This design comes from an exercise in tuning for small area on the open sky130 flow, not from production work.
Only simulation tests tie the RTL to the original design; equivalence was not proved.
Some runs may be left out. An edit can pass the tests and still lose a function that they never use.
Power figures rest on the tool's default switching activity, not on a simulated workload.

==> design/flow/design.v <==
module Keyboard (
    input [2:0] kb_lang,
    input [10:0] ps2_key,
    input pulse,
    input reset,
    output reg caps_lock,
    output [7:0] ascii_code
);
    localparam kb_US = 3'd0;
    localparam kb_GB = 3'd1;
    localparam kb_DE = 3'd2;
    localparam kb_FR = 3'd3;
    localparam kb_IT = 3'd4;
    localparam kb_ES = 3'd5;
    localparam k_F0 = 8'd192;
    localparam NONE = 8'hFF;
    wire [2:0] lang = kb_lang;
    wire ps2_pressed = ps2_key[9];
    wire ps2_released = ~ps2_pressed;
    reg old_ps2_stb;
    reg SHIFT_L;
    reg SHIFT_R;
    reg CTRL_L;
    reg CTRL_R;
    reg ALT_L;
    reg ALT_R;
    reg [7:0] joy_key;
    reg [7:0] ascii_key;
    wire SHIFT = SHIFT_L | SHIFT_R;
    wire CTRL = CTRL_L | CTRL_R;
    wire ALT = ALT_L | ALT_R;
    wire ps2_changed = (old_ps2_stb ^ ps2_key[10]);
    wire [7:0] CAPSTOGGLE = (SHIFT ^ caps_lock) ? 8'h00 : 8'h20;
    wire [7:0] CTRLMASK = CTRL ? 8'h1f : 8'hff;
    wire [8:0] keycode = ps2_key[8:0];
    assign ascii_code = ascii_key & joy_key;
    always @(posedge pulse) begin
        old_ps2_stb <= ps2_key[10];
        if (reset) begin
            caps_lock <= 0;
            SHIFT_L <= 0;
            SHIFT_R <= 0;
            CTRL_L <= 0;
            CTRL_R <= 0;
            ALT_L <= 0;
            ALT_R <= 0;
            joy_key <= 8'hff;
            ascii_key <= 8'hff;
        end else if (ps2_changed) begin
            case (keycode)
                9'h012: begin ascii_key <= NONE; SHIFT_L <= ps2_pressed; end
                9'h059: begin ascii_key <= NONE; SHIFT_R <= ps2_pressed; end
                9'h014: begin ascii_key <= NONE; CTRL_L  <= ps2_pressed; end
                9'h114: begin ascii_key <= NONE; CTRL_R  <= ps2_pressed; end
                9'h011: begin ascii_key <= NONE; ALT_L   <= ps2_pressed; end
                9'h111: begin ascii_key <= NONE; ALT_R   <= ps2_pressed; end
                9'h058: begin ascii_key <= NONE; caps_lock <= caps_lock ^ ps2_pressed; end
                default: begin end
            endcase
            if (ALT_R) begin
                case (lang)
                kb_DE:
                    case (keycode)
                    9'h15: ascii_key <= "@" & CTRLMASK;
                    9'h3d: ascii_key <= "{";
                    9'h3e: ascii_key <= "[" & CTRLMASK;
                    9'h45: ascii_key <= "}";
                    9'h46: ascii_key <= "]" & CTRLMASK;
                    9'h4e: ascii_key <= 8'h5c & CTRLMASK;
                    9'h5b: ascii_key <= "~";
                    9'h5d: ascii_key <= "#";
                    9'h61: ascii_key <= "|";
                    default: ascii_key <= NONE;
                    endcase
                kb_FR:
                    case (keycode)
                    9'h15: ascii_key <= "@" & CTRLMASK;  
                    9'h1e: ascii_key <= "~";
                    9'h25: ascii_key <= "{" & CTRLMASK;
                    9'h26: ascii_key <= "#";
                    9'h2e: ascii_key <= "[" & CTRLMASK;
                    9'h36: ascii_key <= "|";
                    9'h3d: ascii_key <= "`";
                    9'h3e: ascii_key <= 8'h5c & CTRLMASK;
                    9'h45: ascii_key <= "@" & CTRLMASK;
                    9'h46: ascii_key <= "^" & CTRLMASK;
                    9'h4e: ascii_key <= "]" & CTRLMASK;
                    9'h55: ascii_key <= "}";  
                    9'h61: ascii_key <= "|";
                    default: ascii_key <= NONE;
                    endcase
                kb_IT:
                    case (keycode)
                    9'h3d: ascii_key <= "{";
                    9'h3e: ascii_key <= "[" & CTRLMASK;
                    9'h45: ascii_key <= "}";
                    9'h46: ascii_key <= "]" & CTRLMASK;
                    9'h4c: ascii_key <= "@" & CTRLMASK;
                    9'h4e: ascii_key <= "`";
                    9'h52: ascii_key <= "#";
                    9'h54: ascii_key <= "[" & CTRLMASK;
                    9'h55: ascii_key <= "~";
                    9'h5b: ascii_key <= "]" & CTRLMASK;
                    default: ascii_key <= NONE;
                    endcase
                kb_ES:
                    case (keycode)
                    9'h0e: ascii_key <= 8'h5c & CTRLMASK;
                    9'h16: ascii_key <= "|";
                    9'h1e: ascii_key <= "@" & CTRLMASK;
                    9'h25: ascii_key <= "~";
                    9'h26: ascii_key <= "#";
                    9'h52: ascii_key <= "{";
                    9'h54: ascii_key <= "[" & CTRLMASK;
                    9'h5b: ascii_key <= "]" & CTRLMASK;
                    9'h5d: ascii_key <= "}";
                    9'h61: ascii_key <= "|";
                    default: ascii_key <= NONE;
                    endcase
                default: ascii_key <= NONE;
                endcase
            end else begin  
                case (keycode)
                    9'h05: ascii_key <= k_F0 + 8'd1;
                    9'h06: ascii_key <= k_F0 + 8'd2;
                    9'h04: ascii_key <= k_F0 + 8'd3;
                    9'h0c: ascii_key <= k_F0 + 8'd4;
                    9'h03: ascii_key <= k_F0 + 8'd5;
                    9'h0b: ascii_key <= k_F0 + 8'd6;
                    9'h83: ascii_key <= k_F0 + 8'd7;
                    9'h0a: ascii_key <= k_F0 + 8'd8;
                    9'h01: ascii_key <= k_F0 + 8'd9;
                    9'h09: ascii_key <= k_F0 +8'd10;
                    9'h78: ascii_key <= k_F0 +8'd11;
                    9'h07: ascii_key <= k_F0 +8'd12;     
                    9'h174: joy_key[0] <= ps2_released;      
                    9'h16b: joy_key[1] <= ps2_released;      
                    9'h172: joy_key[2] <= ps2_released;      
                    9'h175: joy_key[3] <= ps2_released;      
                    9'h17d: joy_key[4] <= ps2_released;      
                    9'h171: if (CTRL & ALT) joy_key[4] <= ps2_released; 
                        else joy_key[7] <= ps2_released;     
                    9'h17a: joy_key[5] <= ps2_released;      
                    9'h170, 9'h16c:
                            joy_key[6] <= ps2_released;      
                    9'h169: joy_key[7] <= ps2_released;      
                    9'h0d:  ascii_key <= 8'h09;    
                    9'h5a, 9'h15a:
                            ascii_key <= 8'h0a;   
                    9'h76:  ascii_key <= 8'h1b;   
                    9'h66:  ascii_key <= 8'h7f;  
                    9'h29:  ascii_key <= " ";
                    9'h16:
                        case (lang)
                        kb_FR:  ascii_key <= SHIFT ? "1" : "&";
                        default:ascii_key <= SHIFT ? "!" : "1";
                        endcase
                    9'h1e:
                        case (lang)
                        kb_FR:  ascii_key <= SHIFT ? "2" : NONE;
                        kb_US:  ascii_key <= SHIFT ? "@" : "2";
                        default:ascii_key <= SHIFT ? "\"": "2";
                        endcase
                    9'h26:
                        case (lang)
                        kb_FR:  ascii_key <= SHIFT ? "3" : "\"";
                        kb_US:  ascii_key <= SHIFT ? "#" : "3";
                        default:ascii_key <= SHIFT ? NONE : "3";
                        endcase
                    9'h25:
                        case (lang)
                        kb_FR:  ascii_key <= SHIFT ? "4" : "'";
                        default:ascii_key <= SHIFT ? "$" : "4";
                        endcase
                    9'h2e:
                        case (lang)
                        kb_FR:  ascii_key <= SHIFT ? "5" : "(";
                        default:ascii_key <= SHIFT ? "%" : "5";
                        endcase
                    9'h36:
                        case (lang)
                        kb_FR:  ascii_key <= SHIFT ? "6" : "-";
                        kb_US, kb_GB:
                                ascii_key <= SHIFT ? ("^" & CTRLMASK) : "6";
                        default:ascii_key <= SHIFT ? "&" : "6";
                        endcase
                    9'h3d:
                        case (lang)
                        kb_FR:  ascii_key <= SHIFT ? "7" : NONE;
                        kb_US, kb_GB:
                                ascii_key <= SHIFT ? "&" : "7";
                        default:ascii_key <= SHIFT ? "/" : "7";
                        endcase
                    9'h3e:
                        case (lang)
                        kb_FR:  ascii_key <= SHIFT ? "8" : ("_" & CTRLMASK);
                        kb_US, kb_GB:
                                ascii_key <= SHIFT ? "*" : "8";
                        default:ascii_key <= SHIFT ? "(" : "8";
                        endcase
                    9'h46:
                        case (lang)
                        kb_FR:  ascii_key <= SHIFT ? "9" : NONE;
                        kb_US, kb_GB:
                                ascii_key <= SHIFT ? "(" : "9";
                        default:ascii_key <= SHIFT ? ")" : "9";
                        endcase
                    9'h45:
                        case (lang)
                        kb_FR:  ascii_key <= SHIFT ? "0" : NONE;
                        kb_US, kb_GB:
                                ascii_key <= SHIFT ? ")" : "0";
                        default:ascii_key <= SHIFT ? "=" : "0";
                        endcase
                    9'h71: ascii_key <= ".";
                    9'h7b: ascii_key <= "-";
                    9'h79: ascii_key <= "+";
                    9'h7c: ascii_key <= "*";
                    9'h14a:ascii_key <= "/";
                    9'h70: ascii_key <= "0";
                    9'h69: ascii_key <= "1";
                    9'h72: ascii_key <= "2";
                    9'h7a: ascii_key <= "3";
                    9'h6b: ascii_key <= "4";
                    9'h73: ascii_key <= "5";
                    9'h74: ascii_key <= "6";
                    9'h6c: ascii_key <= "7";
                    9'h75: ascii_key <= "8";
                    9'h7d: ascii_key <= "9";
                    9'h0e:
                        case (lang)
                        kb_IT:  ascii_key <= SHIFT ? "|" : (8'h5c & CTRLMASK);
                        kb_DE:  ascii_key <= SHIFT ? NONE : ("^" & CTRLMASK);
                        kb_GB:  ascii_key <= SHIFT ? NONE : "`";
                        kb_US:  ascii_key <= SHIFT ? "~" : "`";
                        default:ascii_key <= NONE;
                        endcase
                    9'h4c:
                        case (lang)
                        kb_FR:  ascii_key <= ("M" | CAPSTOGGLE) & CTRLMASK;
                        kb_US, kb_GB:
                                ascii_key <= SHIFT ? ":" : ";";
                        default:ascii_key <= NONE;
                        endcase
                    9'h41:
                        case (lang)
                        kb_FR:  ascii_key <= SHIFT ? "." : ";";
                        kb_US, kb_GB:
                                ascii_key <= SHIFT ? "<" : ",";
                        default:ascii_key <= SHIFT ? ";" : ",";
                        endcase
                    9'h49:
                        case (lang)
                        kb_FR:  ascii_key <= SHIFT ? "/" : ":";
                        kb_US, kb_GB:
                                ascii_key <= SHIFT ? ">" : ".";
                        default:ascii_key <= SHIFT ? ":" : ".";
                        endcase
                    9'h4a:
                        case (lang)
                        kb_FR:  ascii_key <= SHIFT ? NONE : "!";
                        kb_US, kb_GB:
                                ascii_key <= SHIFT ? (CTRL ? 8'h7f : "?") : "/";
                        default:ascii_key <= SHIFT ? ("_" & CTRLMASK) : "-";
                        endcase
                    9'h4e:
                        case (lang)
                        kb_IT, kb_ES:
                                ascii_key <= SHIFT ? (CTRL ? 8'h7f : "?") : "'";
                        kb_DE:  ascii_key <= SHIFT ? (CTRL ? 8'h7f : "?") : NONE;
                        kb_FR:  ascii_key <= SHIFT ? NONE : ")";
                        default:ascii_key <= SHIFT ? ("_" & CTRLMASK) : "-";
                        endcase
                    9'h52:
                        case (lang)
                        kb_FR:  ascii_key <= SHIFT ? "%" : NONE;
                        kb_US:  ascii_key <= SHIFT ? "\"" : "'";
                        kb_GB:  ascii_key <= SHIFT ? "@" : "'";
                        default:ascii_key <= NONE;
                        endcase
                    9'h54:
                        case (lang)
                        kb_ES:  ascii_key <= SHIFT ? ("^" & CTRLMASK) : "`";
                        kb_FR:  ascii_key <= SHIFT ? NONE : ("^" & CTRLMASK);
                        kb_US, kb_GB:
                                ascii_key <= SHIFT ? "{" : ("[" & CTRLMASK);
                        default:ascii_key <= NONE;
                        endcase
                    9'h55:
                        case (lang)
                        kb_DE:  ascii_key <= SHIFT ? "`" : "'";
                        kb_IT:  ascii_key <= SHIFT ? ("^" & CTRLMASK) : NONE;
                        kb_ES:  ascii_key <= NONE;
                        default:ascii_key <= SHIFT ? "+" : "=";
                        endcase
                    9'h5b:
                        case (lang)
                        kb_FR:  ascii_key <= SHIFT ? NONE : "$";
                        kb_US, kb_GB:
                                ascii_key <= SHIFT ? "}" : ("]" & CTRLMASK);
                        default:ascii_key <= SHIFT ? "*" : "+";
                        endcase
                    9'h5d:
                        case (lang)
                        kb_US:  ascii_key <= SHIFT ? "|" : (8'h5c & CTRLMASK);
                        kb_GB:  ascii_key <= SHIFT ? "~" : "#";
                        kb_DE:  ascii_key <= SHIFT ? "'" : "#";
                        kb_FR:  ascii_key <= SHIFT ? NONE : "*";
                        default:ascii_key <= NONE;
                        endcase
                    9'h61:
                        case (lang)
                        kb_US:  ascii_key <= NONE;
                        kb_GB:  ascii_key <= SHIFT ? "|" : (8'h5c & CTRLMASK);
                        default:ascii_key <= SHIFT ? ">" : "<";
                        endcase
                    9'h1c: ascii_key <= ((lang == kb_FR ? "Q" : "A") | CAPSTOGGLE) & CTRLMASK;
                    9'h32: ascii_key <= ("B" | CAPSTOGGLE) & CTRLMASK;
                    9'h21: ascii_key <= ("C" | CAPSTOGGLE) & CTRLMASK;
                    9'h23: ascii_key <= ("D" | CAPSTOGGLE) & CTRLMASK;
                    9'h24: ascii_key <= ("E" | CAPSTOGGLE) & CTRLMASK;
                    9'h2b: ascii_key <= ("F" | CAPSTOGGLE) & CTRLMASK;
                    9'h34: ascii_key <= ("G" | CAPSTOGGLE) & CTRLMASK;
                    9'h33: ascii_key <= ("H" | CAPSTOGGLE) & CTRLMASK;
                    9'h43: ascii_key <= ("I" | CAPSTOGGLE) & CTRLMASK;
                    9'h3b: ascii_key <= ("J" | CAPSTOGGLE) & CTRLMASK;
                    9'h42: ascii_key <= ("K" | CAPSTOGGLE) & CTRLMASK;
                    9'h4b: ascii_key <= ("L" | CAPSTOGGLE) & CTRLMASK;
                    9'h3a: if (lang == kb_FR) ascii_key <= SHIFT ? (CTRL ? 8'h7f : "?") : ",";
                        else ascii_key <= ("M" | CAPSTOGGLE) & CTRLMASK;
                    9'h31: ascii_key <= ("N" | CAPSTOGGLE) & CTRLMASK;
                    9'h44: ascii_key <= ("O" | CAPSTOGGLE) & CTRLMASK;
                    9'h4d: ascii_key <= ("P" | CAPSTOGGLE) & CTRLMASK;
                    9'h15: ascii_key <= ((lang == kb_FR ? "A" : "Q") | CAPSTOGGLE) & CTRLMASK;
                    9'h2d: ascii_key <= ("R" | CAPSTOGGLE) & CTRLMASK;
                    9'h1b: ascii_key <= ("S" | CAPSTOGGLE) & CTRLMASK;
                    9'h2c: ascii_key <= ("T" | CAPSTOGGLE) & CTRLMASK;
                    9'h3c: ascii_key <= ("U" | CAPSTOGGLE) & CTRLMASK;
                    9'h2a: ascii_key <= ("V" | CAPSTOGGLE) & CTRLMASK;
                    9'h1d: ascii_key <= ((lang == kb_FR ? "Z" : "W") | CAPSTOGGLE) & CTRLMASK;
                    9'h22: ascii_key <= ("X" | CAPSTOGGLE) & CTRLMASK;
                    9'h35: ascii_key <= ((lang == kb_DE ? "Z" : "Y") | CAPSTOGGLE) & CTRLMASK;
                    9'h1a: ascii_key <= ((lang == kb_FR ? "W" : lang == kb_DE ? "Y" : "Z" ) | CAPSTOGGLE) & CTRLMASK;
                    default: ascii_key <= 8'hff;
                endcase
            end
        end else if (ps2_released)
            ascii_key <= 8'hff;
    end
endmodule
==> design/flow/run.sh <==
#!/bin/bash
# synth_recipe.tcl (not shown) runs the flow's synth.tcl, then flattens the netlist and writes it again
# the make line also repeats each setting of config.mk as NAME=value (left out here)
make -C /OpenROAD-flow-scripts/flow DESIGN_CONFIG=/design/flow/config.mk WORK_HOME=/design/flow/orfs CLKGATE_MAP_FILE= SYNTH_SCRIPT=/design/flow/synth_recipe.tcl finish
==> design/flow/config.mk <==
export PLATFORM = sky130hd
export DESIGN_NAME = Keyboard
export DESIGN_NICKNAME = Keyboard
export VERILOG_FILES = /design/flow/design.v
export SDC_FILE = /design/flow/constraint.sdc
export NUM_CORES = 4
export LEC_CHECK = 0
export CAP_MARGIN = 20
export CORE_MARGIN = 2
export CORE_UTILIZATION = 40
export SLEW_MARGIN = 20
==> design/flow/constraint.sdc <==
create_clock -name core_clock -period 10.0 [get_ports {pulse}]
set_input_delay 2.0000 -clock core_clock [delete_from_list [all_inputs] [get_ports {pulse}]]
set_output_delay 2.0000 -clock core_clock [all_outputs]
set_load 0.01 [all_outputs]
==> impl_metrics.yaml, run 1 <==
grt:
  grt_max_degree: 48
  grt_pass1_vias: 6905
  grt.overflow.total: 0
cts:
  post_cts_resized: 0
  path_clk_slew_ns: 0.07
  cts_hold_buffers: 0
  root_buffer: "clkbuf_16"
  cts_setup_buffers: 0
  ctsLongestPathBuffers: 2
  clock_sinks: 24
  clock_latency_ns: 0.26
  htree_levels: 1
  cts_tree: "built"
  numCtsBuffers: 3
synth:
  synth_ff_type: "dfxtp_1"
  synth.yosys.seq_area_share: 0.0934
  synth_edf_count: 0
  async_reset_ff_frac: 0
  synthTopCellsByArea: "dfxtp_1 (9.3%), nor2_1 (6.6%), o21ai_0 (6.0%)"
  synth.top_cell.area_share: 0.0934
  ys.warnings.count: 1
  yosysMostFrequentCell: "nor2_1"
  synth_cells: 798
  ys_ff_latch: 24
  synth_top_area_cell: "dfxtp_1"
  avgSynthCellArea_um2: 6.45
  yosysUniqueCellTypes: 87
placement:
  gp_congestion: 1.15
  placed_area_um2: 5420
  portBuffers: 24
  dp_hpwl_um: 22000
worst_hold_path:
  holdCritPathClass: "reg2reg"
  min_from: "ascii_key[7]"
  hold_path_depth: 2
die:
  io_pins: 25
  dieArea_um2: 13800
  core_um2: 12600
  die_w_um: 117
  initial_core_util: 0.409
  rows: 41
drt:
  ant_nets: 0
  dr.pass1.iters: 7
  dr.first_iter.drc_count: 1827
  via_per_inst: 8.03
timing:
  setup_viol: 0
  rsz0062_at_grt: "no"
  worst_slew_pin_slew_ns: 1.37
  period_share: 0.663
  period_needed_ns: 6.63
  relSlewSlack: 0.0789
  maxSlewViolCount: 0
  fin_worst_skew_ns: 0.00230
  finalHoldViolCount: 0
  setup_tns_ns: 0
  whs_ns: 0.491
  timing.fmax_mhz: 151
layout:
  post-route-cell-area_um2: 5530
  num-nets-final: 789
  top_regs: "ascii_key (8), joy_key (8)"
  multiInputGateArea_um2: 4240
  drive_gt1_frac: 0.0808
  syn_to_final_growth_pct: 7.46
  n_fill_cell: 1311
  seq_area_um2: 480
pwr:
  powerDensity_nw_per_um2: 66.3
  ir_drop_v: 0.0000685
setup_path:
  cp-startpoint: "ps2_key[6]"
  r2r_slack_ns: 6.56
  crit_required_ns: 10.15
  crit_path_max_fanout: 24
  r2r_start: "SHIFT_L"
  cp-start-kind: "input pin"
  r2r_end: "ascii_key[4]"
  critical_path_class: "in2reg"
  endpoint: "ascii_key[3]"
  endpoint_kind: "flop"
status:
  status: "complete, no violations"
run:
  maxCapViolations: 0
## run 1: cell usage in the layout, fill, tap and decap left out, types with 9 or more instances in the layout
cell             instances
nor2b_1                 12
nor3_2                   9
nand3_1                 30
nor3_1                  37
a31oi_1                 19
nand4_1                 10
o22ai_1                 14
o211ai_1                10
o31ai_1                 11
clkdlybuf4s50_1         24
nor4_1                  20
inv_1                   12
dfxtp_1                 24
nand2b_1                12
nor2_1                  91
buf_4                   26
a2111oi_0               11
a21oi_1                 45
o2111ai_1                9
o21ai_0                 62
nand2_1                 72
a211oi_1                16
## run 1: final cells by class
type / instances / area share
Inverter: 12 / 0.00814
Clock inverter: 1 / 0.00543
Tap cell: 172 / 0.0389
Timing Repair Buffer: 50 / 0.0787
Multi-Input combinational cell: 677 / 0.767
Antenna cell: 2 / 0.000905
Clock buffer: 3 / 0.0136
Sequential cell: 24 / 0.0869
## run 1: per-layer routing
layer,track usage,share of wire
met1,0.552,0.36
met2,0.590,0.39
met3,0.153,0.16
met4,0.266,0.093
met5,0.00368,0.0016
## run 1: stage by stage
step | total power [mW] | cells | worst slack, ns | utilization
2_1_floorplan | 0.191 | 798 | 5.32 | -
3_3_place_gp | 0.241 | 935 | 3.53 | 0.430
3_5_place_dp | 0.241 | 935 | 3.47 | 0.431
4_1_cts | 0.355 | 939 | 3.71 | 0.439
5_1_grt | 0.374 | 939 | 3.38 | 0.440
6_report | 0.367 | 941 | 3.37 | 0.440
## run 1: cells by family (layout without fill, tap and decap cells)
kind of cell	after synthesis	in the layout	share of synthesized area
simple gates	366	366	0.386
xor+xnor	10	10	0.0170
other cells	0	2	0
mux	8	8	0.0158
compound gates	288	288	0.391
buf+inv	97	66	0.0839
flops	24	24	0.0934
fa+ha+maj	5	5	0.0122
## run 1: where the power goes
| group | switching, mW | internal (mW) | total, mW |
|---|---|---|---|
| registers | 0.00139 | 0.0975 | 0.0989 |
| clock network | 0.0372 | 0.0797 | 0.117 |
| logic | 0.107 | 0.0442 | 0.151 |
| total | 0.145 | 0.221 | 0.367 |
## run 1: critical path, stage by stage
cell and delay [ns]:
clkdlybuf4s50_1 1.05, nand4bb_1 0.93, nor4_1 1.43, nor4_1 0.14
a41oi_2 0.32, nand2_1 0.11, or4_1 0.59, o221ai_1 0.11
o21ai_1 0.09
run_1/zoom.png
Region (49, 72) to (69, 92) um. Cells in grey, sequential cells in the stronger grey; small squares are vias.
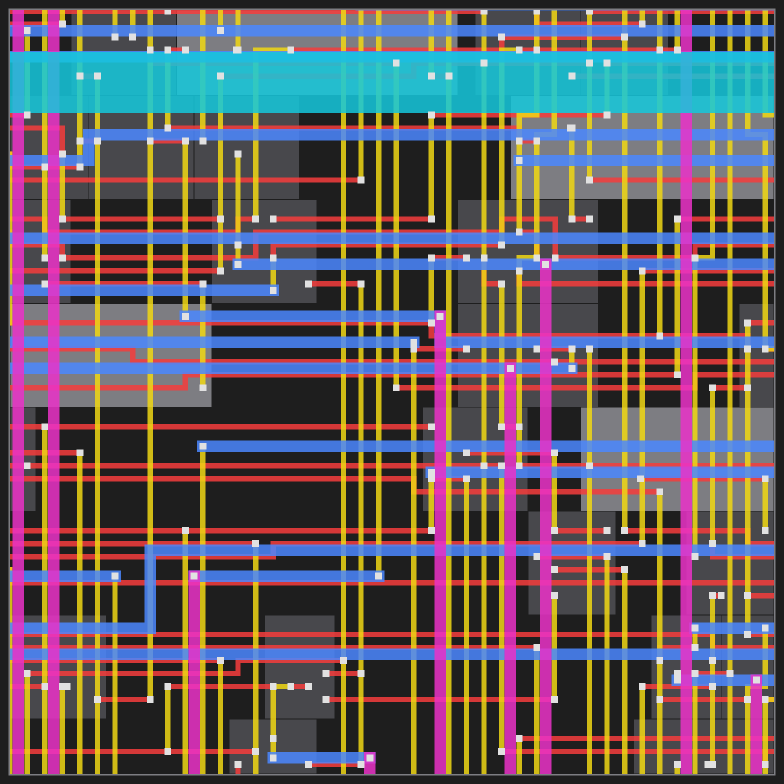
colour	layer
red	met1
blue	met3
yellow	met2
cyan	met5
magenta	met4
cells with their middle in the window	22
netlist names of flops here include	`ascii_key` (3), `joy_key` (1)
sequential cells in the window	4
most frequent	dfxtp_1 (4), or4_1 (3), buf_4 (2)

run_1/metal_stack.png
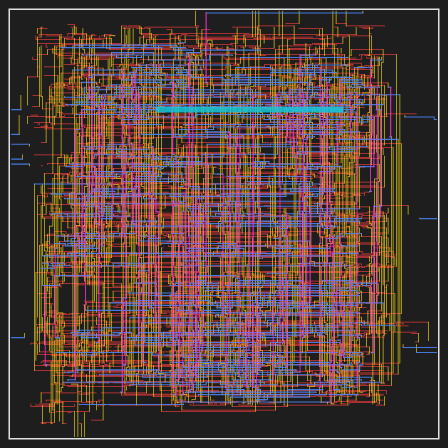
colour	layer	wire length
red	met1	11,100 um
blue	met3	4,970 um
cyan	met5	49.7 um
magenta	met4	2,860 um
yellow	met2	11,900 um
Global Route Usage Sum: 0.425
wire per inst: 32.8 um

run_1/final_routing.png
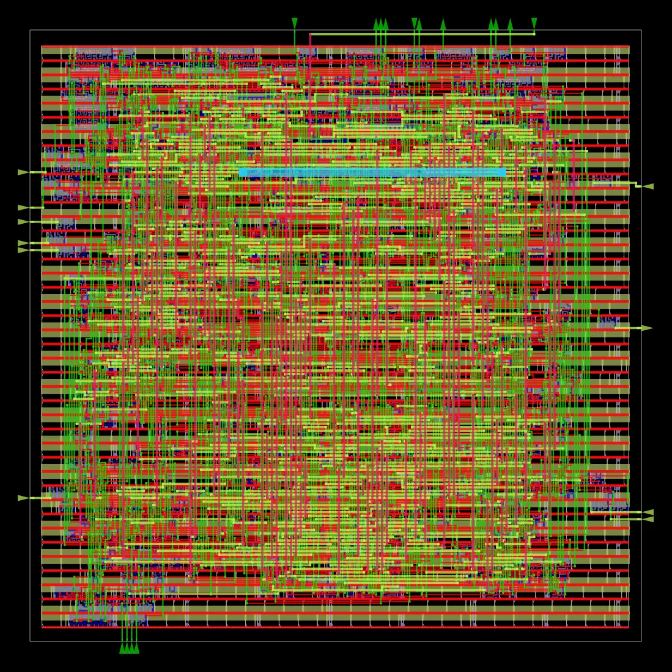
drt total wl: 30,800 um
WL met3: 4970 um

--- run 2 (diff from run 1) ---
--- a/design/flow/config.mk
+++ b/design/flow/config.mk
@@ -5,6 +5,7 @@
 export SDC_FILE = /design/flow/constraint.sdc
 export NUM_CORES = 4
 export LEC_CHECK = 0
+export ABC_AREA = 1
 export CAP_MARGIN = 20
 export CORE_MARGIN = 2
 export CORE_UTILIZATION = 40
run_2/cell_classes.png
Fill, decap, tap and diode cells in grey.
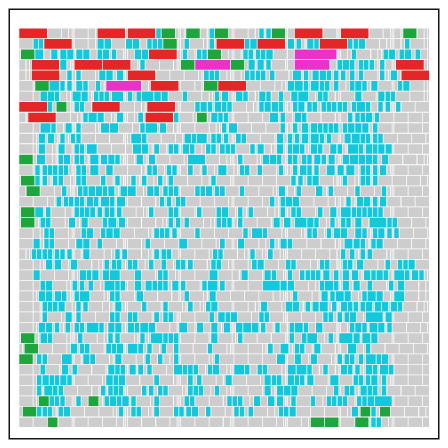
colour	class	cells	share of their area
red	flip-flops	24	9.9%
magenta	clock drivers and dummy loads	4	2.2%
green	other buffers and delay cells	31	6.0%
cyan	all other logic	903	82%
finished layout cell area: 5030 um2
Seq/total area: 0.0956
area of the core: 11,000 um2

run_2/port_nets.png
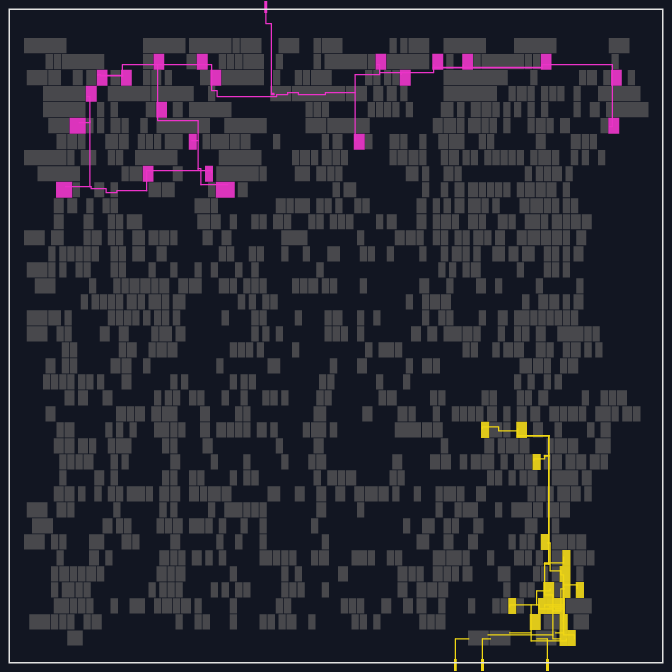
colour	port	bits	direction	end cells	buffers	wire
magenta	`reset`	1	input	21	1	221 um
yellow	`kb_lang`	3	input	17	3	156 um
# port buffers: 24
# IOs: 25

run_2/zoom.png
Region (45, 68) to (65, 88) um. Cells in grey, sequential cells in the stronger grey; small squares are vias.
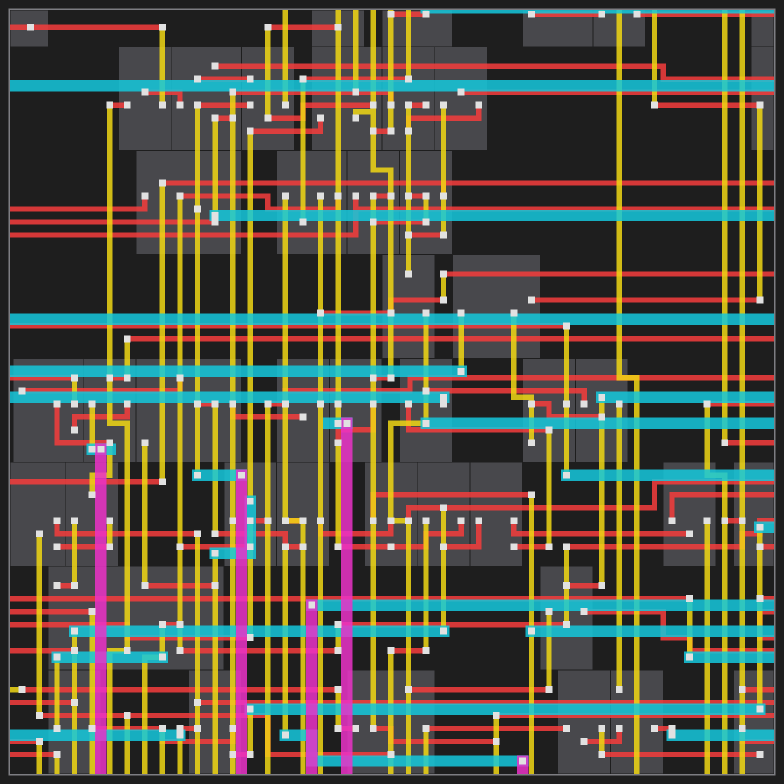
colour	layer
yellow	met2
magenta	met4
red	met1
cyan	met3
sequential cells in the window	0
most frequent	nand2_1 (13), nor2_1 (13), nand3_1 (5)
cells with their middle in the window	37

==> run 2 against run 1 <==
Final area shrank 9.1%. Critical endpoint is now ascii_key[6]. Power down 13%. Fmax increased by 26%. Sequential power about the same.
==> impl_metrics.yaml, run 2 <==
synth:
  ys.warnings.count: 1
  yosysUniqueCellTypes: 35
  syn-cell-area_um2: 4560
  avgSynthCellArea_um2: 4.80
  synth_ff_type: "dfxtp_1"
  ys_ff_latch: 24
  synth.top_cell.area_share: 0.247
  async_reset_ff_frac: 0
  synthTopCellsByArea: "nand2_1 (25%), nor2_1 (16%), nand3_1 (12%)"
  synth_edf_count: 0
  synth.yosys.seq_area_share: 0.105
  synth_cells: 951
  yosysMostFrequentCell: "nand2_1"
  synth_top_area_cell: "nand2_1"
  synth_common_cells: "nand2_1 (300), nor2_1 (197), nand3_1 (113), inv_1 (69), o21ai_0 (60)"
  synth_fp_nets: 972
setup_path:
  critical_path_class: "in2reg"
  cp-start-kind: "input pin"
  endpoint_kind: "flop"
  crit_path_max_fanout: 11
  crit_required_ns: 10.16
  arrival_ns: 5.41
pwr:
  ir_drop_v: 0.000107
  powerDensity_nw_per_um2: 63.6
  p_leak_nw: 2.66
grt:
  grt.overflow.total: 0
  antenna_found_initial: 0
  grt_first_pass_wirelength_um: 37500
  grt_pass1_vias: 6424
  grt_usage: 0.390
  grt_max_degree: 38
cts:
  cts_hold_buffers: 0
  cts_tree: "built"
  root_buffer: "clkbuf_16"
  path_clk_slew_ns: 0.06
  clock_sinks: 24
  numCtsBuffers: 3
  post_cts_resized: 0
  ctsLongestPathBuffers: 2
  cts_setup_buffers: 0
  htree_levels: 1
  clock_latency_ns: 0.26
timing:
  fin_worst_skew_ns: 0.00240
  period_needed_ns: 5.25
  period_share: 0.525
  setup_tns_ns: 0
  relSlewSlack: 0.322
  rsz0062_at_grt: "no"
  worst_slew_pin_slew_ns: 1.01
  whs_ns: 0.468
  maxSlewViolCount: 0
  timing.fmax_mhz: 190
  finalHoldViolCount: 0
  timing.final.ws_setup_ns: 4.75
  setup_viol: 0
die:
  die_y_um: 111
  dieArea_um2: 12300
  die_w_um: 111
  rows: 38
  initial_core_util: 0.415
placement:
  gp_congestion: 1.10
  dp_hpwl_um: 19500
  pre_cts_ws_ns: 4.66
  place_inst: 1098
drt:
  vias: 7008
  via_per_inst: 6.36
  ant_nets: 0
  dr.first_iter.drc_count: 1169
  dr.pass1.iters: 7
  wl_um: 24800
  drc: 0
  wire_per_inst_um: 22.5
worst_hold_path:
  holdCritPathClass: "reg2reg"
status:
  status: "complete, no violations"
run:
  maxCapViolations: 0
layout:
  final_common_cell: "nand2_1"
  layout_common_cells: "nand2_1 (300), nor2_1 (197), nand3_1 (113)"
  drive_gt1_frac: 0.0343
  diodes: 0
  top_regs: "ascii_key (8), joy_key (8)"
  syn_to_final_growth_pct: 10.2
  num-nets-final: 984
  fin_cells: 1102
run 2: cell count changes in the layout (fill, tap and decap cells not counted), sizes merged, moves of 14 or more:
cell    previous run  this run
nand3             30       113
nor3              47        25
a31oi             19         5
nand2             72       301
buf               26         7
nor4              20         3
nor2              92       206
a211oi            16         2
inv               12        79
run 2: logic make-up after synthesis:
logic type	share of synthesized area
and+or+nand+nor	0.623
AOI/OAI and AO/OA	0.168
buffers and inverters	0.0903
DFF	0.105
adders and majority gates	0.0137
run 2: final timing paths:
check / slack (ns) / from / endpoint / depth (start not counted)
worst min-delay path: 0.47 / ascii_key[6] / ascii_key[6] / 2
worst max-delay path: 4.75 / ps2_key[4] / ascii_key[6] / 17
worst min register to register: 0.47 / ascii_key[6] / ascii_key[6] / 2
worst max register to register: 6.83 / SHIFT_L / ascii_key[4] / 18
run 2: layer usage:
metal | share of wire | routed length (um) | global-route usage
met2 | 0.40 | 9870 | 0.575
met5 | 0 | 0 | 0
met3 | 0.13 | 3290 | 0.0847
met4 | 0.077 | 1920 | 0.211
met1 | 0.39 | 9710 | 0.528
run 2: layout make-up:
class                   instances  area [um2]
well taps                     140         175
fillers                      1278        5960
multi-input cells             822        3670
clock inverters                 1        30.0
inverters                      81         304
repair buffers                 31         293
clock buffers                   3        75.1
flip-flops and latches         24         480
run 2: stage by stage:
step	power (mW)	utilization	area, um2
after global placement	0.202	0.448	4920
after CTS	0.316	0.458	5030
after global routing	0.333	0.458	5030
after detailed placement	0.200	0.448	4920
final	0.319	0.458	5030
after floorplan	0.162	-	4560
run 2: worst max-delay path, cell delays in order:
cell	delay [ns]
clkdlybuf4s50_1	0.50
nor2_1	0.35
inv_1	0.07
nor2_1	0.77
nand2_1	0.52
nand2_1	0.32
nor2_1	0.13
nand3_1	0.10
nor2_1	0.07
nand2_1	0.06
nand2_1	0.12
clkinv_1	0.09
nand2_1	0.05
nor2_1	0.09
nand2_1	0.06
nand3_1	0.06
nand2_1	0.05
run 2: report_power, final:
| part | internal [mW] | leakage (nW) | switching, mW |
|---|---|---|---|
| sequential | 0.0984 | 0.195 | 0.00220 |
| combinational | 0.0291 | 2.41 | 0.0735 |
| clock | 0.0797 | 0.0511 | 0.0366 |
--- run 3 (diff from run 2) ---
==> design/flow/flow/run.sh (new file) <==
#!/bin/bash
# Own flow: the standard synthesis, then an area re-optimisation of the gates between the
# flip-flops (flip-flops untouched), then the standard layout from that netlist.
set -euo pipefail
HERE=$(pwd)
R=$HERE/orfs/results/$FLOW_PLATFORM/Keyboard/base
bash standard.sh synth > $HERE/std_synth.log 2>&1
cp $R/1_2_yosys.v $HERE/std_netlist.v
# the flip-flop cells the standard synthesis used
KEEP=$(grep -o 'sky130_fd_sc_hd__[a-z]*df[a-z0-9_]*' $HERE/std_netlist.v | sort -u | tr '\n' ' ' | sed 's/ $//')
LIB_FILE=$FLOW_HOME/platforms/$FLOW_PLATFORM/lib/sky130_fd_sc_hd__tt_025C_1v80.lib \
IN_NETLIST=$HERE/std_netlist.v OUT_NETLIST=$HERE/opt_netlist.v KEEP_CELLS="$KEEP" \
ABC_SCRIPT=$HERE/flow/area.abc \
  yosys -c $HERE/flow/reopt.tcl > $HERE/reopt.log 2>&1
yosys -p "read_liberty -lib $FLOW_HOME/platforms/$FLOW_PLATFORM/lib/sky130_fd_sc_hd__tt_025C_1v80.lib; read_verilog $HERE/opt_netlist.v; hierarchy -check -top $FLOW_TOP; check -assert" > $HERE/reopt_check.log 2>&1
if grep -q 'lpflow\|probe' $HERE/opt_netlist.v; then echo "don't-use cell in netlist" >&2; exit 1; fi
cp $HERE/opt_netlist.v $R/1_2_yosys.v
touch $R/1_2_yosys.v
# smallest buffer on the ports; clkbuf_8 clock tree without a dummy load
bash standard.sh finish \
  BUFFER_PORTS_ARGS="-buffer_cell sky130_fd_sc_hd__buf_1" \
  CTS_ARGS="-sink_clustering_enable -repair_clock_nets -dont_use_dummy_load -buf_list sky130_fd_sc_hd__clkbuf_8" \
  > $HERE/layout.log 2>&1
==> design/flow/flow/area.abc (new file) <==
strash
dc2
balance; resub -K 6; rewrite; resub -K 6 -N 2; refactor; resub -K 8; balance; resub -K 8 -N 2; rewrite; resub -K 10; rewrite -z; resub -K 10 -N 2; balance; resub -K 12; refactor -z; resub -K 12 -N 2; rewrite -z; balance
balance -l; resub -K 6 -l; rewrite -l; resub -K 6 -N 2 -l; refactor -l; resub -K 8 -l; balance -l; resub -K 8 -N 2 -l; rewrite -l; resub -K 10 -l; rewrite -z -l; resub -K 10 -N 2 -l; balance -l; resub -K 12 -l; refactor -z -l; resub -K 12 -N 2 -l; rewrite -z -l; balance -l
&get -n
&deepsyn -T 300
&put
&get -n
&dch -f
&nf -R 1000
&put
topo
==> design/flow/flow/reopt.tcl (new file) <==
# Re-optimise the combinational logic of the standard synthesis netlist with a stronger
# area-oriented ABC script. Every flip-flop instance of the standard netlist is kept as it is
# (same instance name, same cell), only the gates between them are remapped.
yosys -import
set lib $::env(LIB_FILE)
read_liberty -ignore_miss_func $lib
read_verilog $::env(IN_NETLIST)
hierarchy -top $::env(FLOW_TOP)
foreach m [split $::env(KEEP_CELLS) " "] {
  setattr -mod -set keep_hierarchy 1 $m
}
flatten
yosys rename -hide w:*.*
opt_clean -purge
# cells the platform marks don't-use
set dont_use {}
set fh [open $lib r]
while {[gets $fh line] >= 0} {
  if {[regexp {^\s*cell\s*\(\s*"?(sky130_fd_sc_hd__(lpflow|probe)[A-Za-z0-9_]*)"?\s*\)} $line -> name]} {
    lappend dont_use -dont_use $name
  }
}
close $fh
abc -liberty $lib -script $::env(ABC_SCRIPT) {*}$dont_use
opt_clean -purge
hierarchy -top $::env(FLOW_TOP)
blackbox sky130_fd_sc_hd__*
splitnets
opt_clean -purge
hilomap -singleton -hicell sky130_fd_sc_hd__conb_1 HI -locell sky130_fd_sc_hd__conb_1 LO
insbuf -buf sky130_fd_sc_hd__buf_4 A X
# left out here: hide names made inside functions
tee -o reopt_stat.txt stat -liberty $lib

write_verilog -noattr -nohex -nodec $::env(OUT_NETLIST)
==> design/flow/standard.sh (new file) <==
#!/bin/bash
# synth_recipe.tcl (not shown) runs the flow's synth.tcl, then flattens the netlist and writes it again
# the make line also repeats each setting of config.mk as NAME=value (left out here)
make -C /OpenROAD-flow-scripts/flow DESIGN_CONFIG=/design/flow/config.mk WORK_HOME=/design/flow/orfs CLKGATE_MAP_FILE= SYNTH_SCRIPT=/design/flow/synth_recipe.tcl "${@:-finish}"
--- a/design/flow/config.mk
+++ b/design/flow/config.mk
@@ -9,4 +9,5 @@
 export CAP_MARGIN = 20
 export CORE_MARGIN = 2
 export CORE_UTILIZATION = 40
+export GPL_TIMING_DRIVEN = 0
 export SLEW_MARGIN = 20
removed: design/flow/run.sh
run_3/zoom.png
Region (36, 55) to (56, 75) um. Cells in grey, sequential cells in the stronger grey; small squares are vias.
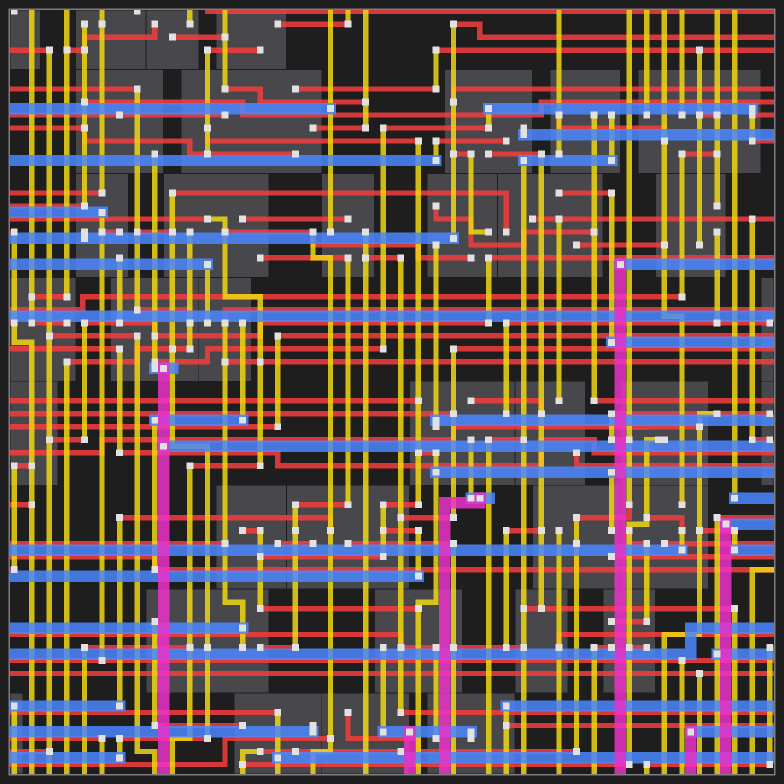
colour	layer
magenta	met4
red	met1
yellow	met2
blue	met3
sequential cells in the window	0
cells with their middle in the window	32
most frequent	a21oi_1 (4)

run_3/metal_stack.png
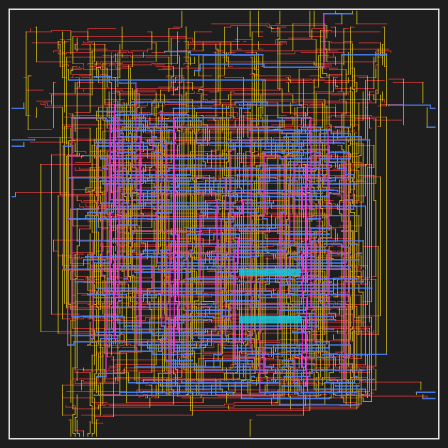
colour	layer	wire length
magenta	met4	1,490 um
red	met1	6,440 um
cyan	met5	23.7 um
blue	met3	2,930 um
yellow	met2	6,740 um
wire per inst: 27.5 um
Global Route Usage Sum: 0.413
Vias: 4,944

run_3/cell_classes.png
Fill, decap, tap and diode cells in grey.
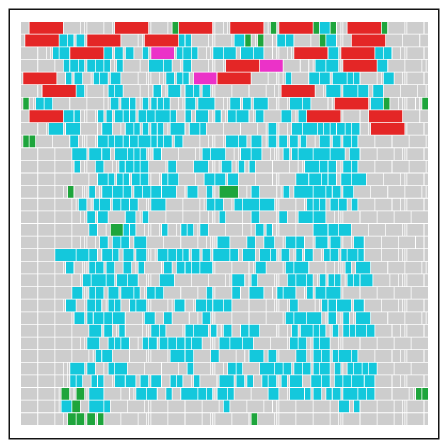
colour	class	cells	share of their area
magenta	cells driving clock nets	3	1.3%
cyan	all other logic	487	81%
green	other buffers and delay cells	26	3.5%
red	flip-flops	24	15%
Seq/total area: 0.141
post-layout util: 0.446

==> run 3 against run 2 <==
Still clean on timing, DRC and antenna. Synthesized area decreased by 32%. Final area decreased by 32%. Cell count decreased by 42%. Via count decreased by 29%. Non-clock buffer count decreased by 5. Clock-buffer cell count unchanged. Critical endpoint is now ascii_key[3]. Fmax decreased by 25%. Wire length decreased by 29%. Sequential share of layout area increased by 4.5 points. Flip-flop and latch count unchanged. Critical path type unchanged. Sequential power about the same. Setup slack got worse by 1.8 ns.
==> impl_metrics.yaml, run 3 <==
cts:
  cts_setup_buffers: 0
  clock_latency_ns: 0.27
  cts_tree: "built"
  htree_levels: 1
  path_clk_slew_ns: 0.09
  cts_hold_buffers: 0
  root_buffer: "clkbuf_8"
  ctsLongestPathBuffers: 2
  clock_sinks: 24
  numCtsBuffers: 3
layout:
  final_common_cell: "nor2_1"
  num-nets-final: 558
  n_fill_cell: 834
  seq_area_um2: 480
  drive_gt1_frac: 0.0222
  multiInputGateArea_um2: 2610
  top_regs: "ascii_key (8), joy_key (8)"
  diodes: 0
  syn_to_final_growth_pct: 9.36
  layout_common_cells: "nor2_1 (78), nand2_1 (69), o21ai_0 (49)"
setup_path:
  r2r_end: "ascii_key[3]"
  r2r_slack_ns: 6.15
  ff2ff_path_depth: 12
  endpoint_kind: "flop"
  critical_path_class: "in2reg"
  arrival_ns: 7.19
  r2r_start: "old_ps2_stb"
  crit_path_max_fanout: 17
  cp-start-kind: "input pin"
synth:
  avgSynthCellArea_um2: 6.10
  synth_cells: 511
  syn-cell-area_um2: 3120
  ys.warnings.count: 1
timing:
  whs_ns: 0.476
  timing.final.ws_setup_ns: 2.96
  fin_worst_skew_ns: 0.0173
  maxSlewViolCount: 0
  period_needed_ns: 7.04
  setup_tns_ns: 0
  worst_slew_pin_slew_ns: 1.21
  timing.fmax_mhz: 142
  relSlewSlack: 0.187
  setup_viol: 0
  period_share: 0.704
  rsz0062_at_grt: "no"
pwr:
  ir_drop_v: 0.0000540
  powerDensity_nw_per_um2: 75.3
worst_hold_path:
  hold_path_depth: 1
  min_from: "ascii_key[5]"
  hold_end: "ascii_key[5]"
  holdCritPathClass: "reg2reg"
die:
  initial_core_util: 0.407
  io_pins: 25
  rows: 32
  die_w_um: 92.3
  dieArea_um2: 8510
  die_y_um: 92.3
drt:
  dr.pass1.iters: 7
  dr.first_iter.drc_count: 1146
  ant_nets: 0
  via_per_inst: 7.70
  wl_um: 17600
placement:
  place_inst: 638
  pre_cts_ws_ns: 3.08
  portBuffers: 24
  dp_hpwl_um: 12900
grt:
  grt_max_degree: 36
  grt.overflow.total: 0
  grt_first_pass_wirelength_um: 26900
  grt_pass1_vias: 4542
run:
  maxCapViolations: 0
status:
  status: "complete, no violations"
[run 3: where the power goes]
| part | switching (mW) | leakage [nW] | total (mW) | internal [mW] |
|---|---|---|---|---|
| clock network | 0.0275 | 0.0216 | 0.0543 | 0.0269 |
| registers | 0.000860 | 0.195 | 0.0980 | 0.0971 |
| logic | 0.0792 | 0.812 | 0.104 | 0.0249 |
[run 3: how the worst max path moves through the flow]
stage | from | endpoint | slack, ns
floorplan | ps2_key[7] | ascii_key[3] | 5.20
global placement | ps2_key[6] | ascii_key[3] | 2.02
detailed placement | ps2_key[4] | ascii_key[3] | 3.08
CTS | ps2_key[4] | ascii_key[3] | 3.32
global route | ps2_key[6] | ascii_key[3] | 2.90
finish | ps2_key[6] | ascii_key[3] | 2.96
[run 3: worst max-delay path, stage by stage]
cell       delay (ns)
buf_1            0.70
nand2b_1         0.38
or4_1            0.82
nor2_1           0.24
a21oi_1          0.07
o21ai_0          0.40
nor3_1           0.17
a21oi_1          0.37
nand2b_1         0.20
o311ai_0         0.31
nor3b_1          0.58
o2111ai_1        0.35
nor4_1           0.50
nor2_1           0.09
[run 3: cell type report]
cell class | count | share of cell area
Inverter | 8 | 0.00881
Tap cell | 102 | 0.0375
Clock buffer | 3 | 0.0121
Multi-Input combinational cell | 479 | 0.766
Timing Repair Buffer | 26 | 0.0342
Sequential cell | 24 | 0.141
[run 3: metrics by stage]
stage	util	power [mW]	instance area, um2
after floorplan	-	0.151	3120
after global placement	0.436	0.197	3330
after detailed placement	0.438	0.195	3350
after CTS	0.444	0.248	3390
after global routing	0.446	0.264	3410
final	0.446	0.256	3410
[run 3: metal layers]
metal / track usage / vias up / share of wire / routed length [um]
li1: - / 2056 / - / -
met1: 0.530 / 2158 / 0.37 / 6440
met2: 0.597 / 554 / 0.38 / 6740
met3: 0.169 / 172 / 0.17 / 2930
met4: 0.198 / 4 / 0.084 / 1490
met5: 0 / - / 0.0013 / 23
## Run 4: files that changed since run 3, shown whole
removed: design/flow/flow/area.abc
==> design/flow/design.v <==
module Keyboard (
    input [2:0] kb_lang,
    input [10:0] ps2_key,
    input pulse,
    input reset,
    output reg caps_lock,
    output [7:0] ascii_code
);
    localparam kb_US = 3'd0;
    localparam kb_GB = 3'd1;
    localparam kb_DE = 3'd2;
    localparam kb_FR = 3'd3;
    localparam kb_IT = 3'd4;
    localparam kb_ES = 3'd5;
    localparam k_F0 = 8'd192;
    localparam NONE = 8'hFF;
    wire [2:0] lang = kb_lang;
    wire ps2_pressed = ps2_key[9];
    wire ps2_released = ~ps2_pressed;
    reg old_ps2_stb;
    reg n_SHIFT_L; wire SHIFT_L = ~n_SHIFT_L;
    reg n_SHIFT_R; wire SHIFT_R = ~n_SHIFT_R;
    reg n_CTRL_L; wire CTRL_L = ~n_CTRL_L;
    reg n_CTRL_R; wire CTRL_R = ~n_CTRL_R;
    reg n_ALT_L; wire ALT_L = ~n_ALT_L;
    reg n_ALT_R; wire ALT_R = ~n_ALT_R;
    reg [7:0] n_joy;
    reg [7:0] n_ascii;
    wire SHIFT = SHIFT_L | SHIFT_R;
    wire CTRL = CTRL_L | CTRL_R;
    wire ALT = ALT_L | ALT_R;
    wire ps2_changed = (old_ps2_stb ^ ps2_key[10]);
    wire [7:0] CAPSTOGGLE = (SHIFT ^ caps_lock) ? 8'h00 : 8'h20;
    wire [7:0] CTRLMASK = CTRL ? 8'h1f : 8'hff;
    wire [8:0] keycode = ps2_key[8:0];
    assign ascii_code = (~n_ascii) & (~n_joy);
    always @(posedge pulse) begin
        old_ps2_stb <= ps2_key[10];
        if (reset) begin
            caps_lock <= 0;
            n_SHIFT_L <= 1;
            n_SHIFT_R <= 1;
            n_CTRL_L <= 1;
            n_CTRL_R <= 1;
            n_ALT_L <= 1;
            n_ALT_R <= 1;
            n_joy <= 8'h00;
            n_ascii <= 8'h00;
        end else if (ps2_changed) begin
            case (keycode)
                9'h012: begin n_ascii <= 8'h00; n_SHIFT_L <= ~ps2_pressed; end
                9'h059: begin n_ascii <= 8'h00; n_SHIFT_R <= ~ps2_pressed; end
                9'h014: begin n_ascii <= 8'h00; n_CTRL_L  <= ~ps2_pressed; end
                9'h114: begin n_ascii <= 8'h00; n_CTRL_R  <= ~ps2_pressed; end
                9'h011: begin n_ascii <= 8'h00; n_ALT_L   <= ~ps2_pressed; end
                9'h111: begin n_ascii <= 8'h00; n_ALT_R   <= ~ps2_pressed; end
                9'h058: begin n_ascii <= 8'h00; caps_lock <= caps_lock ^ ps2_pressed; end
                default: begin end
            endcase
            if (ALT_R) begin
                case (lang)
                kb_DE:
                    case (keycode)
                    9'h15: n_ascii <= ~("@" & CTRLMASK);
                    9'h3d: n_ascii <= ~("{");
                    9'h3e: n_ascii <= ~("[" & CTRLMASK);
                    9'h45: n_ascii <= ~("}");
                    9'h46: n_ascii <= ~("]" & CTRLMASK);
                    9'h4e: n_ascii <= ~(8'h5c & CTRLMASK);
                    9'h5b: n_ascii <= ~("~");
                    9'h5d: n_ascii <= ~("#");
                    9'h61: n_ascii <= ~("|");
                    default: n_ascii <= ~(NONE);
                    endcase
                kb_FR:
                    case (keycode)
                    9'h15: n_ascii <= ~("@" & CTRLMASK);  
                    9'h1e: n_ascii <= ~("~");
                    9'h25: n_ascii <= ~("{" & CTRLMASK);
                    9'h26: n_ascii <= ~("#");
                    9'h2e: n_ascii <= ~("[" & CTRLMASK);
                    9'h36: n_ascii <= ~("|");
                    9'h3d: n_ascii <= ~("`");
                    9'h3e: n_ascii <= ~(8'h5c & CTRLMASK);
                    9'h45: n_ascii <= ~("@" & CTRLMASK);
                    9'h46: n_ascii <= ~("^" & CTRLMASK);
                    9'h4e: n_ascii <= ~("]" & CTRLMASK);
                    9'h55: n_ascii <= ~("}");  
                    9'h61: n_ascii <= ~("|");
                    default: n_ascii <= ~(NONE);
                    endcase
                kb_IT:
                    case (keycode)
                    9'h3d: n_ascii <= ~("{");
                    9'h3e: n_ascii <= ~("[" & CTRLMASK);
                    9'h45: n_ascii <= ~("}");
                    9'h46: n_ascii <= ~("]" & CTRLMASK);
                    9'h4c: n_ascii <= ~("@" & CTRLMASK);
                    9'h4e: n_ascii <= ~("`");
                    9'h52: n_ascii <= ~("#");
                    9'h54: n_ascii <= ~("[" & CTRLMASK);
                    9'h55: n_ascii <= ~("~");
                    9'h5b: n_ascii <= ~("]" & CTRLMASK);
                    default: n_ascii <= ~(NONE);
                    endcase
                kb_ES:
                    case (keycode)
                    9'h0e: n_ascii <= ~(8'h5c & CTRLMASK);
                    9'h16: n_ascii <= ~("|");
                    9'h1e: n_ascii <= ~("@" & CTRLMASK);
                    9'h25: n_ascii <= ~("~");
                    9'h26: n_ascii <= ~("#");
                    9'h52: n_ascii <= ~("{");
                    9'h54: n_ascii <= ~("[" & CTRLMASK);
                    9'h5b: n_ascii <= ~("]" & CTRLMASK);
                    9'h5d: n_ascii <= ~("}");
                    9'h61: n_ascii <= ~("|");
                    default: n_ascii <= ~(NONE);
                    endcase
                default: n_ascii <= ~(NONE);
                endcase
            end else begin  
                case (keycode)
                    9'h05: n_ascii <= ~(k_F0 + 8'd1);
                    9'h06: n_ascii <= ~(k_F0 + 8'd2);
                    9'h04: n_ascii <= ~(k_F0 + 8'd3);
                    9'h0c: n_ascii <= ~(k_F0 + 8'd4);
                    9'h03: n_ascii <= ~(k_F0 + 8'd5);
                    9'h0b: n_ascii <= ~(k_F0 + 8'd6);
                    9'h83: n_ascii <= ~(k_F0 + 8'd7);
                    9'h0a: n_ascii <= ~(k_F0 + 8'd8);
                    9'h01: n_ascii <= ~(k_F0 + 8'd9);
                    9'h09: n_ascii <= ~(k_F0 +8'd10);
                    9'h78: n_ascii <= ~(k_F0 +8'd11);
                    9'h07: n_ascii <= ~(k_F0 +8'd12);     
                    9'h174: n_joy[0] <= ps2_pressed;      
                    9'h16b: n_joy[1] <= ps2_pressed;      
                    9'h172: n_joy[2] <= ps2_pressed;      
                    9'h175: n_joy[3] <= ps2_pressed;      
                    9'h17d: n_joy[4] <= ps2_pressed;      
                    9'h171: if (CTRL & ALT) n_joy[4] <= ps2_pressed; 
                        else n_joy[7] <= ps2_pressed;     
                    9'h17a: n_joy[5] <= ps2_pressed;      
                    9'h170, 9'h16c:
                            n_joy[6] <= ps2_pressed;      
                    9'h169: n_joy[7] <= ps2_pressed;      
                    9'h0d:  n_ascii <= ~(8'h09);    
                    9'h5a, 9'h15a:
                            n_ascii <= ~(8'h0a);   
                    9'h76:  n_ascii <= ~(8'h1b);   
                    9'h66:  n_ascii <= ~(8'h7f);  
                    9'h29:  n_ascii <= ~(" ");
                    9'h16:
                        case (lang)
                        kb_FR:  n_ascii <= ~(SHIFT ? "1" : "&");
                        default:n_ascii <= ~(SHIFT ? "!" : "1");
                        endcase
                    9'h1e:
                        case (lang)
                        kb_FR:  n_ascii <= ~(SHIFT ? "2" : NONE);
                        kb_US:  n_ascii <= ~(SHIFT ? "@" : "2");
                        default:n_ascii <= ~(SHIFT ? "\"": "2");
                        endcase
                    9'h26:
                        case (lang)
                        kb_FR:  n_ascii <= ~(SHIFT ? "3" : "\"");
                        kb_US:  n_ascii <= ~(SHIFT ? "#" : "3");
                        default:n_ascii <= ~(SHIFT ? NONE : "3");
                        endcase
                    9'h25:
                        case (lang)
                        kb_FR:  n_ascii <= ~(SHIFT ? "4" : "'");
                        default:n_ascii <= ~(SHIFT ? "$" : "4");
                        endcase
                    9'h2e:
                        case (lang)
                        kb_FR:  n_ascii <= ~(SHIFT ? "5" : "(");
                        default:n_ascii <= ~(SHIFT ? "%" : "5");
                        endcase
                    9'h36:
                        case (lang)
                        kb_FR:  n_ascii <= ~(SHIFT ? "6" : "-");
                        kb_US, kb_GB:
                                n_ascii <= ~(SHIFT ? ("^" & CTRLMASK) : "6");
                        default:n_ascii <= ~(SHIFT ? "&" : "6");
                        endcase
                    9'h3d:
                        case (lang)
                        kb_FR:  n_ascii <= ~(SHIFT ? "7" : NONE);
                        kb_US, kb_GB:
                                n_ascii <= ~(SHIFT ? "&" : "7");
                        default:n_ascii <= ~(SHIFT ? "/" : "7");
                        endcase
                    9'h3e:
                        case (lang)
                        kb_FR:  n_ascii <= ~(SHIFT ? "8" : ("_" & CTRLMASK));
                        kb_US, kb_GB:
                                n_ascii <= ~(SHIFT ? "*" : "8");
                        default:n_ascii <= ~(SHIFT ? "(" : "8");
                        endcase
                    9'h46:
                        case (lang)
                        kb_FR:  n_ascii <= ~(SHIFT ? "9" : NONE);
                        kb_US, kb_GB:
                                n_ascii <= ~(SHIFT ? "(" : "9");
                        default:n_ascii <= ~(SHIFT ? ")" : "9");
                        endcase
                    9'h45:
                        case (lang)
                        kb_FR:  n_ascii <= ~(SHIFT ? "0" : NONE);
                        kb_US, kb_GB:
                                n_ascii <= ~(SHIFT ? ")" : "0");
                        default:n_ascii <= ~(SHIFT ? "=" : "0");
                        endcase
                    9'h71: n_ascii <= ~(".");
                    9'h7b: n_ascii <= ~("-");
                    9'h79: n_ascii <= ~("+");
                    9'h7c: n_ascii <= ~("*");
                    9'h14a:n_ascii <= ~("/");
                    9'h70: n_ascii <= ~("0");
                    9'h69: n_ascii <= ~("1");
                    9'h72: n_ascii <= ~("2");
                    9'h7a: n_ascii <= ~("3");
                    9'h6b: n_ascii <= ~("4");
                    9'h73: n_ascii <= ~("5");
                    9'h74: n_ascii <= ~("6");
                    9'h6c: n_ascii <= ~("7");
                    9'h75: n_ascii <= ~("8");
                    9'h7d: n_ascii <= ~("9");
                    9'h0e:
                        case (lang)
                        kb_IT:  n_ascii <= ~(SHIFT ? "|" : (8'h5c & CTRLMASK));
                        kb_DE:  n_ascii <= ~(SHIFT ? NONE : ("^" & CTRLMASK));
                        kb_GB:  n_ascii <= ~(SHIFT ? NONE : "`");
                        kb_US:  n_ascii <= ~(SHIFT ? "~" : "`");
                        default:n_ascii <= ~(NONE);
                        endcase
                    9'h4c:
                        case (lang)
                        kb_FR:  n_ascii <= ~(("M" | CAPSTOGGLE) & CTRLMASK);
                        kb_US, kb_GB:
                                n_ascii <= ~(SHIFT ? ":" : ";");
                        default:n_ascii <= ~(NONE);
                        endcase
                    9'h41:
                        case (lang)
                        kb_FR:  n_ascii <= ~(SHIFT ? "." : ";");
                        kb_US, kb_GB:
                                n_ascii <= ~(SHIFT ? "<" : ",");
                        default:n_ascii <= ~(SHIFT ? ";" : ",");
                        endcase
                    9'h49:
                        case (lang)
                        kb_FR:  n_ascii <= ~(SHIFT ? "/" : ":");
                        kb_US, kb_GB:
                                n_ascii <= ~(SHIFT ? ">" : ".");
                        default:n_ascii <= ~(SHIFT ? ":" : ".");
                        endcase
                    9'h4a:
                        case (lang)
                        kb_FR:  n_ascii <= ~(SHIFT ? NONE : "!");
                        kb_US, kb_GB:
                                n_ascii <= ~(SHIFT ? (CTRL ? 8'h7f : "?") : "/");
                        default:n_ascii <= ~(SHIFT ? ("_" & CTRLMASK) : "-");
                        endcase
                    9'h4e:
                        case (lang)
                        kb_IT, kb_ES:
                                n_ascii <= ~(SHIFT ? (CTRL ? 8'h7f : "?") : "'");
                        kb_DE:  n_ascii <= ~(SHIFT ? (CTRL ? 8'h7f : "?") : NONE);
                        kb_FR:  n_ascii <= ~(SHIFT ? NONE : ")");
                        default:n_ascii <= ~(SHIFT ? ("_" & CTRLMASK) : "-");
                        endcase
                    9'h52:
                        case (lang)
                        kb_FR:  n_ascii <= ~(SHIFT ? "%" : NONE);
                        kb_US:  n_ascii <= ~(SHIFT ? "\"" : "'");
                        kb_GB:  n_ascii <= ~(SHIFT ? "@" : "'");
                        default:n_ascii <= ~(NONE);
                        endcase
                    9'h54:
                        case (lang)
                        kb_ES:  n_ascii <= ~(SHIFT ? ("^" & CTRLMASK) : "`");
                        kb_FR:  n_ascii <= ~(SHIFT ? NONE : ("^" & CTRLMASK));
                        kb_US, kb_GB:
                                n_ascii <= ~(SHIFT ? "{" : ("[" & CTRLMASK));
                        default:n_ascii <= ~(NONE);
                        endcase
                    9'h55:
                        case (lang)
                        kb_DE:  n_ascii <= ~(SHIFT ? "`" : "'");
                        kb_IT:  n_ascii <= ~(SHIFT ? ("^" & CTRLMASK) : NONE);
                        kb_ES:  n_ascii <= ~(NONE);
                        default:n_ascii <= ~(SHIFT ? "+" : "=");
                        endcase
                    9'h5b:
                        case (lang)
                        kb_FR:  n_ascii <= ~(SHIFT ? NONE : "$");
                        kb_US, kb_GB:
                                n_ascii <= ~(SHIFT ? "}" : ("]" & CTRLMASK));
                        default:n_ascii <= ~(SHIFT ? "*" : "+");
                        endcase
                    9'h5d:
                        case (lang)
                        kb_US:  n_ascii <= ~(SHIFT ? "|" : (8'h5c & CTRLMASK));
                        kb_GB:  n_ascii <= ~(SHIFT ? "~" : "#");
                        kb_DE:  n_ascii <= ~(SHIFT ? "'" : "#");
                        kb_FR:  n_ascii <= ~(SHIFT ? NONE : "*");
                        default:n_ascii <= ~(NONE);
                        endcase
                    9'h61:
                        case (lang)
                        kb_US:  n_ascii <= ~(NONE);
                        kb_GB:  n_ascii <= ~(SHIFT ? "|" : (8'h5c & CTRLMASK));
                        default:n_ascii <= ~(SHIFT ? ">" : "<");
                        endcase
                    9'h1c: n_ascii <= ~(((lang == kb_FR ? "Q" : "A") | CAPSTOGGLE) & CTRLMASK);
                    9'h32: n_ascii <= ~(("B" | CAPSTOGGLE) & CTRLMASK);
                    9'h21: n_ascii <= ~(("C" | CAPSTOGGLE) & CTRLMASK);
                    9'h23: n_ascii <= ~(("D" | CAPSTOGGLE) & CTRLMASK);
                    9'h24: n_ascii <= ~(("E" | CAPSTOGGLE) & CTRLMASK);
                    9'h2b: n_ascii <= ~(("F" | CAPSTOGGLE) & CTRLMASK);
                    9'h34: n_ascii <= ~(("G" | CAPSTOGGLE) & CTRLMASK);
                    9'h33: n_ascii <= ~(("H" | CAPSTOGGLE) & CTRLMASK);
                    9'h43: n_ascii <= ~(("I" | CAPSTOGGLE) & CTRLMASK);
                    9'h3b: n_ascii <= ~(("J" | CAPSTOGGLE) & CTRLMASK);
                    9'h42: n_ascii <= ~(("K" | CAPSTOGGLE) & CTRLMASK);
                    9'h4b: n_ascii <= ~(("L" | CAPSTOGGLE) & CTRLMASK);
                    9'h3a: if (lang == kb_FR) n_ascii <= ~(SHIFT ? (CTRL ? 8'h7f : "?") : ",");
                        else n_ascii <= ~(("M" | CAPSTOGGLE) & CTRLMASK);
                    9'h31: n_ascii <= ~(("N" | CAPSTOGGLE) & CTRLMASK);
                    9'h44: n_ascii <= ~(("O" | CAPSTOGGLE) & CTRLMASK);
                    9'h4d: n_ascii <= ~(("P" | CAPSTOGGLE) & CTRLMASK);
                    9'h15: n_ascii <= ~(((lang == kb_FR ? "A" : "Q") | CAPSTOGGLE) & CTRLMASK);
                    9'h2d: n_ascii <= ~(("R" | CAPSTOGGLE) & CTRLMASK);
                    9'h1b: n_ascii <= ~(("S" | CAPSTOGGLE) & CTRLMASK);
                    9'h2c: n_ascii <= ~(("T" | CAPSTOGGLE) & CTRLMASK);
                    9'h3c: n_ascii <= ~(("U" | CAPSTOGGLE) & CTRLMASK);
                    9'h2a: n_ascii <= ~(("V" | CAPSTOGGLE) & CTRLMASK);
                    9'h1d: n_ascii <= ~(((lang == kb_FR ? "Z" : "W") | CAPSTOGGLE) & CTRLMASK);
                    9'h22: n_ascii <= ~(("X" | CAPSTOGGLE) & CTRLMASK);
                    9'h35: n_ascii <= ~(((lang == kb_DE ? "Z" : "Y") | CAPSTOGGLE) & CTRLMASK);
                    9'h1a: n_ascii <= ~(((lang == kb_FR ? "W" : lang == kb_DE ? "Y" : "Z" ) | CAPSTOGGLE) & CTRLMASK);
                    default: n_ascii <= 8'h00;
                endcase
            end
        end else if (ps2_released)
            n_ascii <= 8'h00;
    end
endmodule
==> design/flow/flow/run.sh <==
#!/bin/bash
# Own flow: the standard synthesis, then an area re-optimisation of the gates between the
# flip-flops (flip-flops untouched: same instances, names and cells), then the standard
# layout from that netlist, with the smallest buffer on the ports and a small clock tree.
set -euo pipefail
HERE=$(pwd)
R=$HERE/orfs/results/$FLOW_PLATFORM/Keyboard/base
LIB=$FLOW_HOME/platforms/$FLOW_PLATFORM/lib/sky130_fd_sc_hd__tt_025C_1v80.lib
bash standard.sh synth > $HERE/std_synth.log 2>&1
cp $R/1_2_yosys.v $HERE/std_netlist.v
# the flip-flop cells the standard synthesis used
KEEP=$(grep -o 'sky130_fd_sc_hd__[a-z]*df[a-z0-9_]*' $HERE/std_netlist.v | sort -u | tr '\n' ' ' | sed 's/ $//')
# deepsyn from several random seeds in parallel; keep the smallest result
SEEDS="1 2 3 4"
for s in $SEEDS; do
  sed -e "s/@SEED@/$s/" -e "s/@TIME@/${DEEPSYN_T:-300}/" $HERE/flow/area.abc.in > $HERE/area_$s.abc
  LIB_FILE=$LIB IN_NETLIST=$HERE/std_netlist.v OUT_NETLIST=$HERE/opt_netlist_$s.v KEEP_CELLS="$KEEP" \
  ABC_SCRIPT=$HERE/area_$s.abc STAT_FILE=$HERE/reopt_stat_$s.txt \
    yosys -c $HERE/flow/reopt.tcl > $HERE/reopt_$s.log 2>&1 &
done
wait
best=""; bestA=""
for s in $SEEDS; do
  a=$(grep -i "chip area for module" $HERE/reopt_stat_$s.txt | awk '{print $NF}') || continue
  echo "seed $s area $a" >> $HERE/reopt_summary.log
  if [[ -z "$best" ]] || awk -v a="$a" -v b="$bestA" 'BEGIN{exit !(a<b)}'; then best=$s; bestA=$a; fi
done
echo "best seed $best area $bestA" >> $HERE/reopt_summary.log
cp $HERE/opt_netlist_$best.v $HERE/opt_netlist.v
# prove the re-optimised gates equal to the standard ones (flip-flops cut, paired by instance name)
python3 $HERE/flow/cutff.py $HERE/std_netlist.v $HERE/eq_std.v
python3 $HERE/flow/cutff.py $HERE/opt_netlist.v $HERE/eq_opt.v
if ! yosys -p "
read_liberty -ignore_miss_func $LIB; read_verilog $HERE/eq_std.v; hierarchy -top $FLOW_TOP; flatten; rename $FLOW_TOP gold; design -stash g;
read_liberty -ignore_miss_func $LIB; read_verilog $HERE/eq_opt.v; hierarchy -top $FLOW_TOP; flatten; rename $FLOW_TOP gate; design -stash h;
design -copy-from g -as gold gold; design -copy-from h -as gate gate;
miter -equiv -flatten -make_assert gold gate miter; hierarchy -top miter; sat -verify -prove-asserts miter" > $HERE/reopt_equiv.log 2>&1; then
  echo "re-optimised netlist not proven equal; using the standard one" >> $HERE/reopt_summary.log
  cp $HERE/std_netlist.v $HERE/opt_netlist.v
fi
yosys -p "read_liberty -lib $LIB; read_verilog $HERE/opt_netlist.v; hierarchy -check -top $FLOW_TOP; check -assert" > $HERE/reopt_check.log 2>&1
if grep -q 'lpflow\|probe' $HERE/opt_netlist.v; then echo "don't-use cell in netlist" >&2; exit 1; fi
cp $HERE/opt_netlist.v $R/1_2_yosys.v
touch $R/1_2_yosys.v
bash standard.sh finish \
  BUFFER_PORTS_ARGS="-buffer_cell sky130_fd_sc_hd__buf_1" \
  CTS_ARGS="-sink_clustering_enable -repair_clock_nets -dont_use_dummy_load -buf_list sky130_fd_sc_hd__clkbuf_8" \
  > $HERE/layout.log 2>&1
==> design/flow/flow/area.abc.in <==
strash
dc2
balance; resub -K 6; rewrite; resub -K 6 -N 2; refactor; resub -K 8; balance; resub -K 8 -N 2; rewrite; resub -K 10; rewrite -z; resub -K 10 -N 2; balance; resub -K 12; refactor -z; resub -K 12 -N 2; rewrite -z; balance
balance -l; resub -K 6 -l; rewrite -l; resub -K 6 -N 2 -l; refactor -l; resub -K 8 -l; balance -l; resub -K 8 -N 2 -l; rewrite -l; resub -K 10 -l; rewrite -z -l; resub -K 10 -N 2 -l; balance -l; resub -K 12 -l; refactor -z -l; resub -K 12 -N 2 -l; rewrite -z -l; balance -l
&get -n
&deepsyn -T @TIME@ -S @SEED@
&put
&get -n
&dch -f
&nf -R 1000
&put
topo
==> design/flow/flow/cutff.py <==
import re,sys
t=open(sys.argv[1]).read()
pat=re.compile(r'^\s*sky130_fd_sc_hd__df\w+\s+(\\\S+|\w+)\s*\(\s*\.CLK\(([^)]*)\),\s*\.D\(([^)]*)\),\s*\.Q\(([^)]*)\)\s*\);',re.M)
ffs=sorted(pat.findall(t), key=lambda x:x[0])
t=pat.sub('',t)
ports=[];body=[]
for i,(name,clk,d,q) in enumerate(ffs):
    ports.append(f'ffq_{i}'); ports.append(f'ffd_{i}')
    body.append(f'  input ffq_{i};\n  output ffd_{i};\n  assign {q.strip()} = ffq_{i};\n  assign ffd_{i} = {d.strip()};\n')
t=re.sub(r'module\s+\w+\s*\(', 'module Keyboard('+', '.join(ports)+', ', t, count=1)
t=t.replace('endmodule', ''.join(body)+'endmodule')
open(sys.argv[2],'w').write(t)
print(len(ffs),'flops cut', file=sys.stderr)
==> design/flow/flow/reopt.tcl <==
# Re-optimise the combinational logic of the standard synthesis netlist with a stronger
# area-oriented ABC script. Every flip-flop instance of the standard netlist is kept as it is
# (same instance name, same cell), only the gates between them are remapped.
yosys -import
set lib $::env(LIB_FILE)
read_liberty -ignore_miss_func $lib
read_verilog $::env(IN_NETLIST)
hierarchy -top $::env(FLOW_TOP)
foreach m [split $::env(KEEP_CELLS) " "] {
  setattr -mod -set keep_hierarchy 1 $m
}
flatten
yosys rename -hide w:*.*
opt_clean -purge
# cells the platform marks don't-use
set dont_use {}
set fh [open $lib r]
while {[gets $fh line] >= 0} {
  if {[regexp {^\s*cell\s*\(\s*"?(sky130_fd_sc_hd__(lpflow|probe)[A-Za-z0-9_]*)"?\s*\)} $line -> name]} {
    lappend dont_use -dont_use $name
  }
}
close $fh
abc -liberty $lib -script $::env(ABC_SCRIPT) {*}$dont_use
opt_clean -purge
hierarchy -top $::env(FLOW_TOP)
blackbox sky130_fd_sc_hd__*
splitnets
opt_clean -purge
hilomap -singleton -hicell sky130_fd_sc_hd__conb_1 HI -locell sky130_fd_sc_hd__conb_1 LO
insbuf -buf sky130_fd_sc_hd__buf_4 A X
# left out here: hide names made inside functions
tee -o $::env(STAT_FILE) stat -liberty $lib

write_verilog -noattr -nohex -nodec $::env(OUT_NETLIST)
run_4/final_routing.png
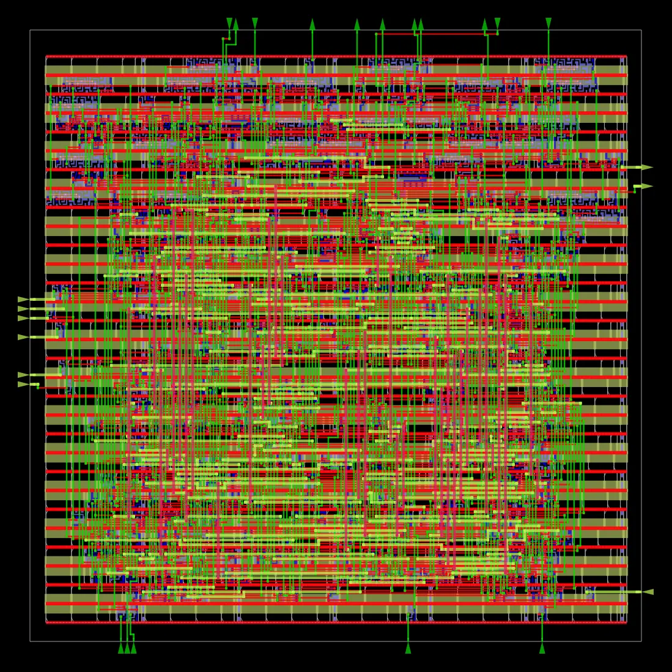
Post-Route M1 WL: 5740 um
met2 routed WL: 6020 um
WL met3: 1880 um
top routing layer used: met4
drt total wl: 14,500 um

run_4/metal_stack.png
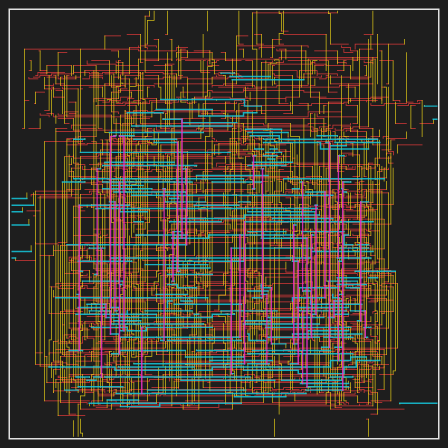
colour	layer	wire length
yellow	met2	6,020 um
cyan	met3	1,880 um
magenta	met4	817 um
red	met1	5,740 um
Global Route Usage Sum: 0.381
Vias: 4,254
wire per inst: 24.2 um

run_4/cell_classes.png
Fill, decap, tap and diode cells in grey.
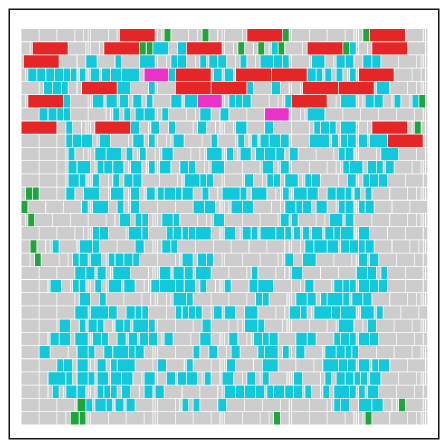
colour	class	cells	share of their area
magenta	cells driving clock nets	3	1.4%
green	other buffers and delay cells	24	3.1%
red	flip-flops	24	16%
cyan	all other logic	449	79%
Seq/total area: 0.155
area of the core: 6830 um2
Site Rows: 30

==> run 4 against run 3 <==
Non-clock buffer count fell by 2. Final area fell by 9.3%. Largest power group is now registers. Utilization rose by 0.69 points. Highest routed layer is now met4. Synthesized area fell by 9.1%. Via count fell by 14%. Critical path type unchanged. Die area fell by 8.7%.
==> impl_metrics.yaml, run 4 <==
die:
  io_pins: 25
setup_path:
  endpoint_kind: "flop"
  ff2ff_path_depth: 8
  path_delay_family: "simple AND/OR/NAND/NOR gates"
  r2r_start: "n_SHIFT_L"
  r2r_slack_ns: 6.54
  r2r_end: "n_ascii[6]"
layout:
  drive_gt1_frac: 0.0120
  layout_common_cells: "nor2_1 (95), nand2_1 (60), a21oi_1 (54)"
  syn_to_final_growth_pct: 9.15
  top_regs: "n_ascii (8), n_joy (8)"
  diodes: 0
  fin_cells: 596
pwr:
  p_int_uw: 141
  p_switching_uw: 80.6
  ir_drop_v: 0.0000438
  power.clock.fraction: 0.245
  powerDensity_nw_per_um2: 71.8
  combPwrFrac: 0.311
synth:
  avgSynthCellArea_um2: 5.99
  syn-cell-area_um2: 2830
  ys.warnings.count: 1
  synth_cells: 473
  synth_fp_nets: 489
placement:
  portBuffers: 24
  gp_congestion: 1.10
  place_inst: 593
worst_hold_path:
  holdCritPathClass: "reg2reg"
run:
  maxCapViolations: 0
cts:
  cts_hold_buffers: 0
  clock_latency_ns: 0.26
  numCtsBuffers: 3
  root_buffer: "clkbuf_8"
  ctsLongestPathBuffers: 2
  cts_tree: "built"
grt:
  grt_first_pass_wirelength_um: 22300
  grt_pass1_vias: 3945
  grt.overflow.total: 0
  grt_max_degree: 28
timing:
  relSlewSlack: 0.252
  worst_slew_pin_slew_ns: 1.11
  setup_tns_ns: 0
  rsz0062_at_grt: "no"
  period_share: 0.608
drt:
  ant_nets: 0
  via_per_inst: 7.14
  dr.pass1.iters: 6
status:
  status: "complete, no violations"
==> run 4: layout make-up <==
| class | instances | area [um2] |
|---|---|---|
| fill | 756 | 3740 |
| multi-input combinational | 445 | 2340 |
| tap | 96 | 120 |
| clock buffer | 3 | 41.3 |
| inverter | 4 | 15.0 |
| timing repair buffer | 24 | 92.6 |
| sequential | 24 | 480 |
==> run 4: power groups by stage <==
stage                     Combinational [mW]  Clock [mW]  Sequential, mW
after global routing                  0.0732      0.0591          0.0985
after global placement                0.0654           0           0.101
after CTS                             0.0649      0.0563          0.0983
after floorplan                       0.0359           0           0.100
final                                 0.0691      0.0545          0.0983
after detailed placement              0.0646           0           0.101
==> run 4: worst max path at each step <==
stage / start / to / slack (ns) / cells after the start
after CTS: ps2_key[2] / n_ascii[6] / 4.15 / 16
after detailed placement: ps2_key[2] / n_ascii[6] / 3.88 / 16
final: ps2_key[0] / n_ascii[6] / 3.92 / 15
after global routing: ps2_key[0] / n_ascii[6] / 3.69 / 15
after global placement: ps2_key[2] / n_ascii[6] / 3.78 / 16
after floorplan: kb_lang[1] / n_ascii[6] / 5.43 / 9
==> run 4: through the flow <==
step / setup slack (ns) / hold slack [ns] / utilization / instance area (um2)
CTS: 4.15 / 0.468 / 0.452 / 3090
global placement: 3.78 / 0.436 / 0.445 / 3040
finish: 3.92 / 0.461 / 0.452 / 3090
global route: 3.69 / 0.490 / 0.452 / 3090
floorplan: 5.43 / 0.426 / - / 2830
detailed placement: 3.88 / 0.449 / 0.446 / 3050
==> run 4: routing by layer <==
metal | global-route usage | wire length [um]
met5 | 0 | 0
met3 | 0.0924 | 1880
met4 | 0.178 | 816
met2 | 0.567 | 6020
met1 | 0.517 | 5740
--- run 5 (diff from run 4) ---
--- a/design/flow/design.v
+++ b/design/flow/design.v
@@ -33,7 +33,7 @@
     wire [7:0] CAPSTOGGLE = (SHIFT ^ caps_lock) ? 8'h00 : 8'h20;
     wire [7:0] CTRLMASK = CTRL ? 8'h1f : 8'hff;
     wire [8:0] keycode = ps2_key[8:0];
-    assign ascii_code = (~n_ascii) & (~n_joy);
+    assign ascii_code = ~(n_ascii | n_joy);
     always @(posedge pulse) begin
         old_ps2_stb <= ps2_key[10];
         if (reset) begin
--- a/design/flow/flow/run.sh
+++ b/design/flow/flow/run.sh
@@ -10,23 +10,28 @@
 cp $R/1_2_yosys.v $HERE/std_netlist.v
 # the flip-flop cells the standard synthesis used
 KEEP=$(grep -o 'sky130_fd_sc_hd__[a-z]*df[a-z0-9_]*' $HERE/std_netlist.v | sort -u | tr '\n' ' ' | sed 's/ $//')
-# deepsyn from several random seeds in parallel; keep the smallest result
-SEEDS="1 2 3 4"
+# deepsyn from several random seeds, NUM_CORES at a time; keep the smallest result
+SEEDS="1 2 3 4 5 6 7 8"
+n=0
 for s in $SEEDS; do
   sed -e "s/@SEED@/$s/" -e "s/@TIME@/${DEEPSYN_T:-300}/" $HERE/flow/area.abc.in > $HERE/area_$s.abc
   LIB_FILE=$LIB IN_NETLIST=$HERE/std_netlist.v OUT_NETLIST=$HERE/opt_netlist_$s.v KEEP_CELLS="$KEEP" \
   ABC_SCRIPT=$HERE/area_$s.abc STAT_FILE=$HERE/reopt_stat_$s.txt \
     yosys -c $HERE/flow/reopt.tcl > $HERE/reopt_$s.log 2>&1 &
+  n=$((n+1))
+  if (( n % ${NUM_CORES:-4} == 0 )); then wait; fi
 done
 wait
 best=""; bestA=""
 for s in $SEEDS; do
-  a=$(grep -i "chip area for module" $HERE/reopt_stat_$s.txt | awk '{print $NF}') || continue
+  [[ -f $HERE/reopt_stat_$s.txt ]] || continue
+  a=$(grep -i "chip area for module" $HERE/reopt_stat_$s.txt | awk '{print $NF}')
+  [[ -n "$a" ]] || continue
   echo "seed $s area $a" >> $HERE/reopt_summary.log
   if [[ -z "$best" ]] || awk -v a="$a" -v b="$bestA" 'BEGIN{exit !(a<b)}'; then best=$s; bestA=$a; fi
 done
 echo "best seed $best area $bestA" >> $HERE/reopt_summary.log
-cp $HERE/opt_netlist_$best.v $HERE/opt_netlist.v
+if [[ -n "$best" ]]; then cp $HERE/opt_netlist_$best.v $HERE/opt_netlist.v; else cp $HERE/std_netlist.v $HERE/opt_netlist.v; fi
 # prove the re-optimised gates equal to the standard ones (flip-flops cut, paired by instance name)
 python3 $HERE/flow/cutff.py $HERE/std_netlist.v $HERE/eq_std.v
 python3 $HERE/flow/cutff.py $HERE/opt_netlist.v $HERE/eq_opt.v
run_5/port_nets.png
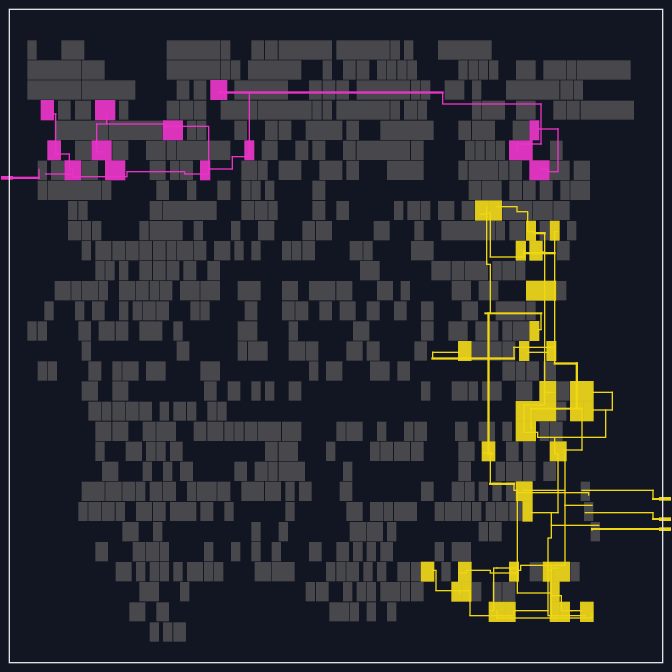
colour	port	bits	direction	end cells	buffers	wire
magenta	`reset`	1	input	13	1	150 um
yellow	`kb_lang`	3	input	35	3	411 um

run_5/cell_classes.png
Fill, decap, tap and diode cells in grey.
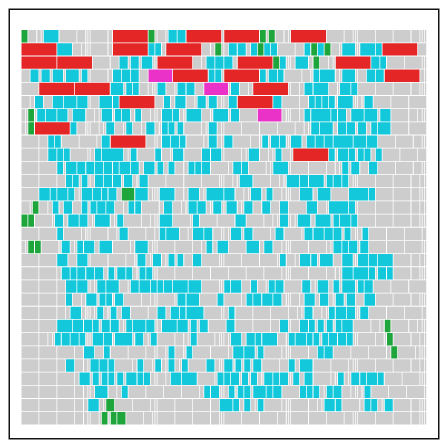
colour	class	cells	share of their area
red	flip-flops	24	16%
green	other buffers and delay cells	25	3.3%
cyan	all other logic	461	79%
magenta	cells driving clock nets	3	1.4%
post-layout util: 0.457
Seq/total area: 0.154
finished layout cell area: 3120 um2

run_5/zoom.png
Region (34, 52) to (54, 72) um. Cells in grey, sequential cells in the stronger grey; small squares are vias.
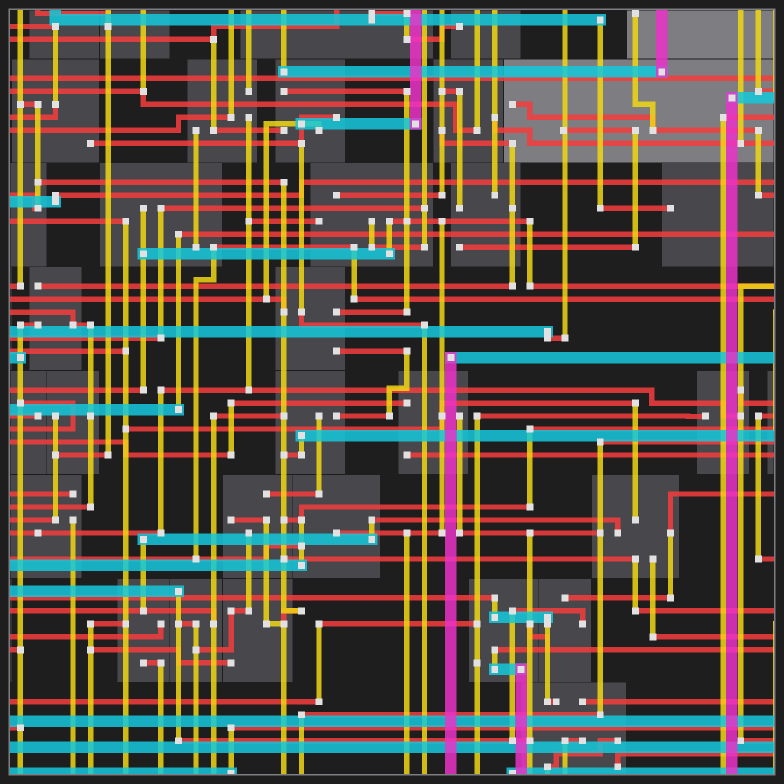
colour	layer
yellow	met2
magenta	met4
cyan	met3
red	met1
cells with their middle in the window	27
sequential cells in the window	1
netlist names of flops here include	`n_joy` (1)
most frequent	a21oi_1 (8), nand2_1 (4), nor2_1 (3)

==> run 5 against run 4 <==
Flip-flop and latch count did not move. Cell count rose by 2.2%. Clock-buffer cell count did not move. Synthesized cell count rose by 2.5%. Non-clock buffer count rose by 1. Critical path depth fell by 3. Final area rose by 0.97%. Register-to-register slack got worse by 0.19 ns. Power rose by 1.9%. Largest power group unchanged.
==> impl_metrics.yaml, run 5 <==
status:
  status: "complete, no violations"
pwr:
  swShare: 0.371
  power.clock.fraction: 0.247
  p_int_uw: 142
  ir_drop_v: 0.0000628
  power_frac_seq: 0.438
  p_switching_uw: 83.9
  p_leak_nw: 1.07
grt:
  grt_first_pass_wirelength_um: 22900
  grt_max_degree: 32
  antenna_found_initial: 0
  grt_pass1_vias: 3953
  grt.overflow.total: 0
  grt_usage: 0.393
setup_path:
  arrival_ns: 6.33
  ff2ff_path_depth: 7
  crit_path_max_fanout: 31
  crit_top_cell: "o21ai_0"
  cp-start-kind: "input pin"
  r2r_start: "n_SHIFT_L"
  crit_required_ns: 10.21
  r2r_end: "n_ascii[6]"
  endpoint_kind: "flop"
  critical-path-max-stage-delay_ns: 0.86
  path_cells: "buf_2 -> clkinv_1 -> and3_1 -> o31ai_1 -> nor3_1 -> a211oi_1 -> o21ai_0 -> nor4_1 -> o21ai_0 -> a2111o_1 -> a32oi_1 -> a21o_1"
  crit_slowest_cell: "nor4_1"
  critical_path_class: "in2reg"
  r2r_slack_ns: 6.35
drt:
  vias: 4366
  wire_per_inst_um: 24.8
  ant_nets: 0
  wl_um: 15100
  drc: 0
  dr.first_iter.drc_count: 856
  via_per_inst: 7.17
  dr.pass1.iters: 6
cts:
  path_clk_slew_ns: 0.07
  numCtsBuffers: 3
  ctsLongestPathBuffers: 2
  post_cts_resized: 0
  clock_sinks: 24
  root_buffer: "clkbuf_8"
  htree_levels: 1
  cts_tree: "built"
  cts_setup_buffers: 0
  clock_latency_ns: 0.27
  cts_hold_buffers: 0
layout:
  layout_common_cells: "nand2_1 (94), nor2_1 (78), a21oi_1 (57)"
  final_common_cell: "nand2_1"
  num-nets-final: 531
  diodes: 0
  n_fill_cell: 777
  drive_gt1_frac: 0.0156
  syn_to_final_growth_pct: 9.58
  multiInputGateArea_um2: 2360
  top_regs: "n_ascii (8), n_joy (8)"
placement:
  portBuffers: 24
  pre_cts_ws_ns: 3.85
  dp_hpwl_um: 11500
  gp_congestion: 1.15
  placed_area_um2: 3080
timing:
  finalHoldViolCount: 0
  setup_viol: 0
  period_needed_ns: 6.12
  period_share: 0.612
  maxSlewViolCount: 0
  worst_slew_pin_slew_ns: 1.03
  timing.fmax_mhz: 163
  setup_tns_ns: 0
  rsz0062_at_grt: "no"
  timing.final.ws_setup_ns: 3.88
  fin_worst_skew_ns: 0.0102
  relSlewSlack: 0.312
synth:
  avgSynthCellArea_um2: 5.87
  ys.warnings.count: 1
  synth_fp_nets: 501
  syn-cell-area_um2: 2850
  synth_cells: 485
die:
  die_y_um: 88.4
  rows: 30
  core_um2: 6830
  io_pins: 25
  dieArea_um2: 7810
  die_w_um: 88.4
  initial_core_util: 0.417
run:
  maxCapViolations: 0
worst_hold_path:
  min_from: "n_ascii[6]"
  holdCritPathClass: "reg2reg"
  hold_end: "n_ascii[6]"
[run 5: how the worst max path moves through the flow]
| stage | depth (start not counted) | end | startpoint |
|---|---|---|---|
| after global placement | 12 | n_ascii[6] | ps2_key[3] |
| after floorplan | 11 | n_ascii[6] | ps2_key[2] |
| final | 12 | n_ascii[6] | ps2_key[3] |
| after global routing | 12 | n_ascii[6] | ps2_key[3] |
| after CTS | 12 | n_ascii[6] | ps2_key[1] |
| after detailed placement | 12 | n_ascii[6] | ps2_key[1] |
[run 5: critical path: cells and delay by family]
kind | cells | cell delay, ns
AO/OA/AOI/OAI | 7 | 1.91
buffers and inverters | 2 | 1.00
AND/OR/NAND/NOR | 3 | 1.39
[run 5: per-stage QoR]
stage,std cells,hold slack [ns]
CTS,609,0.476
global placement,605,0.446
detailed placement,606,0.452
floorplan,485,0.426
global route,609,0.494
finish,609,0.481
[run 5: power groups by stage]
stage	registers, mW	clock network (mW)	logic, mW
detailed placement	0.101	0	0.0664
CTS	0.0989	0.0563	0.0667
finish	0.0990	0.0559	0.0711
global route	0.0991	0.0606	0.0754
floorplan	0.101	0	0.0361
global placement	0.101	0	0.0668
[run 5: final cells by class]
cell class,count,share of cell area
multi-input cells,456,0.756
flip-flops and latches,24,0.154
well taps,96,0.0385
repair buffers,25,0.0321
clock buffers,3,0.0132
inverters,5,0.00601
[run 5: metal layers]
layer	part of all wire	track usage	vias to the layer above
met1	0.39	0.536	1967
met5	0	0	-
met3	0.13	0.0914	105
met2	0.42	0.586	411
li1	-	-	1883
met4	0.066	0.183	0
--- run 6 (diff from run 5) ---
--- a/design/flow/flow/run.sh
+++ b/design/flow/flow/run.sh
@@ -11,10 +11,10 @@
 # the flip-flop cells the standard synthesis used
 KEEP=$(grep -o 'sky130_fd_sc_hd__[a-z]*df[a-z0-9_]*' $HERE/std_netlist.v | sort -u | tr '\n' ' ' | sed 's/ $//')
 # deepsyn from several random seeds, NUM_CORES at a time; keep the smallest result
-SEEDS="1 2 3 4 5 6 7 8"
+SEEDS="1 2 3 4"
 n=0
 for s in $SEEDS; do
-  sed -e "s/@SEED@/$s/" -e "s/@TIME@/${DEEPSYN_T:-300}/" $HERE/flow/area.abc.in > $HERE/area_$s.abc
+  sed -e "s/@SEED@/$s/" -e "s/@TIME@/${DEEPSYN_T:-1500}/" $HERE/flow/area.abc.in > $HERE/area_$s.abc
   LIB_FILE=$LIB IN_NETLIST=$HERE/std_netlist.v OUT_NETLIST=$HERE/opt_netlist_$s.v KEEP_CELLS="$KEEP" \
   ABC_SCRIPT=$HERE/area_$s.abc STAT_FILE=$HERE/reopt_stat_$s.txt \
     yosys -c $HERE/flow/reopt.tcl > $HERE/reopt_$s.log 2>&1 &
run_6/port_nets.png
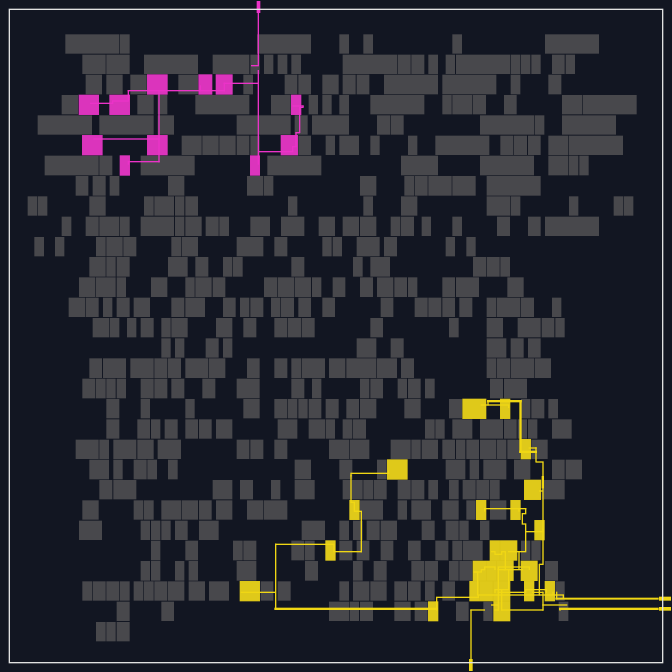
colour	port	bits	direction	end cells	buffers	wire
magenta	`reset`	1	input	11	1	82.9 um
yellow	`kb_lang`	3	input	24	3	236 um

run_6/zoom.png
Region (34, 51) to (54, 71) um. Cells in grey, sequential cells in the stronger grey; small squares are vias.
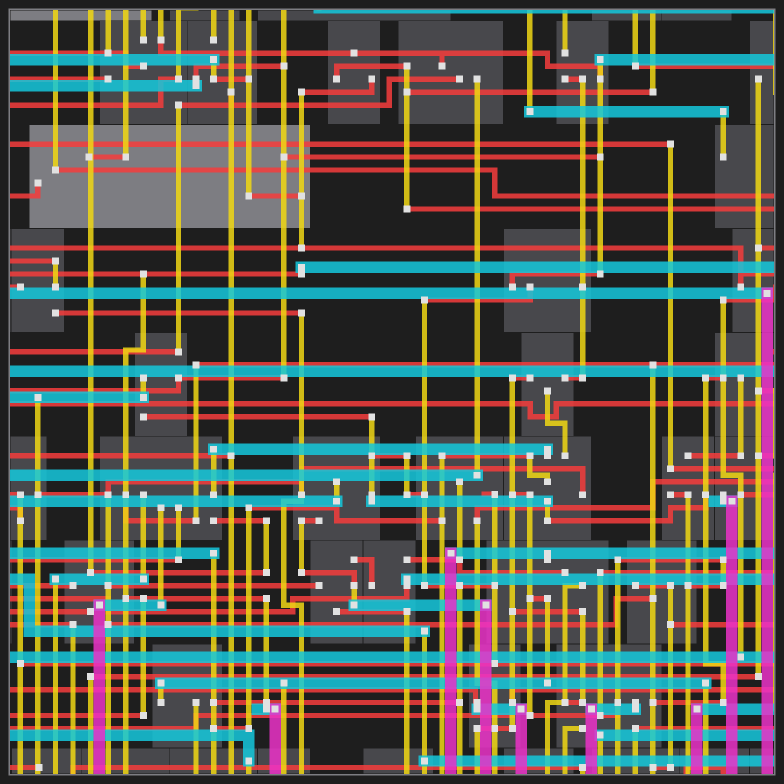
colour	layer
magenta	met4
red	met1
cyan	met3
yellow	met2
netlist names of flops here include	`n_joy` (1)
sequential cells in the window	1
most frequent	nand2_1 (7), nor2_1 (3), a31oi_1 (3)
cells with their middle in the window	26

run_6/cell_classes.png
Fill, decap, tap and diode cells in grey.
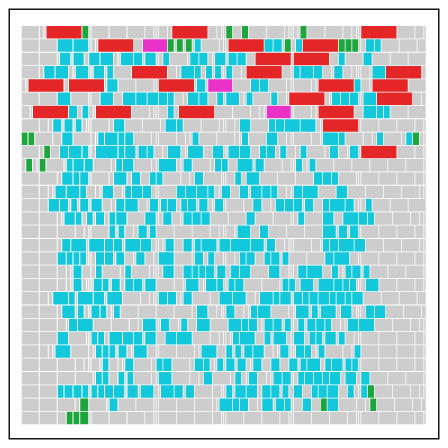
colour	class	cells	share of their area
green	other buffers and delay cells	24	3.2%
magenta	cells driving clock nets	3	1.4%
red	flip-flops	24	16%
cyan	all other logic	434	79%
area of the core: 6760 um2
post-layout util: 0.448
finished layout cell area: 3030 um2
Seq/total area: 0.159

==> run 6 against run 5 <==
Still clean. Worst hold slack lost 0.030 ns. Die area fell by 1.9%. Register-to-register slack got worse by 0.04 ns. Non-clock buffer count down 1. Largest cell class unchanged.
==> impl_metrics.yaml, run 6 <==
status:
  status: "complete, no violations"
grt:
  grt_first_pass_wirelength_um: 21200
  grt_max_degree: 38
  antenna_found_initial: 0
  grt_pass1_vias: 3796
setup_path:
  endpoint_kind: "flop"
  ff2ff_path_depth: 12
  crit_path_max_fanout: 18
  r2r_start: "n_SHIFT_L"
  crit_required_ns: 10.17
  cp-startpoint: "ps2_key[1]"
  r2r_slack_ns: 6.31
timing:
  maxSlewViolCount: 0
  period_share: 0.685
  setup_viol: 0
  finalHoldViolCount: 0
cts:
  clock_latency_ns: 0.27
  path_clk_slew_ns: 0.08
  numCtsBuffers: 3
  clock_sinks: 24
  root_buffer: "clkbuf_8"
  htree_levels: 1
  cts_tree: "built"
  ctsLongestPathBuffers: 2
placement:
  dp_hpwl_um: 10500
  portBuffers: 24
  gp_congestion: 1.14
synth:
  avgSynthCellArea_um2: 6.09
  synth_fp_nets: 474
  ys.warnings.count: 1
  syn-cell-area_um2: 2790
layout:
  layout_common_cells: "nor2_1 (71), nand2_1 (66), o21ai_0 (47)"
  top_regs: "n_ascii (8), n_joy (8)"
  diodes: 0
  multiInputGateArea_um2: 2290
drt:
  drc: 0
  dr.pass1.iters: 7
  vias: 4236
  via_per_inst: 7.50
  ant_nets: 0
  wire_per_inst_um: 24.9
pwr:
  powerDensity_nw_per_um2: 77.5
  ir_drop_v: 0.0000500
worst_hold_path:
  holdCritPathClass: "reg2reg"
die:
  rows: 30
  io_pins: 25
  initial_core_util: 0.413
  die_w_um: 87.5
[run 6: cell types whose count changed in the layout (fill, tap and decap cells not counted), sizes merged, moves of 5 or more]
cell	previous run	this run
nor4	12	3
and2	9	4
nand3	26	33
nand2	94	66
or2	0	6
nor3	29	23
nor2	78	71
a21oi	57	44
[run 6: metrics by stage]
| stage | utilization | hold slack, ns | worst slack (ns) | std cells | cell area (um2) |
|---|---|---|---|---|---|
| 6_report | 0.448 | 0.451 | 3.15 | 565 | 3030 |
| 5_1_grt | 0.448 | 0.481 | 3.22 | 565 | 3030 |
| 3_3_place_gp | 0.441 | 0.436 | 2.57 | 562 | 2980 |
| 2_1_floorplan | - | 0.416 | 5.24 | 458 | 2790 |
| 3_5_place_dp | 0.442 | 0.442 | 3.48 | 562 | 2990 |
| 4_1_cts | 0.448 | 0.455 | 3.72 | 565 | 3030 |
[run 6: cell type report]
type | count | share of cell area
tap | 80 | 0.0330
inverter | 6 | 0.00743
sequential | 24 | 0.159
clock buffer | 3 | 0.0136
timing repair buffer | 24 | 0.0306
multi-input combinational | 428 | 0.757
[run 6: per-layer routing]
layer	vias up	routed length [um]
li1	1810	-
met4	0	888
met3	112	2480
met5	-	0
met1	1849	5160
met2	465	5540
[run 6: worst min path at each step]
stage,startpoint,to,cells past startpoint
2_1_floorplan,n_ascii[1],n_ascii[1],2
3_3_place_gp,n_ascii[4],n_ascii[4],1
3_5_place_dp,n_ascii[1],n_ascii[1],2
4_1_cts,n_ascii[1],n_ascii[1],2
5_1_grt,n_ascii[1],n_ascii[1],2
6_report,n_ascii[1],n_ascii[1],2
[run 6: power by group]
group | internal [mW] | leakage, nW | switching [mW]
clock network | 0.0269 | 0.0216 | 0.0288
logic | 0.0193 | 0.774 | 0.0606
registers | 0.0977 | 0.194 | 0.00146
total | 0.144 | 0.990 | 0.0908
[run 6: worst max-delay path, stage by stage]
cell and delay, ns:
buf_1 0.68, nand3_1 0.50, nor3_1 0.98, o21ai_0 0.29
o21ai_0 0.34, a2111oi_0 0.32, a21oi_1 0.31, o21ai_0 0.13
nand2_1 0.13, a31oi_1 0.09, a2111oi_0 0.77, o21ai_0 0.22
a22o_1 0.23
--- run 7 (diff from run 6) ---
--- a/design/flow/flow/run.sh
+++ b/design/flow/flow/run.sh
@@ -11,10 +11,10 @@
 # the flip-flop cells the standard synthesis used
 KEEP=$(grep -o 'sky130_fd_sc_hd__[a-z]*df[a-z0-9_]*' $HERE/std_netlist.v | sort -u | tr '\n' ' ' | sed 's/ $//')
 # deepsyn from several random seeds, NUM_CORES at a time; keep the smallest result
-SEEDS="1 2 3 4"
+SEEDS="5 6 7 8"
 n=0
 for s in $SEEDS; do
-  sed -e "s/@SEED@/$s/" -e "s/@TIME@/${DEEPSYN_T:-1500}/" $HERE/flow/area.abc.in > $HERE/area_$s.abc
+  sed -e "s/@SEED@/$s/" -e "s/@TIME@/${DEEPSYN_T:-2100}/" $HERE/flow/area.abc.in > $HERE/area_$s.abc
   LIB_FILE=$LIB IN_NETLIST=$HERE/std_netlist.v OUT_NETLIST=$HERE/opt_netlist_$s.v KEEP_CELLS="$KEEP" \
   ABC_SCRIPT=$HERE/area_$s.abc STAT_FILE=$HERE/reopt_stat_$s.txt \
     yosys -c $HERE/flow/reopt.tcl > $HERE/reopt_$s.log 2>&1 &
run_7/zoom.png
Region (34, 52) to (54, 72) um. Cells in grey, sequential cells in the stronger grey; small squares are vias.
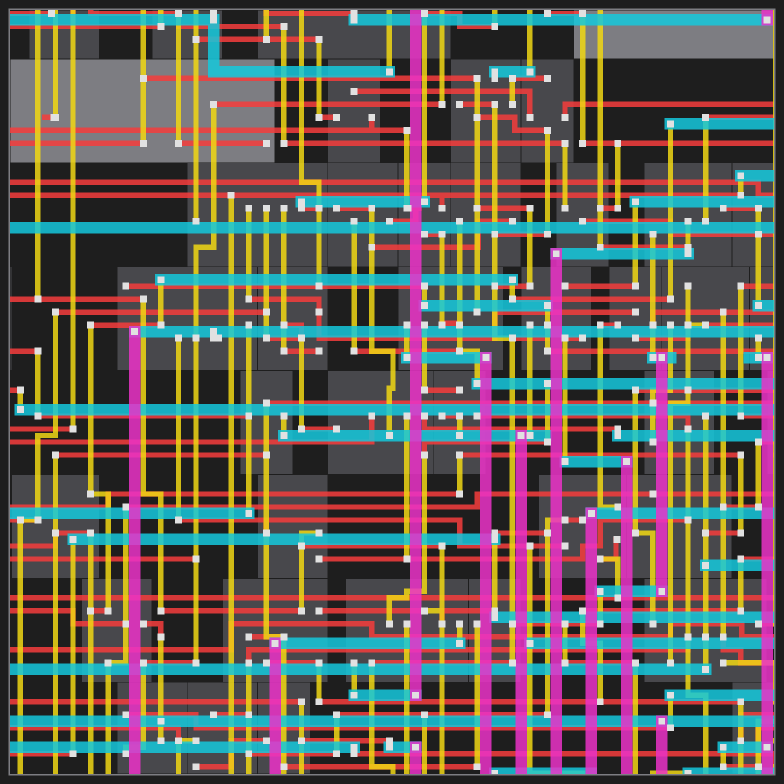
colour	layer
magenta	met4
cyan	met3
red	met1
yellow	met2
cells with their middle in the window	33
netlist names of flops here include	`n_joy` (1)
sequential cells in the window	1
most frequent	nand2_1 (6), nor2_1 (4), o21ai_0 (4)

run_7/final_routing.png
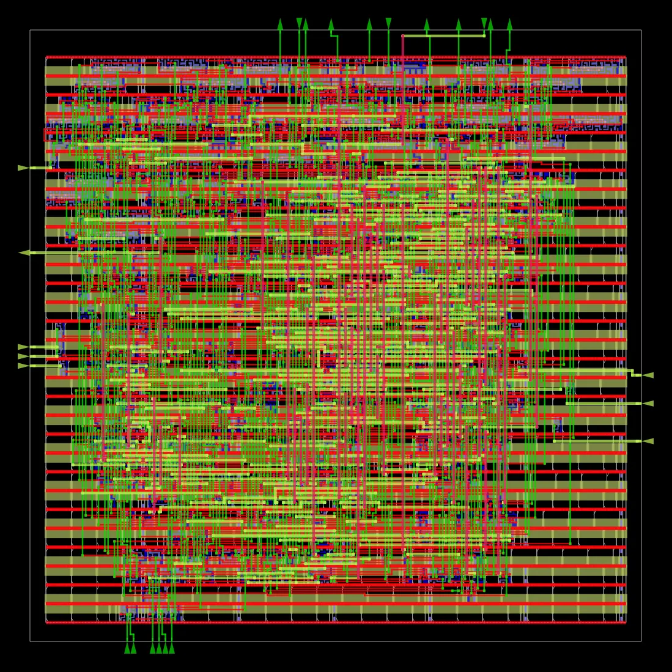
Post-Route M1 WL: 5760 um
wire per inst: 25.4 um
Vias: 4,357

run_7/cell_classes.png
Fill, decap, tap and diode cells in grey.
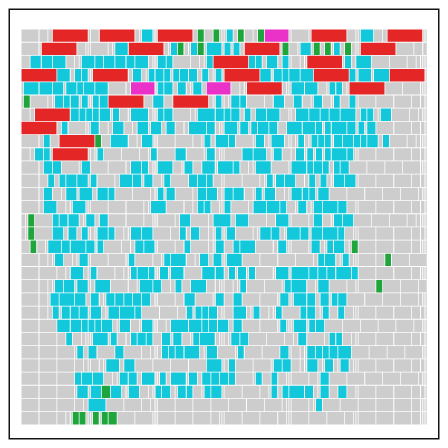
colour	class	cells	share of their area
red	flip-flops	24	16%
magenta	cells driving clock nets	3	1.4%
green	other buffers and delay cells	24	3.1%
cyan	all other logic	438	79%
area of the core: 6830 um2
Seq/total area: 0.155

==> run 7 against run 6 <==
Fmax down 10%. Wire length up 5.6%. Still clean on timing, DRC and antenna. Critical path type unchanged. Clock power rose by 0.9%.
==> impl_metrics.yaml, run 7 <==
status:
  status: "complete, no violations"
cts:
  clock_sinks: 24
  cts_hold_buffers: 0
  htree_levels: 1
  path_clk_slew_ns: 0.07
  ctsLongestPathBuffers: 2
  numCtsBuffers: 3
  root_buffer: "clkbuf_8"
  clock_latency_ns: 0.27
  cts_setup_buffers: 0
  cts_tree: "built"
  post_cts_resized: 0
die:
  die_w_um: 88.2
  dieArea_um2: 7790
  io_pins: 25
  rows: 30
  initial_core_util: 0.416
  die_y_um: 88.2
pwr:
  p_leak_nw: 1.06
  ir_drop_v: 0.0000606
  powerDensity_nw_per_um2: 74.2
timing:
  period_needed_ns: 7.64
  period_share: 0.764
  worst_slew_pin_slew_ns: 1.16
  setup_viol: 0
  setup_tns_ns: 0
  timing.fmax_mhz: 131
  whs_ns: 0.454
  finalHoldViolCount: 0
  rsz0062_at_grt: "no"
  relSlewSlack: 0.227
  fin_worst_skew_ns: 0.00970
  maxSlewViolCount: 0
layout:
  diodes: 0
  syn_to_final_growth_pct: 9.12
  layout_common_cells: "nor2_1 (79), nand2_1 (69), a21oi_1 (44)"
  n_fill_cell: 785
  top_regs: "n_ascii (8), n_joy (8)"
  num-nets-final: 507
  final_common_cell: "nor2_1"
  drive_gt1_frac: 0.0123
setup_path:
  cp-start-kind: "input pin"
  critical_path_class: "in2reg"
  arrival_ns: 7.80
  ff2ff_path_depth: 19
  r2r_slack_ns: 5.60
  endpoint_kind: "flop"
  crit_required_ns: 10.16
  crit_path_max_fanout: 22
worst_hold_path:
  hold_path_depth: 2
  holdCritPathClass: "reg2reg"
grt:
  grt.overflow.total: 0
  grt_first_pass_wirelength_um: 22000
  grt_pass1_vias: 3771
  grt_max_degree: 38
  grt_usage: 0.379
  antenna_found_initial: 0
synth:
  synth_cells: 462
  syn-cell-area_um2: 2840
  ys.warnings.count: 1
  avgSynthCellArea_um2: 6.14
  synth_fp_nets: 478
drt:
  via_per_inst: 7.45
  ant_nets: 0
  dr.pass1.iters: 6
  dr.first_iter.drc_count: 699
  drc: 0
  wl_um: 14900
placement:
  portBuffers: 24
  dp_hpwl_um: 11200
  gp_congestion: 1.15
run:
  maxCapViolations: 0
-- run 7: through the flow --
stage	total power [mW]	cells	util	area [um2]	worst slack, ns
global route	0.236	585	0.453	3100	2.32
finish	0.230	585	0.453	3100	2.36
floorplan	0.137	462	-	2840	4.61
detailed placement	0.170	582	0.447	3060	2.53
CTS	0.225	585	0.453	3100	2.79
global placement	0.171	582	0.446	3050	2.26
-- run 7: layout make-up --
cell class	count	area, um2	area share
inverters	2	7.51	0.00242
well taps	96	120	0.0388
clock buffers	3	41.3	0.0133
flip-flops and latches	24	480	0.155
repair buffers	24	92.6	0.0299
multi-input cells	436	2360	0.761
-- run 7: report_power, final --
group          switching [mW]  internal (mW)  total (mW)
clock network          0.0292         0.0270      0.0562
logic                  0.0572         0.0178      0.0750
registers             0.00115         0.0974      0.0985
total                  0.0876          0.142       0.230
-- run 7: worst max-delay path: stages --
cell and delay, ns:
buf_1 0.83, nor2b_1 0.76, o21ai_0 0.19, and3_1 0.32, nand3_1 0.13, nor2_1 0.11
a21boi_0 0.63, o211ai_1 0.19, o21a_1 0.17, or4_1 0.59, and4_1 0.27, nor2_1 0.09
o21ai_0 0.11, a21oi_1 0.19, nor2_1 0.08, nand4b_1 0.22, nor2_1 0.23, nand3_1 0.15
nor3_1 0.28, a31oi_1 0.09, a21o_1 0.17
-- run 7: final timing paths --
kind	start	to
worst max-delay path	ps2_key[1]	n_ascii[7]
worst min-delay path	n_ascii[2]	n_ascii[2]
worst max register to register	n_SHIFT_L	n_ascii[7]
worst min register to register	n_ascii[2]	n_ascii[2]
-- run 7: per-layer routing --
metal | track usage | vias up | share of wire
li1 | - | 1832 | -
met1 | 0.520 | 1973 | 0.39
met2 | 0.552 | 442 | 0.40
met3 | 0.104 | 110 | 0.14
met4 | 0.174 | 0 | 0.068
met5 | 0 | - | 0
--- run 8 (diff from run 7) ---
--- a/design/flow/design.v
+++ b/design/flow/design.v
@@ -18,13 +18,13 @@
     wire ps2_pressed = ps2_key[9];
     wire ps2_released = ~ps2_pressed;
     reg old_ps2_stb;
-    reg n_SHIFT_L; wire SHIFT_L = ~n_SHIFT_L;
-    reg n_SHIFT_R; wire SHIFT_R = ~n_SHIFT_R;
-    reg n_CTRL_L; wire CTRL_L = ~n_CTRL_L;
-    reg n_CTRL_R; wire CTRL_R = ~n_CTRL_R;
-    reg n_ALT_L; wire ALT_L = ~n_ALT_L;
-    reg n_ALT_R; wire ALT_R = ~n_ALT_R;
-    reg [7:0] n_joy;
+    reg SHIFT_L;
+    reg SHIFT_R;
+    reg CTRL_L;
+    reg CTRL_R;
+    reg ALT_L;
+    reg ALT_R;
+    reg [7:0] joy_key;
     reg [7:0] n_ascii;
     wire SHIFT = SHIFT_L | SHIFT_R;
     wire CTRL = CTRL_L | CTRL_R;
@@ -33,27 +33,27 @@
     wire [7:0] CAPSTOGGLE = (SHIFT ^ caps_lock) ? 8'h00 : 8'h20;
     wire [7:0] CTRLMASK = CTRL ? 8'h1f : 8'hff;
     wire [8:0] keycode = ps2_key[8:0];
-    assign ascii_code = ~(n_ascii | n_joy);
+    assign ascii_code = (~n_ascii) & (joy_key);
     always @(posedge pulse) begin
         old_ps2_stb <= ps2_key[10];
         if (reset) begin
             caps_lock <= 0;
-            n_SHIFT_L <= 1;
-            n_SHIFT_R <= 1;
-            n_CTRL_L <= 1;
-            n_CTRL_R <= 1;
-            n_ALT_L <= 1;
-            n_ALT_R <= 1;
-            n_joy <= 8'h00;
+            SHIFT_L <= 0;
+            SHIFT_R <= 0;
+            CTRL_L <= 0;
+            CTRL_R <= 0;
+            ALT_L <= 0;
+            ALT_R <= 0;
+            joy_key <= 8'hff;
             n_ascii <= 8'h00;
         end else if (ps2_changed) begin
             case (keycode)
-                9'h012: begin n_ascii <= 8'h00; n_SHIFT_L <= ~ps2_pressed; end
-                9'h059: begin n_ascii <= 8'h00; n_SHIFT_R <= ~ps2_pressed; end
-                9'h014: begin n_ascii <= 8'h00; n_CTRL_L  <= ~ps2_pressed; end
-                9'h114: begin n_ascii <= 8'h00; n_CTRL_R  <= ~ps2_pressed; end
-                9'h011: begin n_ascii <= 8'h00; n_ALT_L   <= ~ps2_pressed; end
-                9'h111: begin n_ascii <= 8'h00; n_ALT_R   <= ~ps2_pressed; end
+                9'h012: begin n_ascii <= 8'h00; SHIFT_L <= ps2_pressed; end
+                9'h059: begin n_ascii <= 8'h00; SHIFT_R <= ps2_pressed; end
+                9'h014: begin n_ascii <= 8'h00; CTRL_L  <= ps2_pressed; end
+                9'h114: begin n_ascii <= 8'h00; CTRL_R  <= ps2_pressed; end
+                9'h011: begin n_ascii <= 8'h00; ALT_L   <= ps2_pressed; end
+                9'h111: begin n_ascii <= 8'h00; ALT_R   <= ps2_pressed; end
                 9'h058: begin n_ascii <= 8'h00; caps_lock <= caps_lock ^ ps2_pressed; end
                 default: begin end
             endcase
@@ -133,17 +133,17 @@
                     9'h09: n_ascii <= ~(k_F0 +8'd10);
                     9'h78: n_ascii <= ~(k_F0 +8'd11);
                     9'h07: n_ascii <= ~(k_F0 +8'd12);     
-                    9'h174: n_joy[0] <= ps2_pressed;      
-                    9'h16b: n_joy[1] <= ps2_pressed;      
-                    9'h172: n_joy[2] <= ps2_pressed;      
-                    9'h175: n_joy[3] <= ps2_pressed;      
-                    9'h17d: n_joy[4] <= ps2_pressed;      
-                    9'h171: if (CTRL & ALT) n_joy[4] <= ps2_pressed; 
-                        else n_joy[7] <= ps2_pressed;     
-                    9'h17a: n_joy[5] <= ps2_pressed;      
+                    9'h174: joy_key[0] <= ps2_released;      
+                    9'h16b: joy_key[1] <= ps2_released;      
+                    9'h172: joy_key[2] <= ps2_released;      
+                    9'h175: joy_key[3] <= ps2_released;      
+                    9'h17d: joy_key[4] <= ps2_released;      
+                    9'h171: if (CTRL & ALT) joy_key[4] <= ps2_released; 
+                        else joy_key[7] <= ps2_released;     
+                    9'h17a: joy_key[5] <= ps2_released;      
                     9'h170, 9'h16c:
-                            n_joy[6] <= ps2_pressed;      
-                    9'h169: n_joy[7] <= ps2_pressed;      
+                            joy_key[6] <= ps2_released;      
+                    9'h169: joy_key[7] <= ps2_released;      
                     9'h0d:  n_ascii <= ~(8'h09);    
                     9'h5a, 9'h15a:
                             n_ascii <= ~(8'h0a);   
--- a/design/flow/flow/run.sh
+++ b/design/flow/flow/run.sh
@@ -11,10 +11,10 @@
 # the flip-flop cells the standard synthesis used
 KEEP=$(grep -o 'sky130_fd_sc_hd__[a-z]*df[a-z0-9_]*' $HERE/std_netlist.v | sort -u | tr '\n' ' ' | sed 's/ $//')
 # deepsyn from several random seeds, NUM_CORES at a time; keep the smallest result
-SEEDS="5 6 7 8"
+SEEDS="1 2 3 4"
 n=0
 for s in $SEEDS; do
-  sed -e "s/@SEED@/$s/" -e "s/@TIME@/${DEEPSYN_T:-2100}/" $HERE/flow/area.abc.in > $HERE/area_$s.abc
+  sed -e "s/@SEED@/$s/" -e "s/@TIME@/${DEEPSYN_T:-1500}/" $HERE/flow/area.abc.in > $HERE/area_$s.abc
   LIB_FILE=$LIB IN_NETLIST=$HERE/std_netlist.v OUT_NETLIST=$HERE/opt_netlist_$s.v KEEP_CELLS="$KEEP" \
   ABC_SCRIPT=$HERE/area_$s.abc STAT_FILE=$HERE/reopt_stat_$s.txt \
     yosys -c $HERE/flow/reopt.tcl > $HERE/reopt_$s.log 2>&1 &
run_8/zoom.png
Region (34, 51) to (54, 71) um. Cells in grey, sequential cells in the stronger grey; small squares are vias.
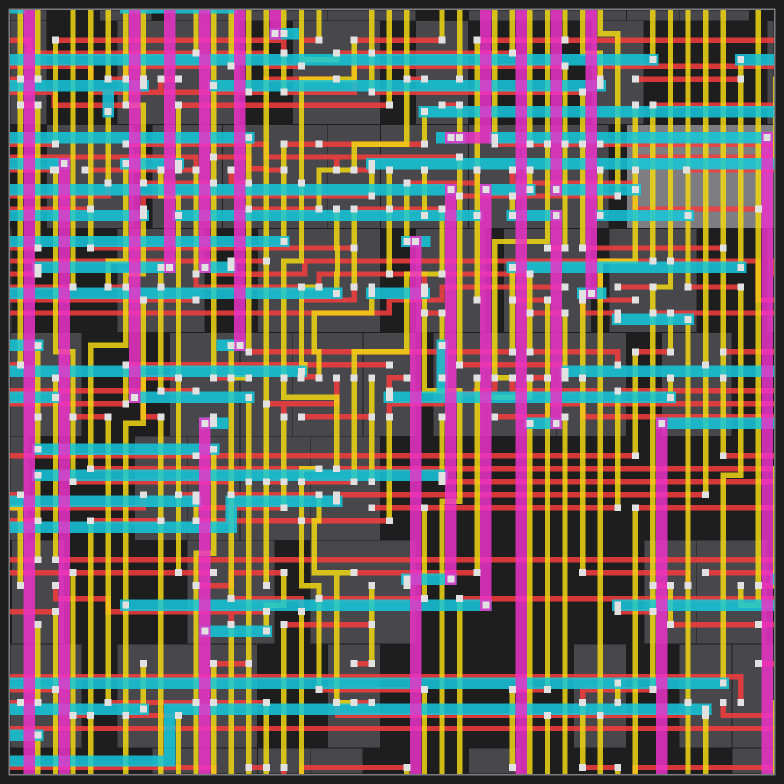
colour	layer
red	met1
yellow	met2
cyan	met3
magenta	met4
cells with their middle in the window	42
netlist names of flops here include	`SHIFT_L` (1)
most frequent	nor2_1 (10), nand2_1 (6), nor3_1 (5)
sequential cells in the window	1

run_8/cell_classes.png
Fill, decap, tap and diode cells in grey.
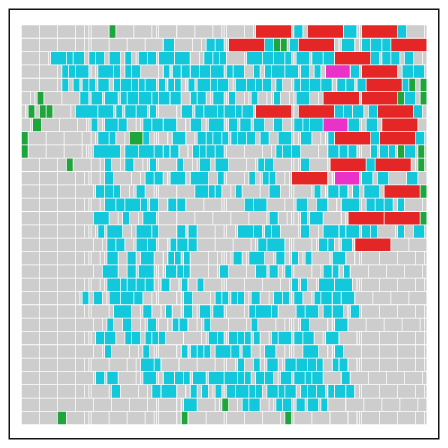
colour	class	cells	share of their area
green	other buffers and delay cells	25	3.4%
cyan	all other logic	432	79%
red	flip-flops	24	16%
magenta	cells driving clock nets	3	1.4%
finished layout cell area: 3030 um2
Seq/total area: 0.158

run_8/metal_stack.png
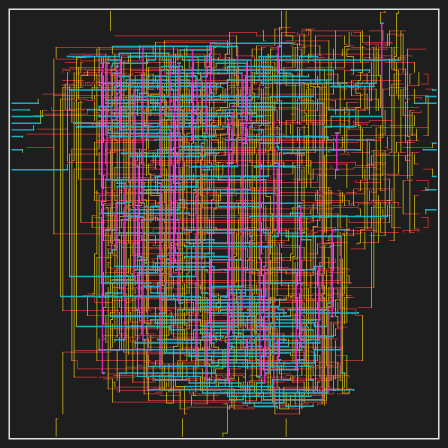
colour	layer	wire length
red	met1	5,200 um
yellow	met2	5,980 um
magenta	met4	1,390 um
cyan	met3	2,200 um
drt total wl: 14,800 um
Global Route Usage Sum: 0.388
wire per inst: 26.2 um
Vias: 4,295

==> run 8 against run 7 <==
Die area fell by 2.0%. Non-clock buffer count grew 1. Final area fell by 2.1%. Critical path type unchanged. Critical endpoint is now n_ascii[2]. Largest cell class unchanged. Highest routed layer unchanged.
==> impl_metrics.yaml, run 8 <==
placement:
  pre_cts_ws_ns: 3.56
  gp_congestion: 1.08
  dp_hpwl_um: 11300
  portBuffers: 24
timing:
  timing.final.ws_setup_ns: 3.34
  finalHoldViolCount: 0
  period_share: 0.666
  fin_worst_skew_ns: 0.0124
  worst_slew_pin_slew_ns: 1.16
  setup_viol: 0
  rsz0062_at_grt: "no"
  timing.fmax_mhz: 150
  maxSlewViolCount: 0
  period_needed_ns: 6.66
  whs_ns: 0.466
  relSlewSlack: 0.219
  setup_tns_ns: 0
layout:
  syn_to_final_growth_pct: 9.14
  diodes: 0
  final_common_cell: "nor2_1"
  top_regs: "joy_key (8), n_ascii (8)"
  num-nets-final: 502
  drive_gt1_frac: 0.0165
  layout_common_cells: "nor2_1 (75), nand2_1 (66), o21ai_0 (49)"
die:
  dieArea_um2: 7630
  initial_core_util: 0.411
  io_pins: 25
  core_um2: 6760
  rows: 30
  die_y_um: 87.4
  die_w_um: 87.4
cts:
  cts_hold_buffers: 0
  root_buffer: "clkbuf_8"
  htree_levels: 1
  path_clk_slew_ns: 0.07
  post_cts_resized: 0
  ctsLongestPathBuffers: 2
  clock_latency_ns: 0.26
  cts_setup_buffers: 0
  clock_sinks: 24
  cts_tree: "built"
  numCtsBuffers: 3
drt:
  drc: 0
  via_per_inst: 7.62
  ant_nets: 0
  dr.pass1.iters: 9
  dr.first_iter.drc_count: 1008
setup_path:
  critical-path-max-stage-delay_ns: 0.79
  crit_path_max_fanout: 15
  critical_path_class: "in2reg"
  crit_required_ns: 10.11
  crit_slowest_cell: "nor4b_2"
  cp-start-kind: "input pin"
  endpoint_kind: "flop"
  crit_top_cell: "a21oi_1"
  arrival_ns: 6.77
  path_cells: "buf_1 -> clkinv_1 -> nand2_1 -> nor2_1 -> nor2b_1 -> o22a_1 -> a21oi_1 -> o21bai_1 -> a21oi_1 -> nor4b_2 -> o211ai_1 -> nor4_1 -> o21ai_0"
synth:
  syn-cell-area_um2: 2780
  avgSynthCellArea_um2: 6.10
  synth_cells: 456
  ys.warnings.count: 1
  synth_fp_nets: 472
pwr:
  finalPower_uw: 224
  p_leak_nw: 0.952
  ir_drop_v: 0.0000441
  powerDensity_nw_per_um2: 74.0
grt:
  grt_pass1_vias: 3881
  grt.overflow.total: 0
  grt_max_degree: 28
  grt_first_pass_wirelength_um: 22400
  antenna_found_initial: 0
worst_hold_path:
  holdCritPathClass: "reg2reg"
run:
  maxCapViolations: 0
status:
  status: "complete, no violations"
==> run 8: through the flow <==
step                utilization  cell area [um2]  instances
floorplan                     -             2780        456
global placement          0.440             2970        560
detailed placement        0.443             2990        561
CTS                       0.449             3030        564
global route              0.449             3030        564
finish                    0.449             3030        564
==> run 8: per-layer routing <==
metal / up-vias / part of all wire / GRT usage
li1: 1800 / - / -
met3: 147 / 0.15 / 0.101
met5: - / 0 / 0
met2: 443 / 0.40 / 0.588
met4: 0 / 0.094 / 0.220
met1: 1905 / 0.35 / 0.495
==> run 8: worst paths after layout <==
| check | from | endpoint | slack, ns | cells past startpoint |
|---|---|---|---|---|
| setup / recovery | ps2_key[1] | n_ascii[2] | 3.34 | 13 |
| setup reg to reg | SHIFT_R | n_ascii[1] | 5.32 | 11 |
| hold / removal | n_ascii[5] | n_ascii[5] | 0.47 | 2 |
| hold reg to reg | n_ascii[5] | n_ascii[5] | 0.47 | 2 |
==> run 8: final cells by class <==
class | instances | area [um2]
Clock buffer | 3 | 41.3
Fill cell | 736 | 3720
Inverter | 4 | 15.0
Multi-Input combinational cell | 428 | 2300
Sequential cell | 24 | 480
Tap cell | 80 | 100
Timing Repair Buffer | 25 | 100
==> run 8: worst max-delay path, delay by kind of cell <==
kind	cells	cell delay, ns
and+or+nand+nor	5	2.33
AOI/OAI and AO/OA	6	1.33
buffers and inverters	2	1.10
==> run 8: where the power goes <==
group	internal, mW	switching [mW]
clock	0.0268	0.0273
sequential	0.0972	0.00104
combinational	0.0161	0.0559

afterwards: timing with drivers on the ports:
Ports are ideal in the flow. The routed layouts listed here were re-timed in OpenROAD.
Step 1 sets driving cells, clkbuf_16 on the clock port and buf_2 on the other inputs (assumed; they add their load-dependent delay and slew).
Step 2, shift: input delay + t, output delay - t, t = (earliest + latest rising clock arrival at the registers) / 2. This alone moves slack from input paths to output paths.
Three values: no drivers, after step 1, after step 2; two values: the first two.
run	t, ns	slack for setup (ns)	worst slew at a driven data input, ns	pins driven straight from the clock port
run 1	0.290	3.374 / 3.382 / 3.092	0.03	1
run 2	0.287	4.748 / 4.753 / 4.465	0.03	1
run 3	0.283	2.962 / 2.960 / 2.677	0.03	1
run 4	0.282	3.920 / 3.920 / 3.637	0.03	1
run 5	0.285	3.879 / 3.878 / 3.593	0.03	1
run 6	0.286	3.145 / 3.144 / 2.858	0.03	1
run 7	0.288	2.361 / 2.356 / 2.068	0.03	1
run 8	0.279	3.345 / 3.344 / 3.065	0.04	1
After both steps every run listed still meets setup and hold. For run 7, which loses most, drivers alone change the setup slack by -0.005 ns; drivers and shift together by -0.293 ns.
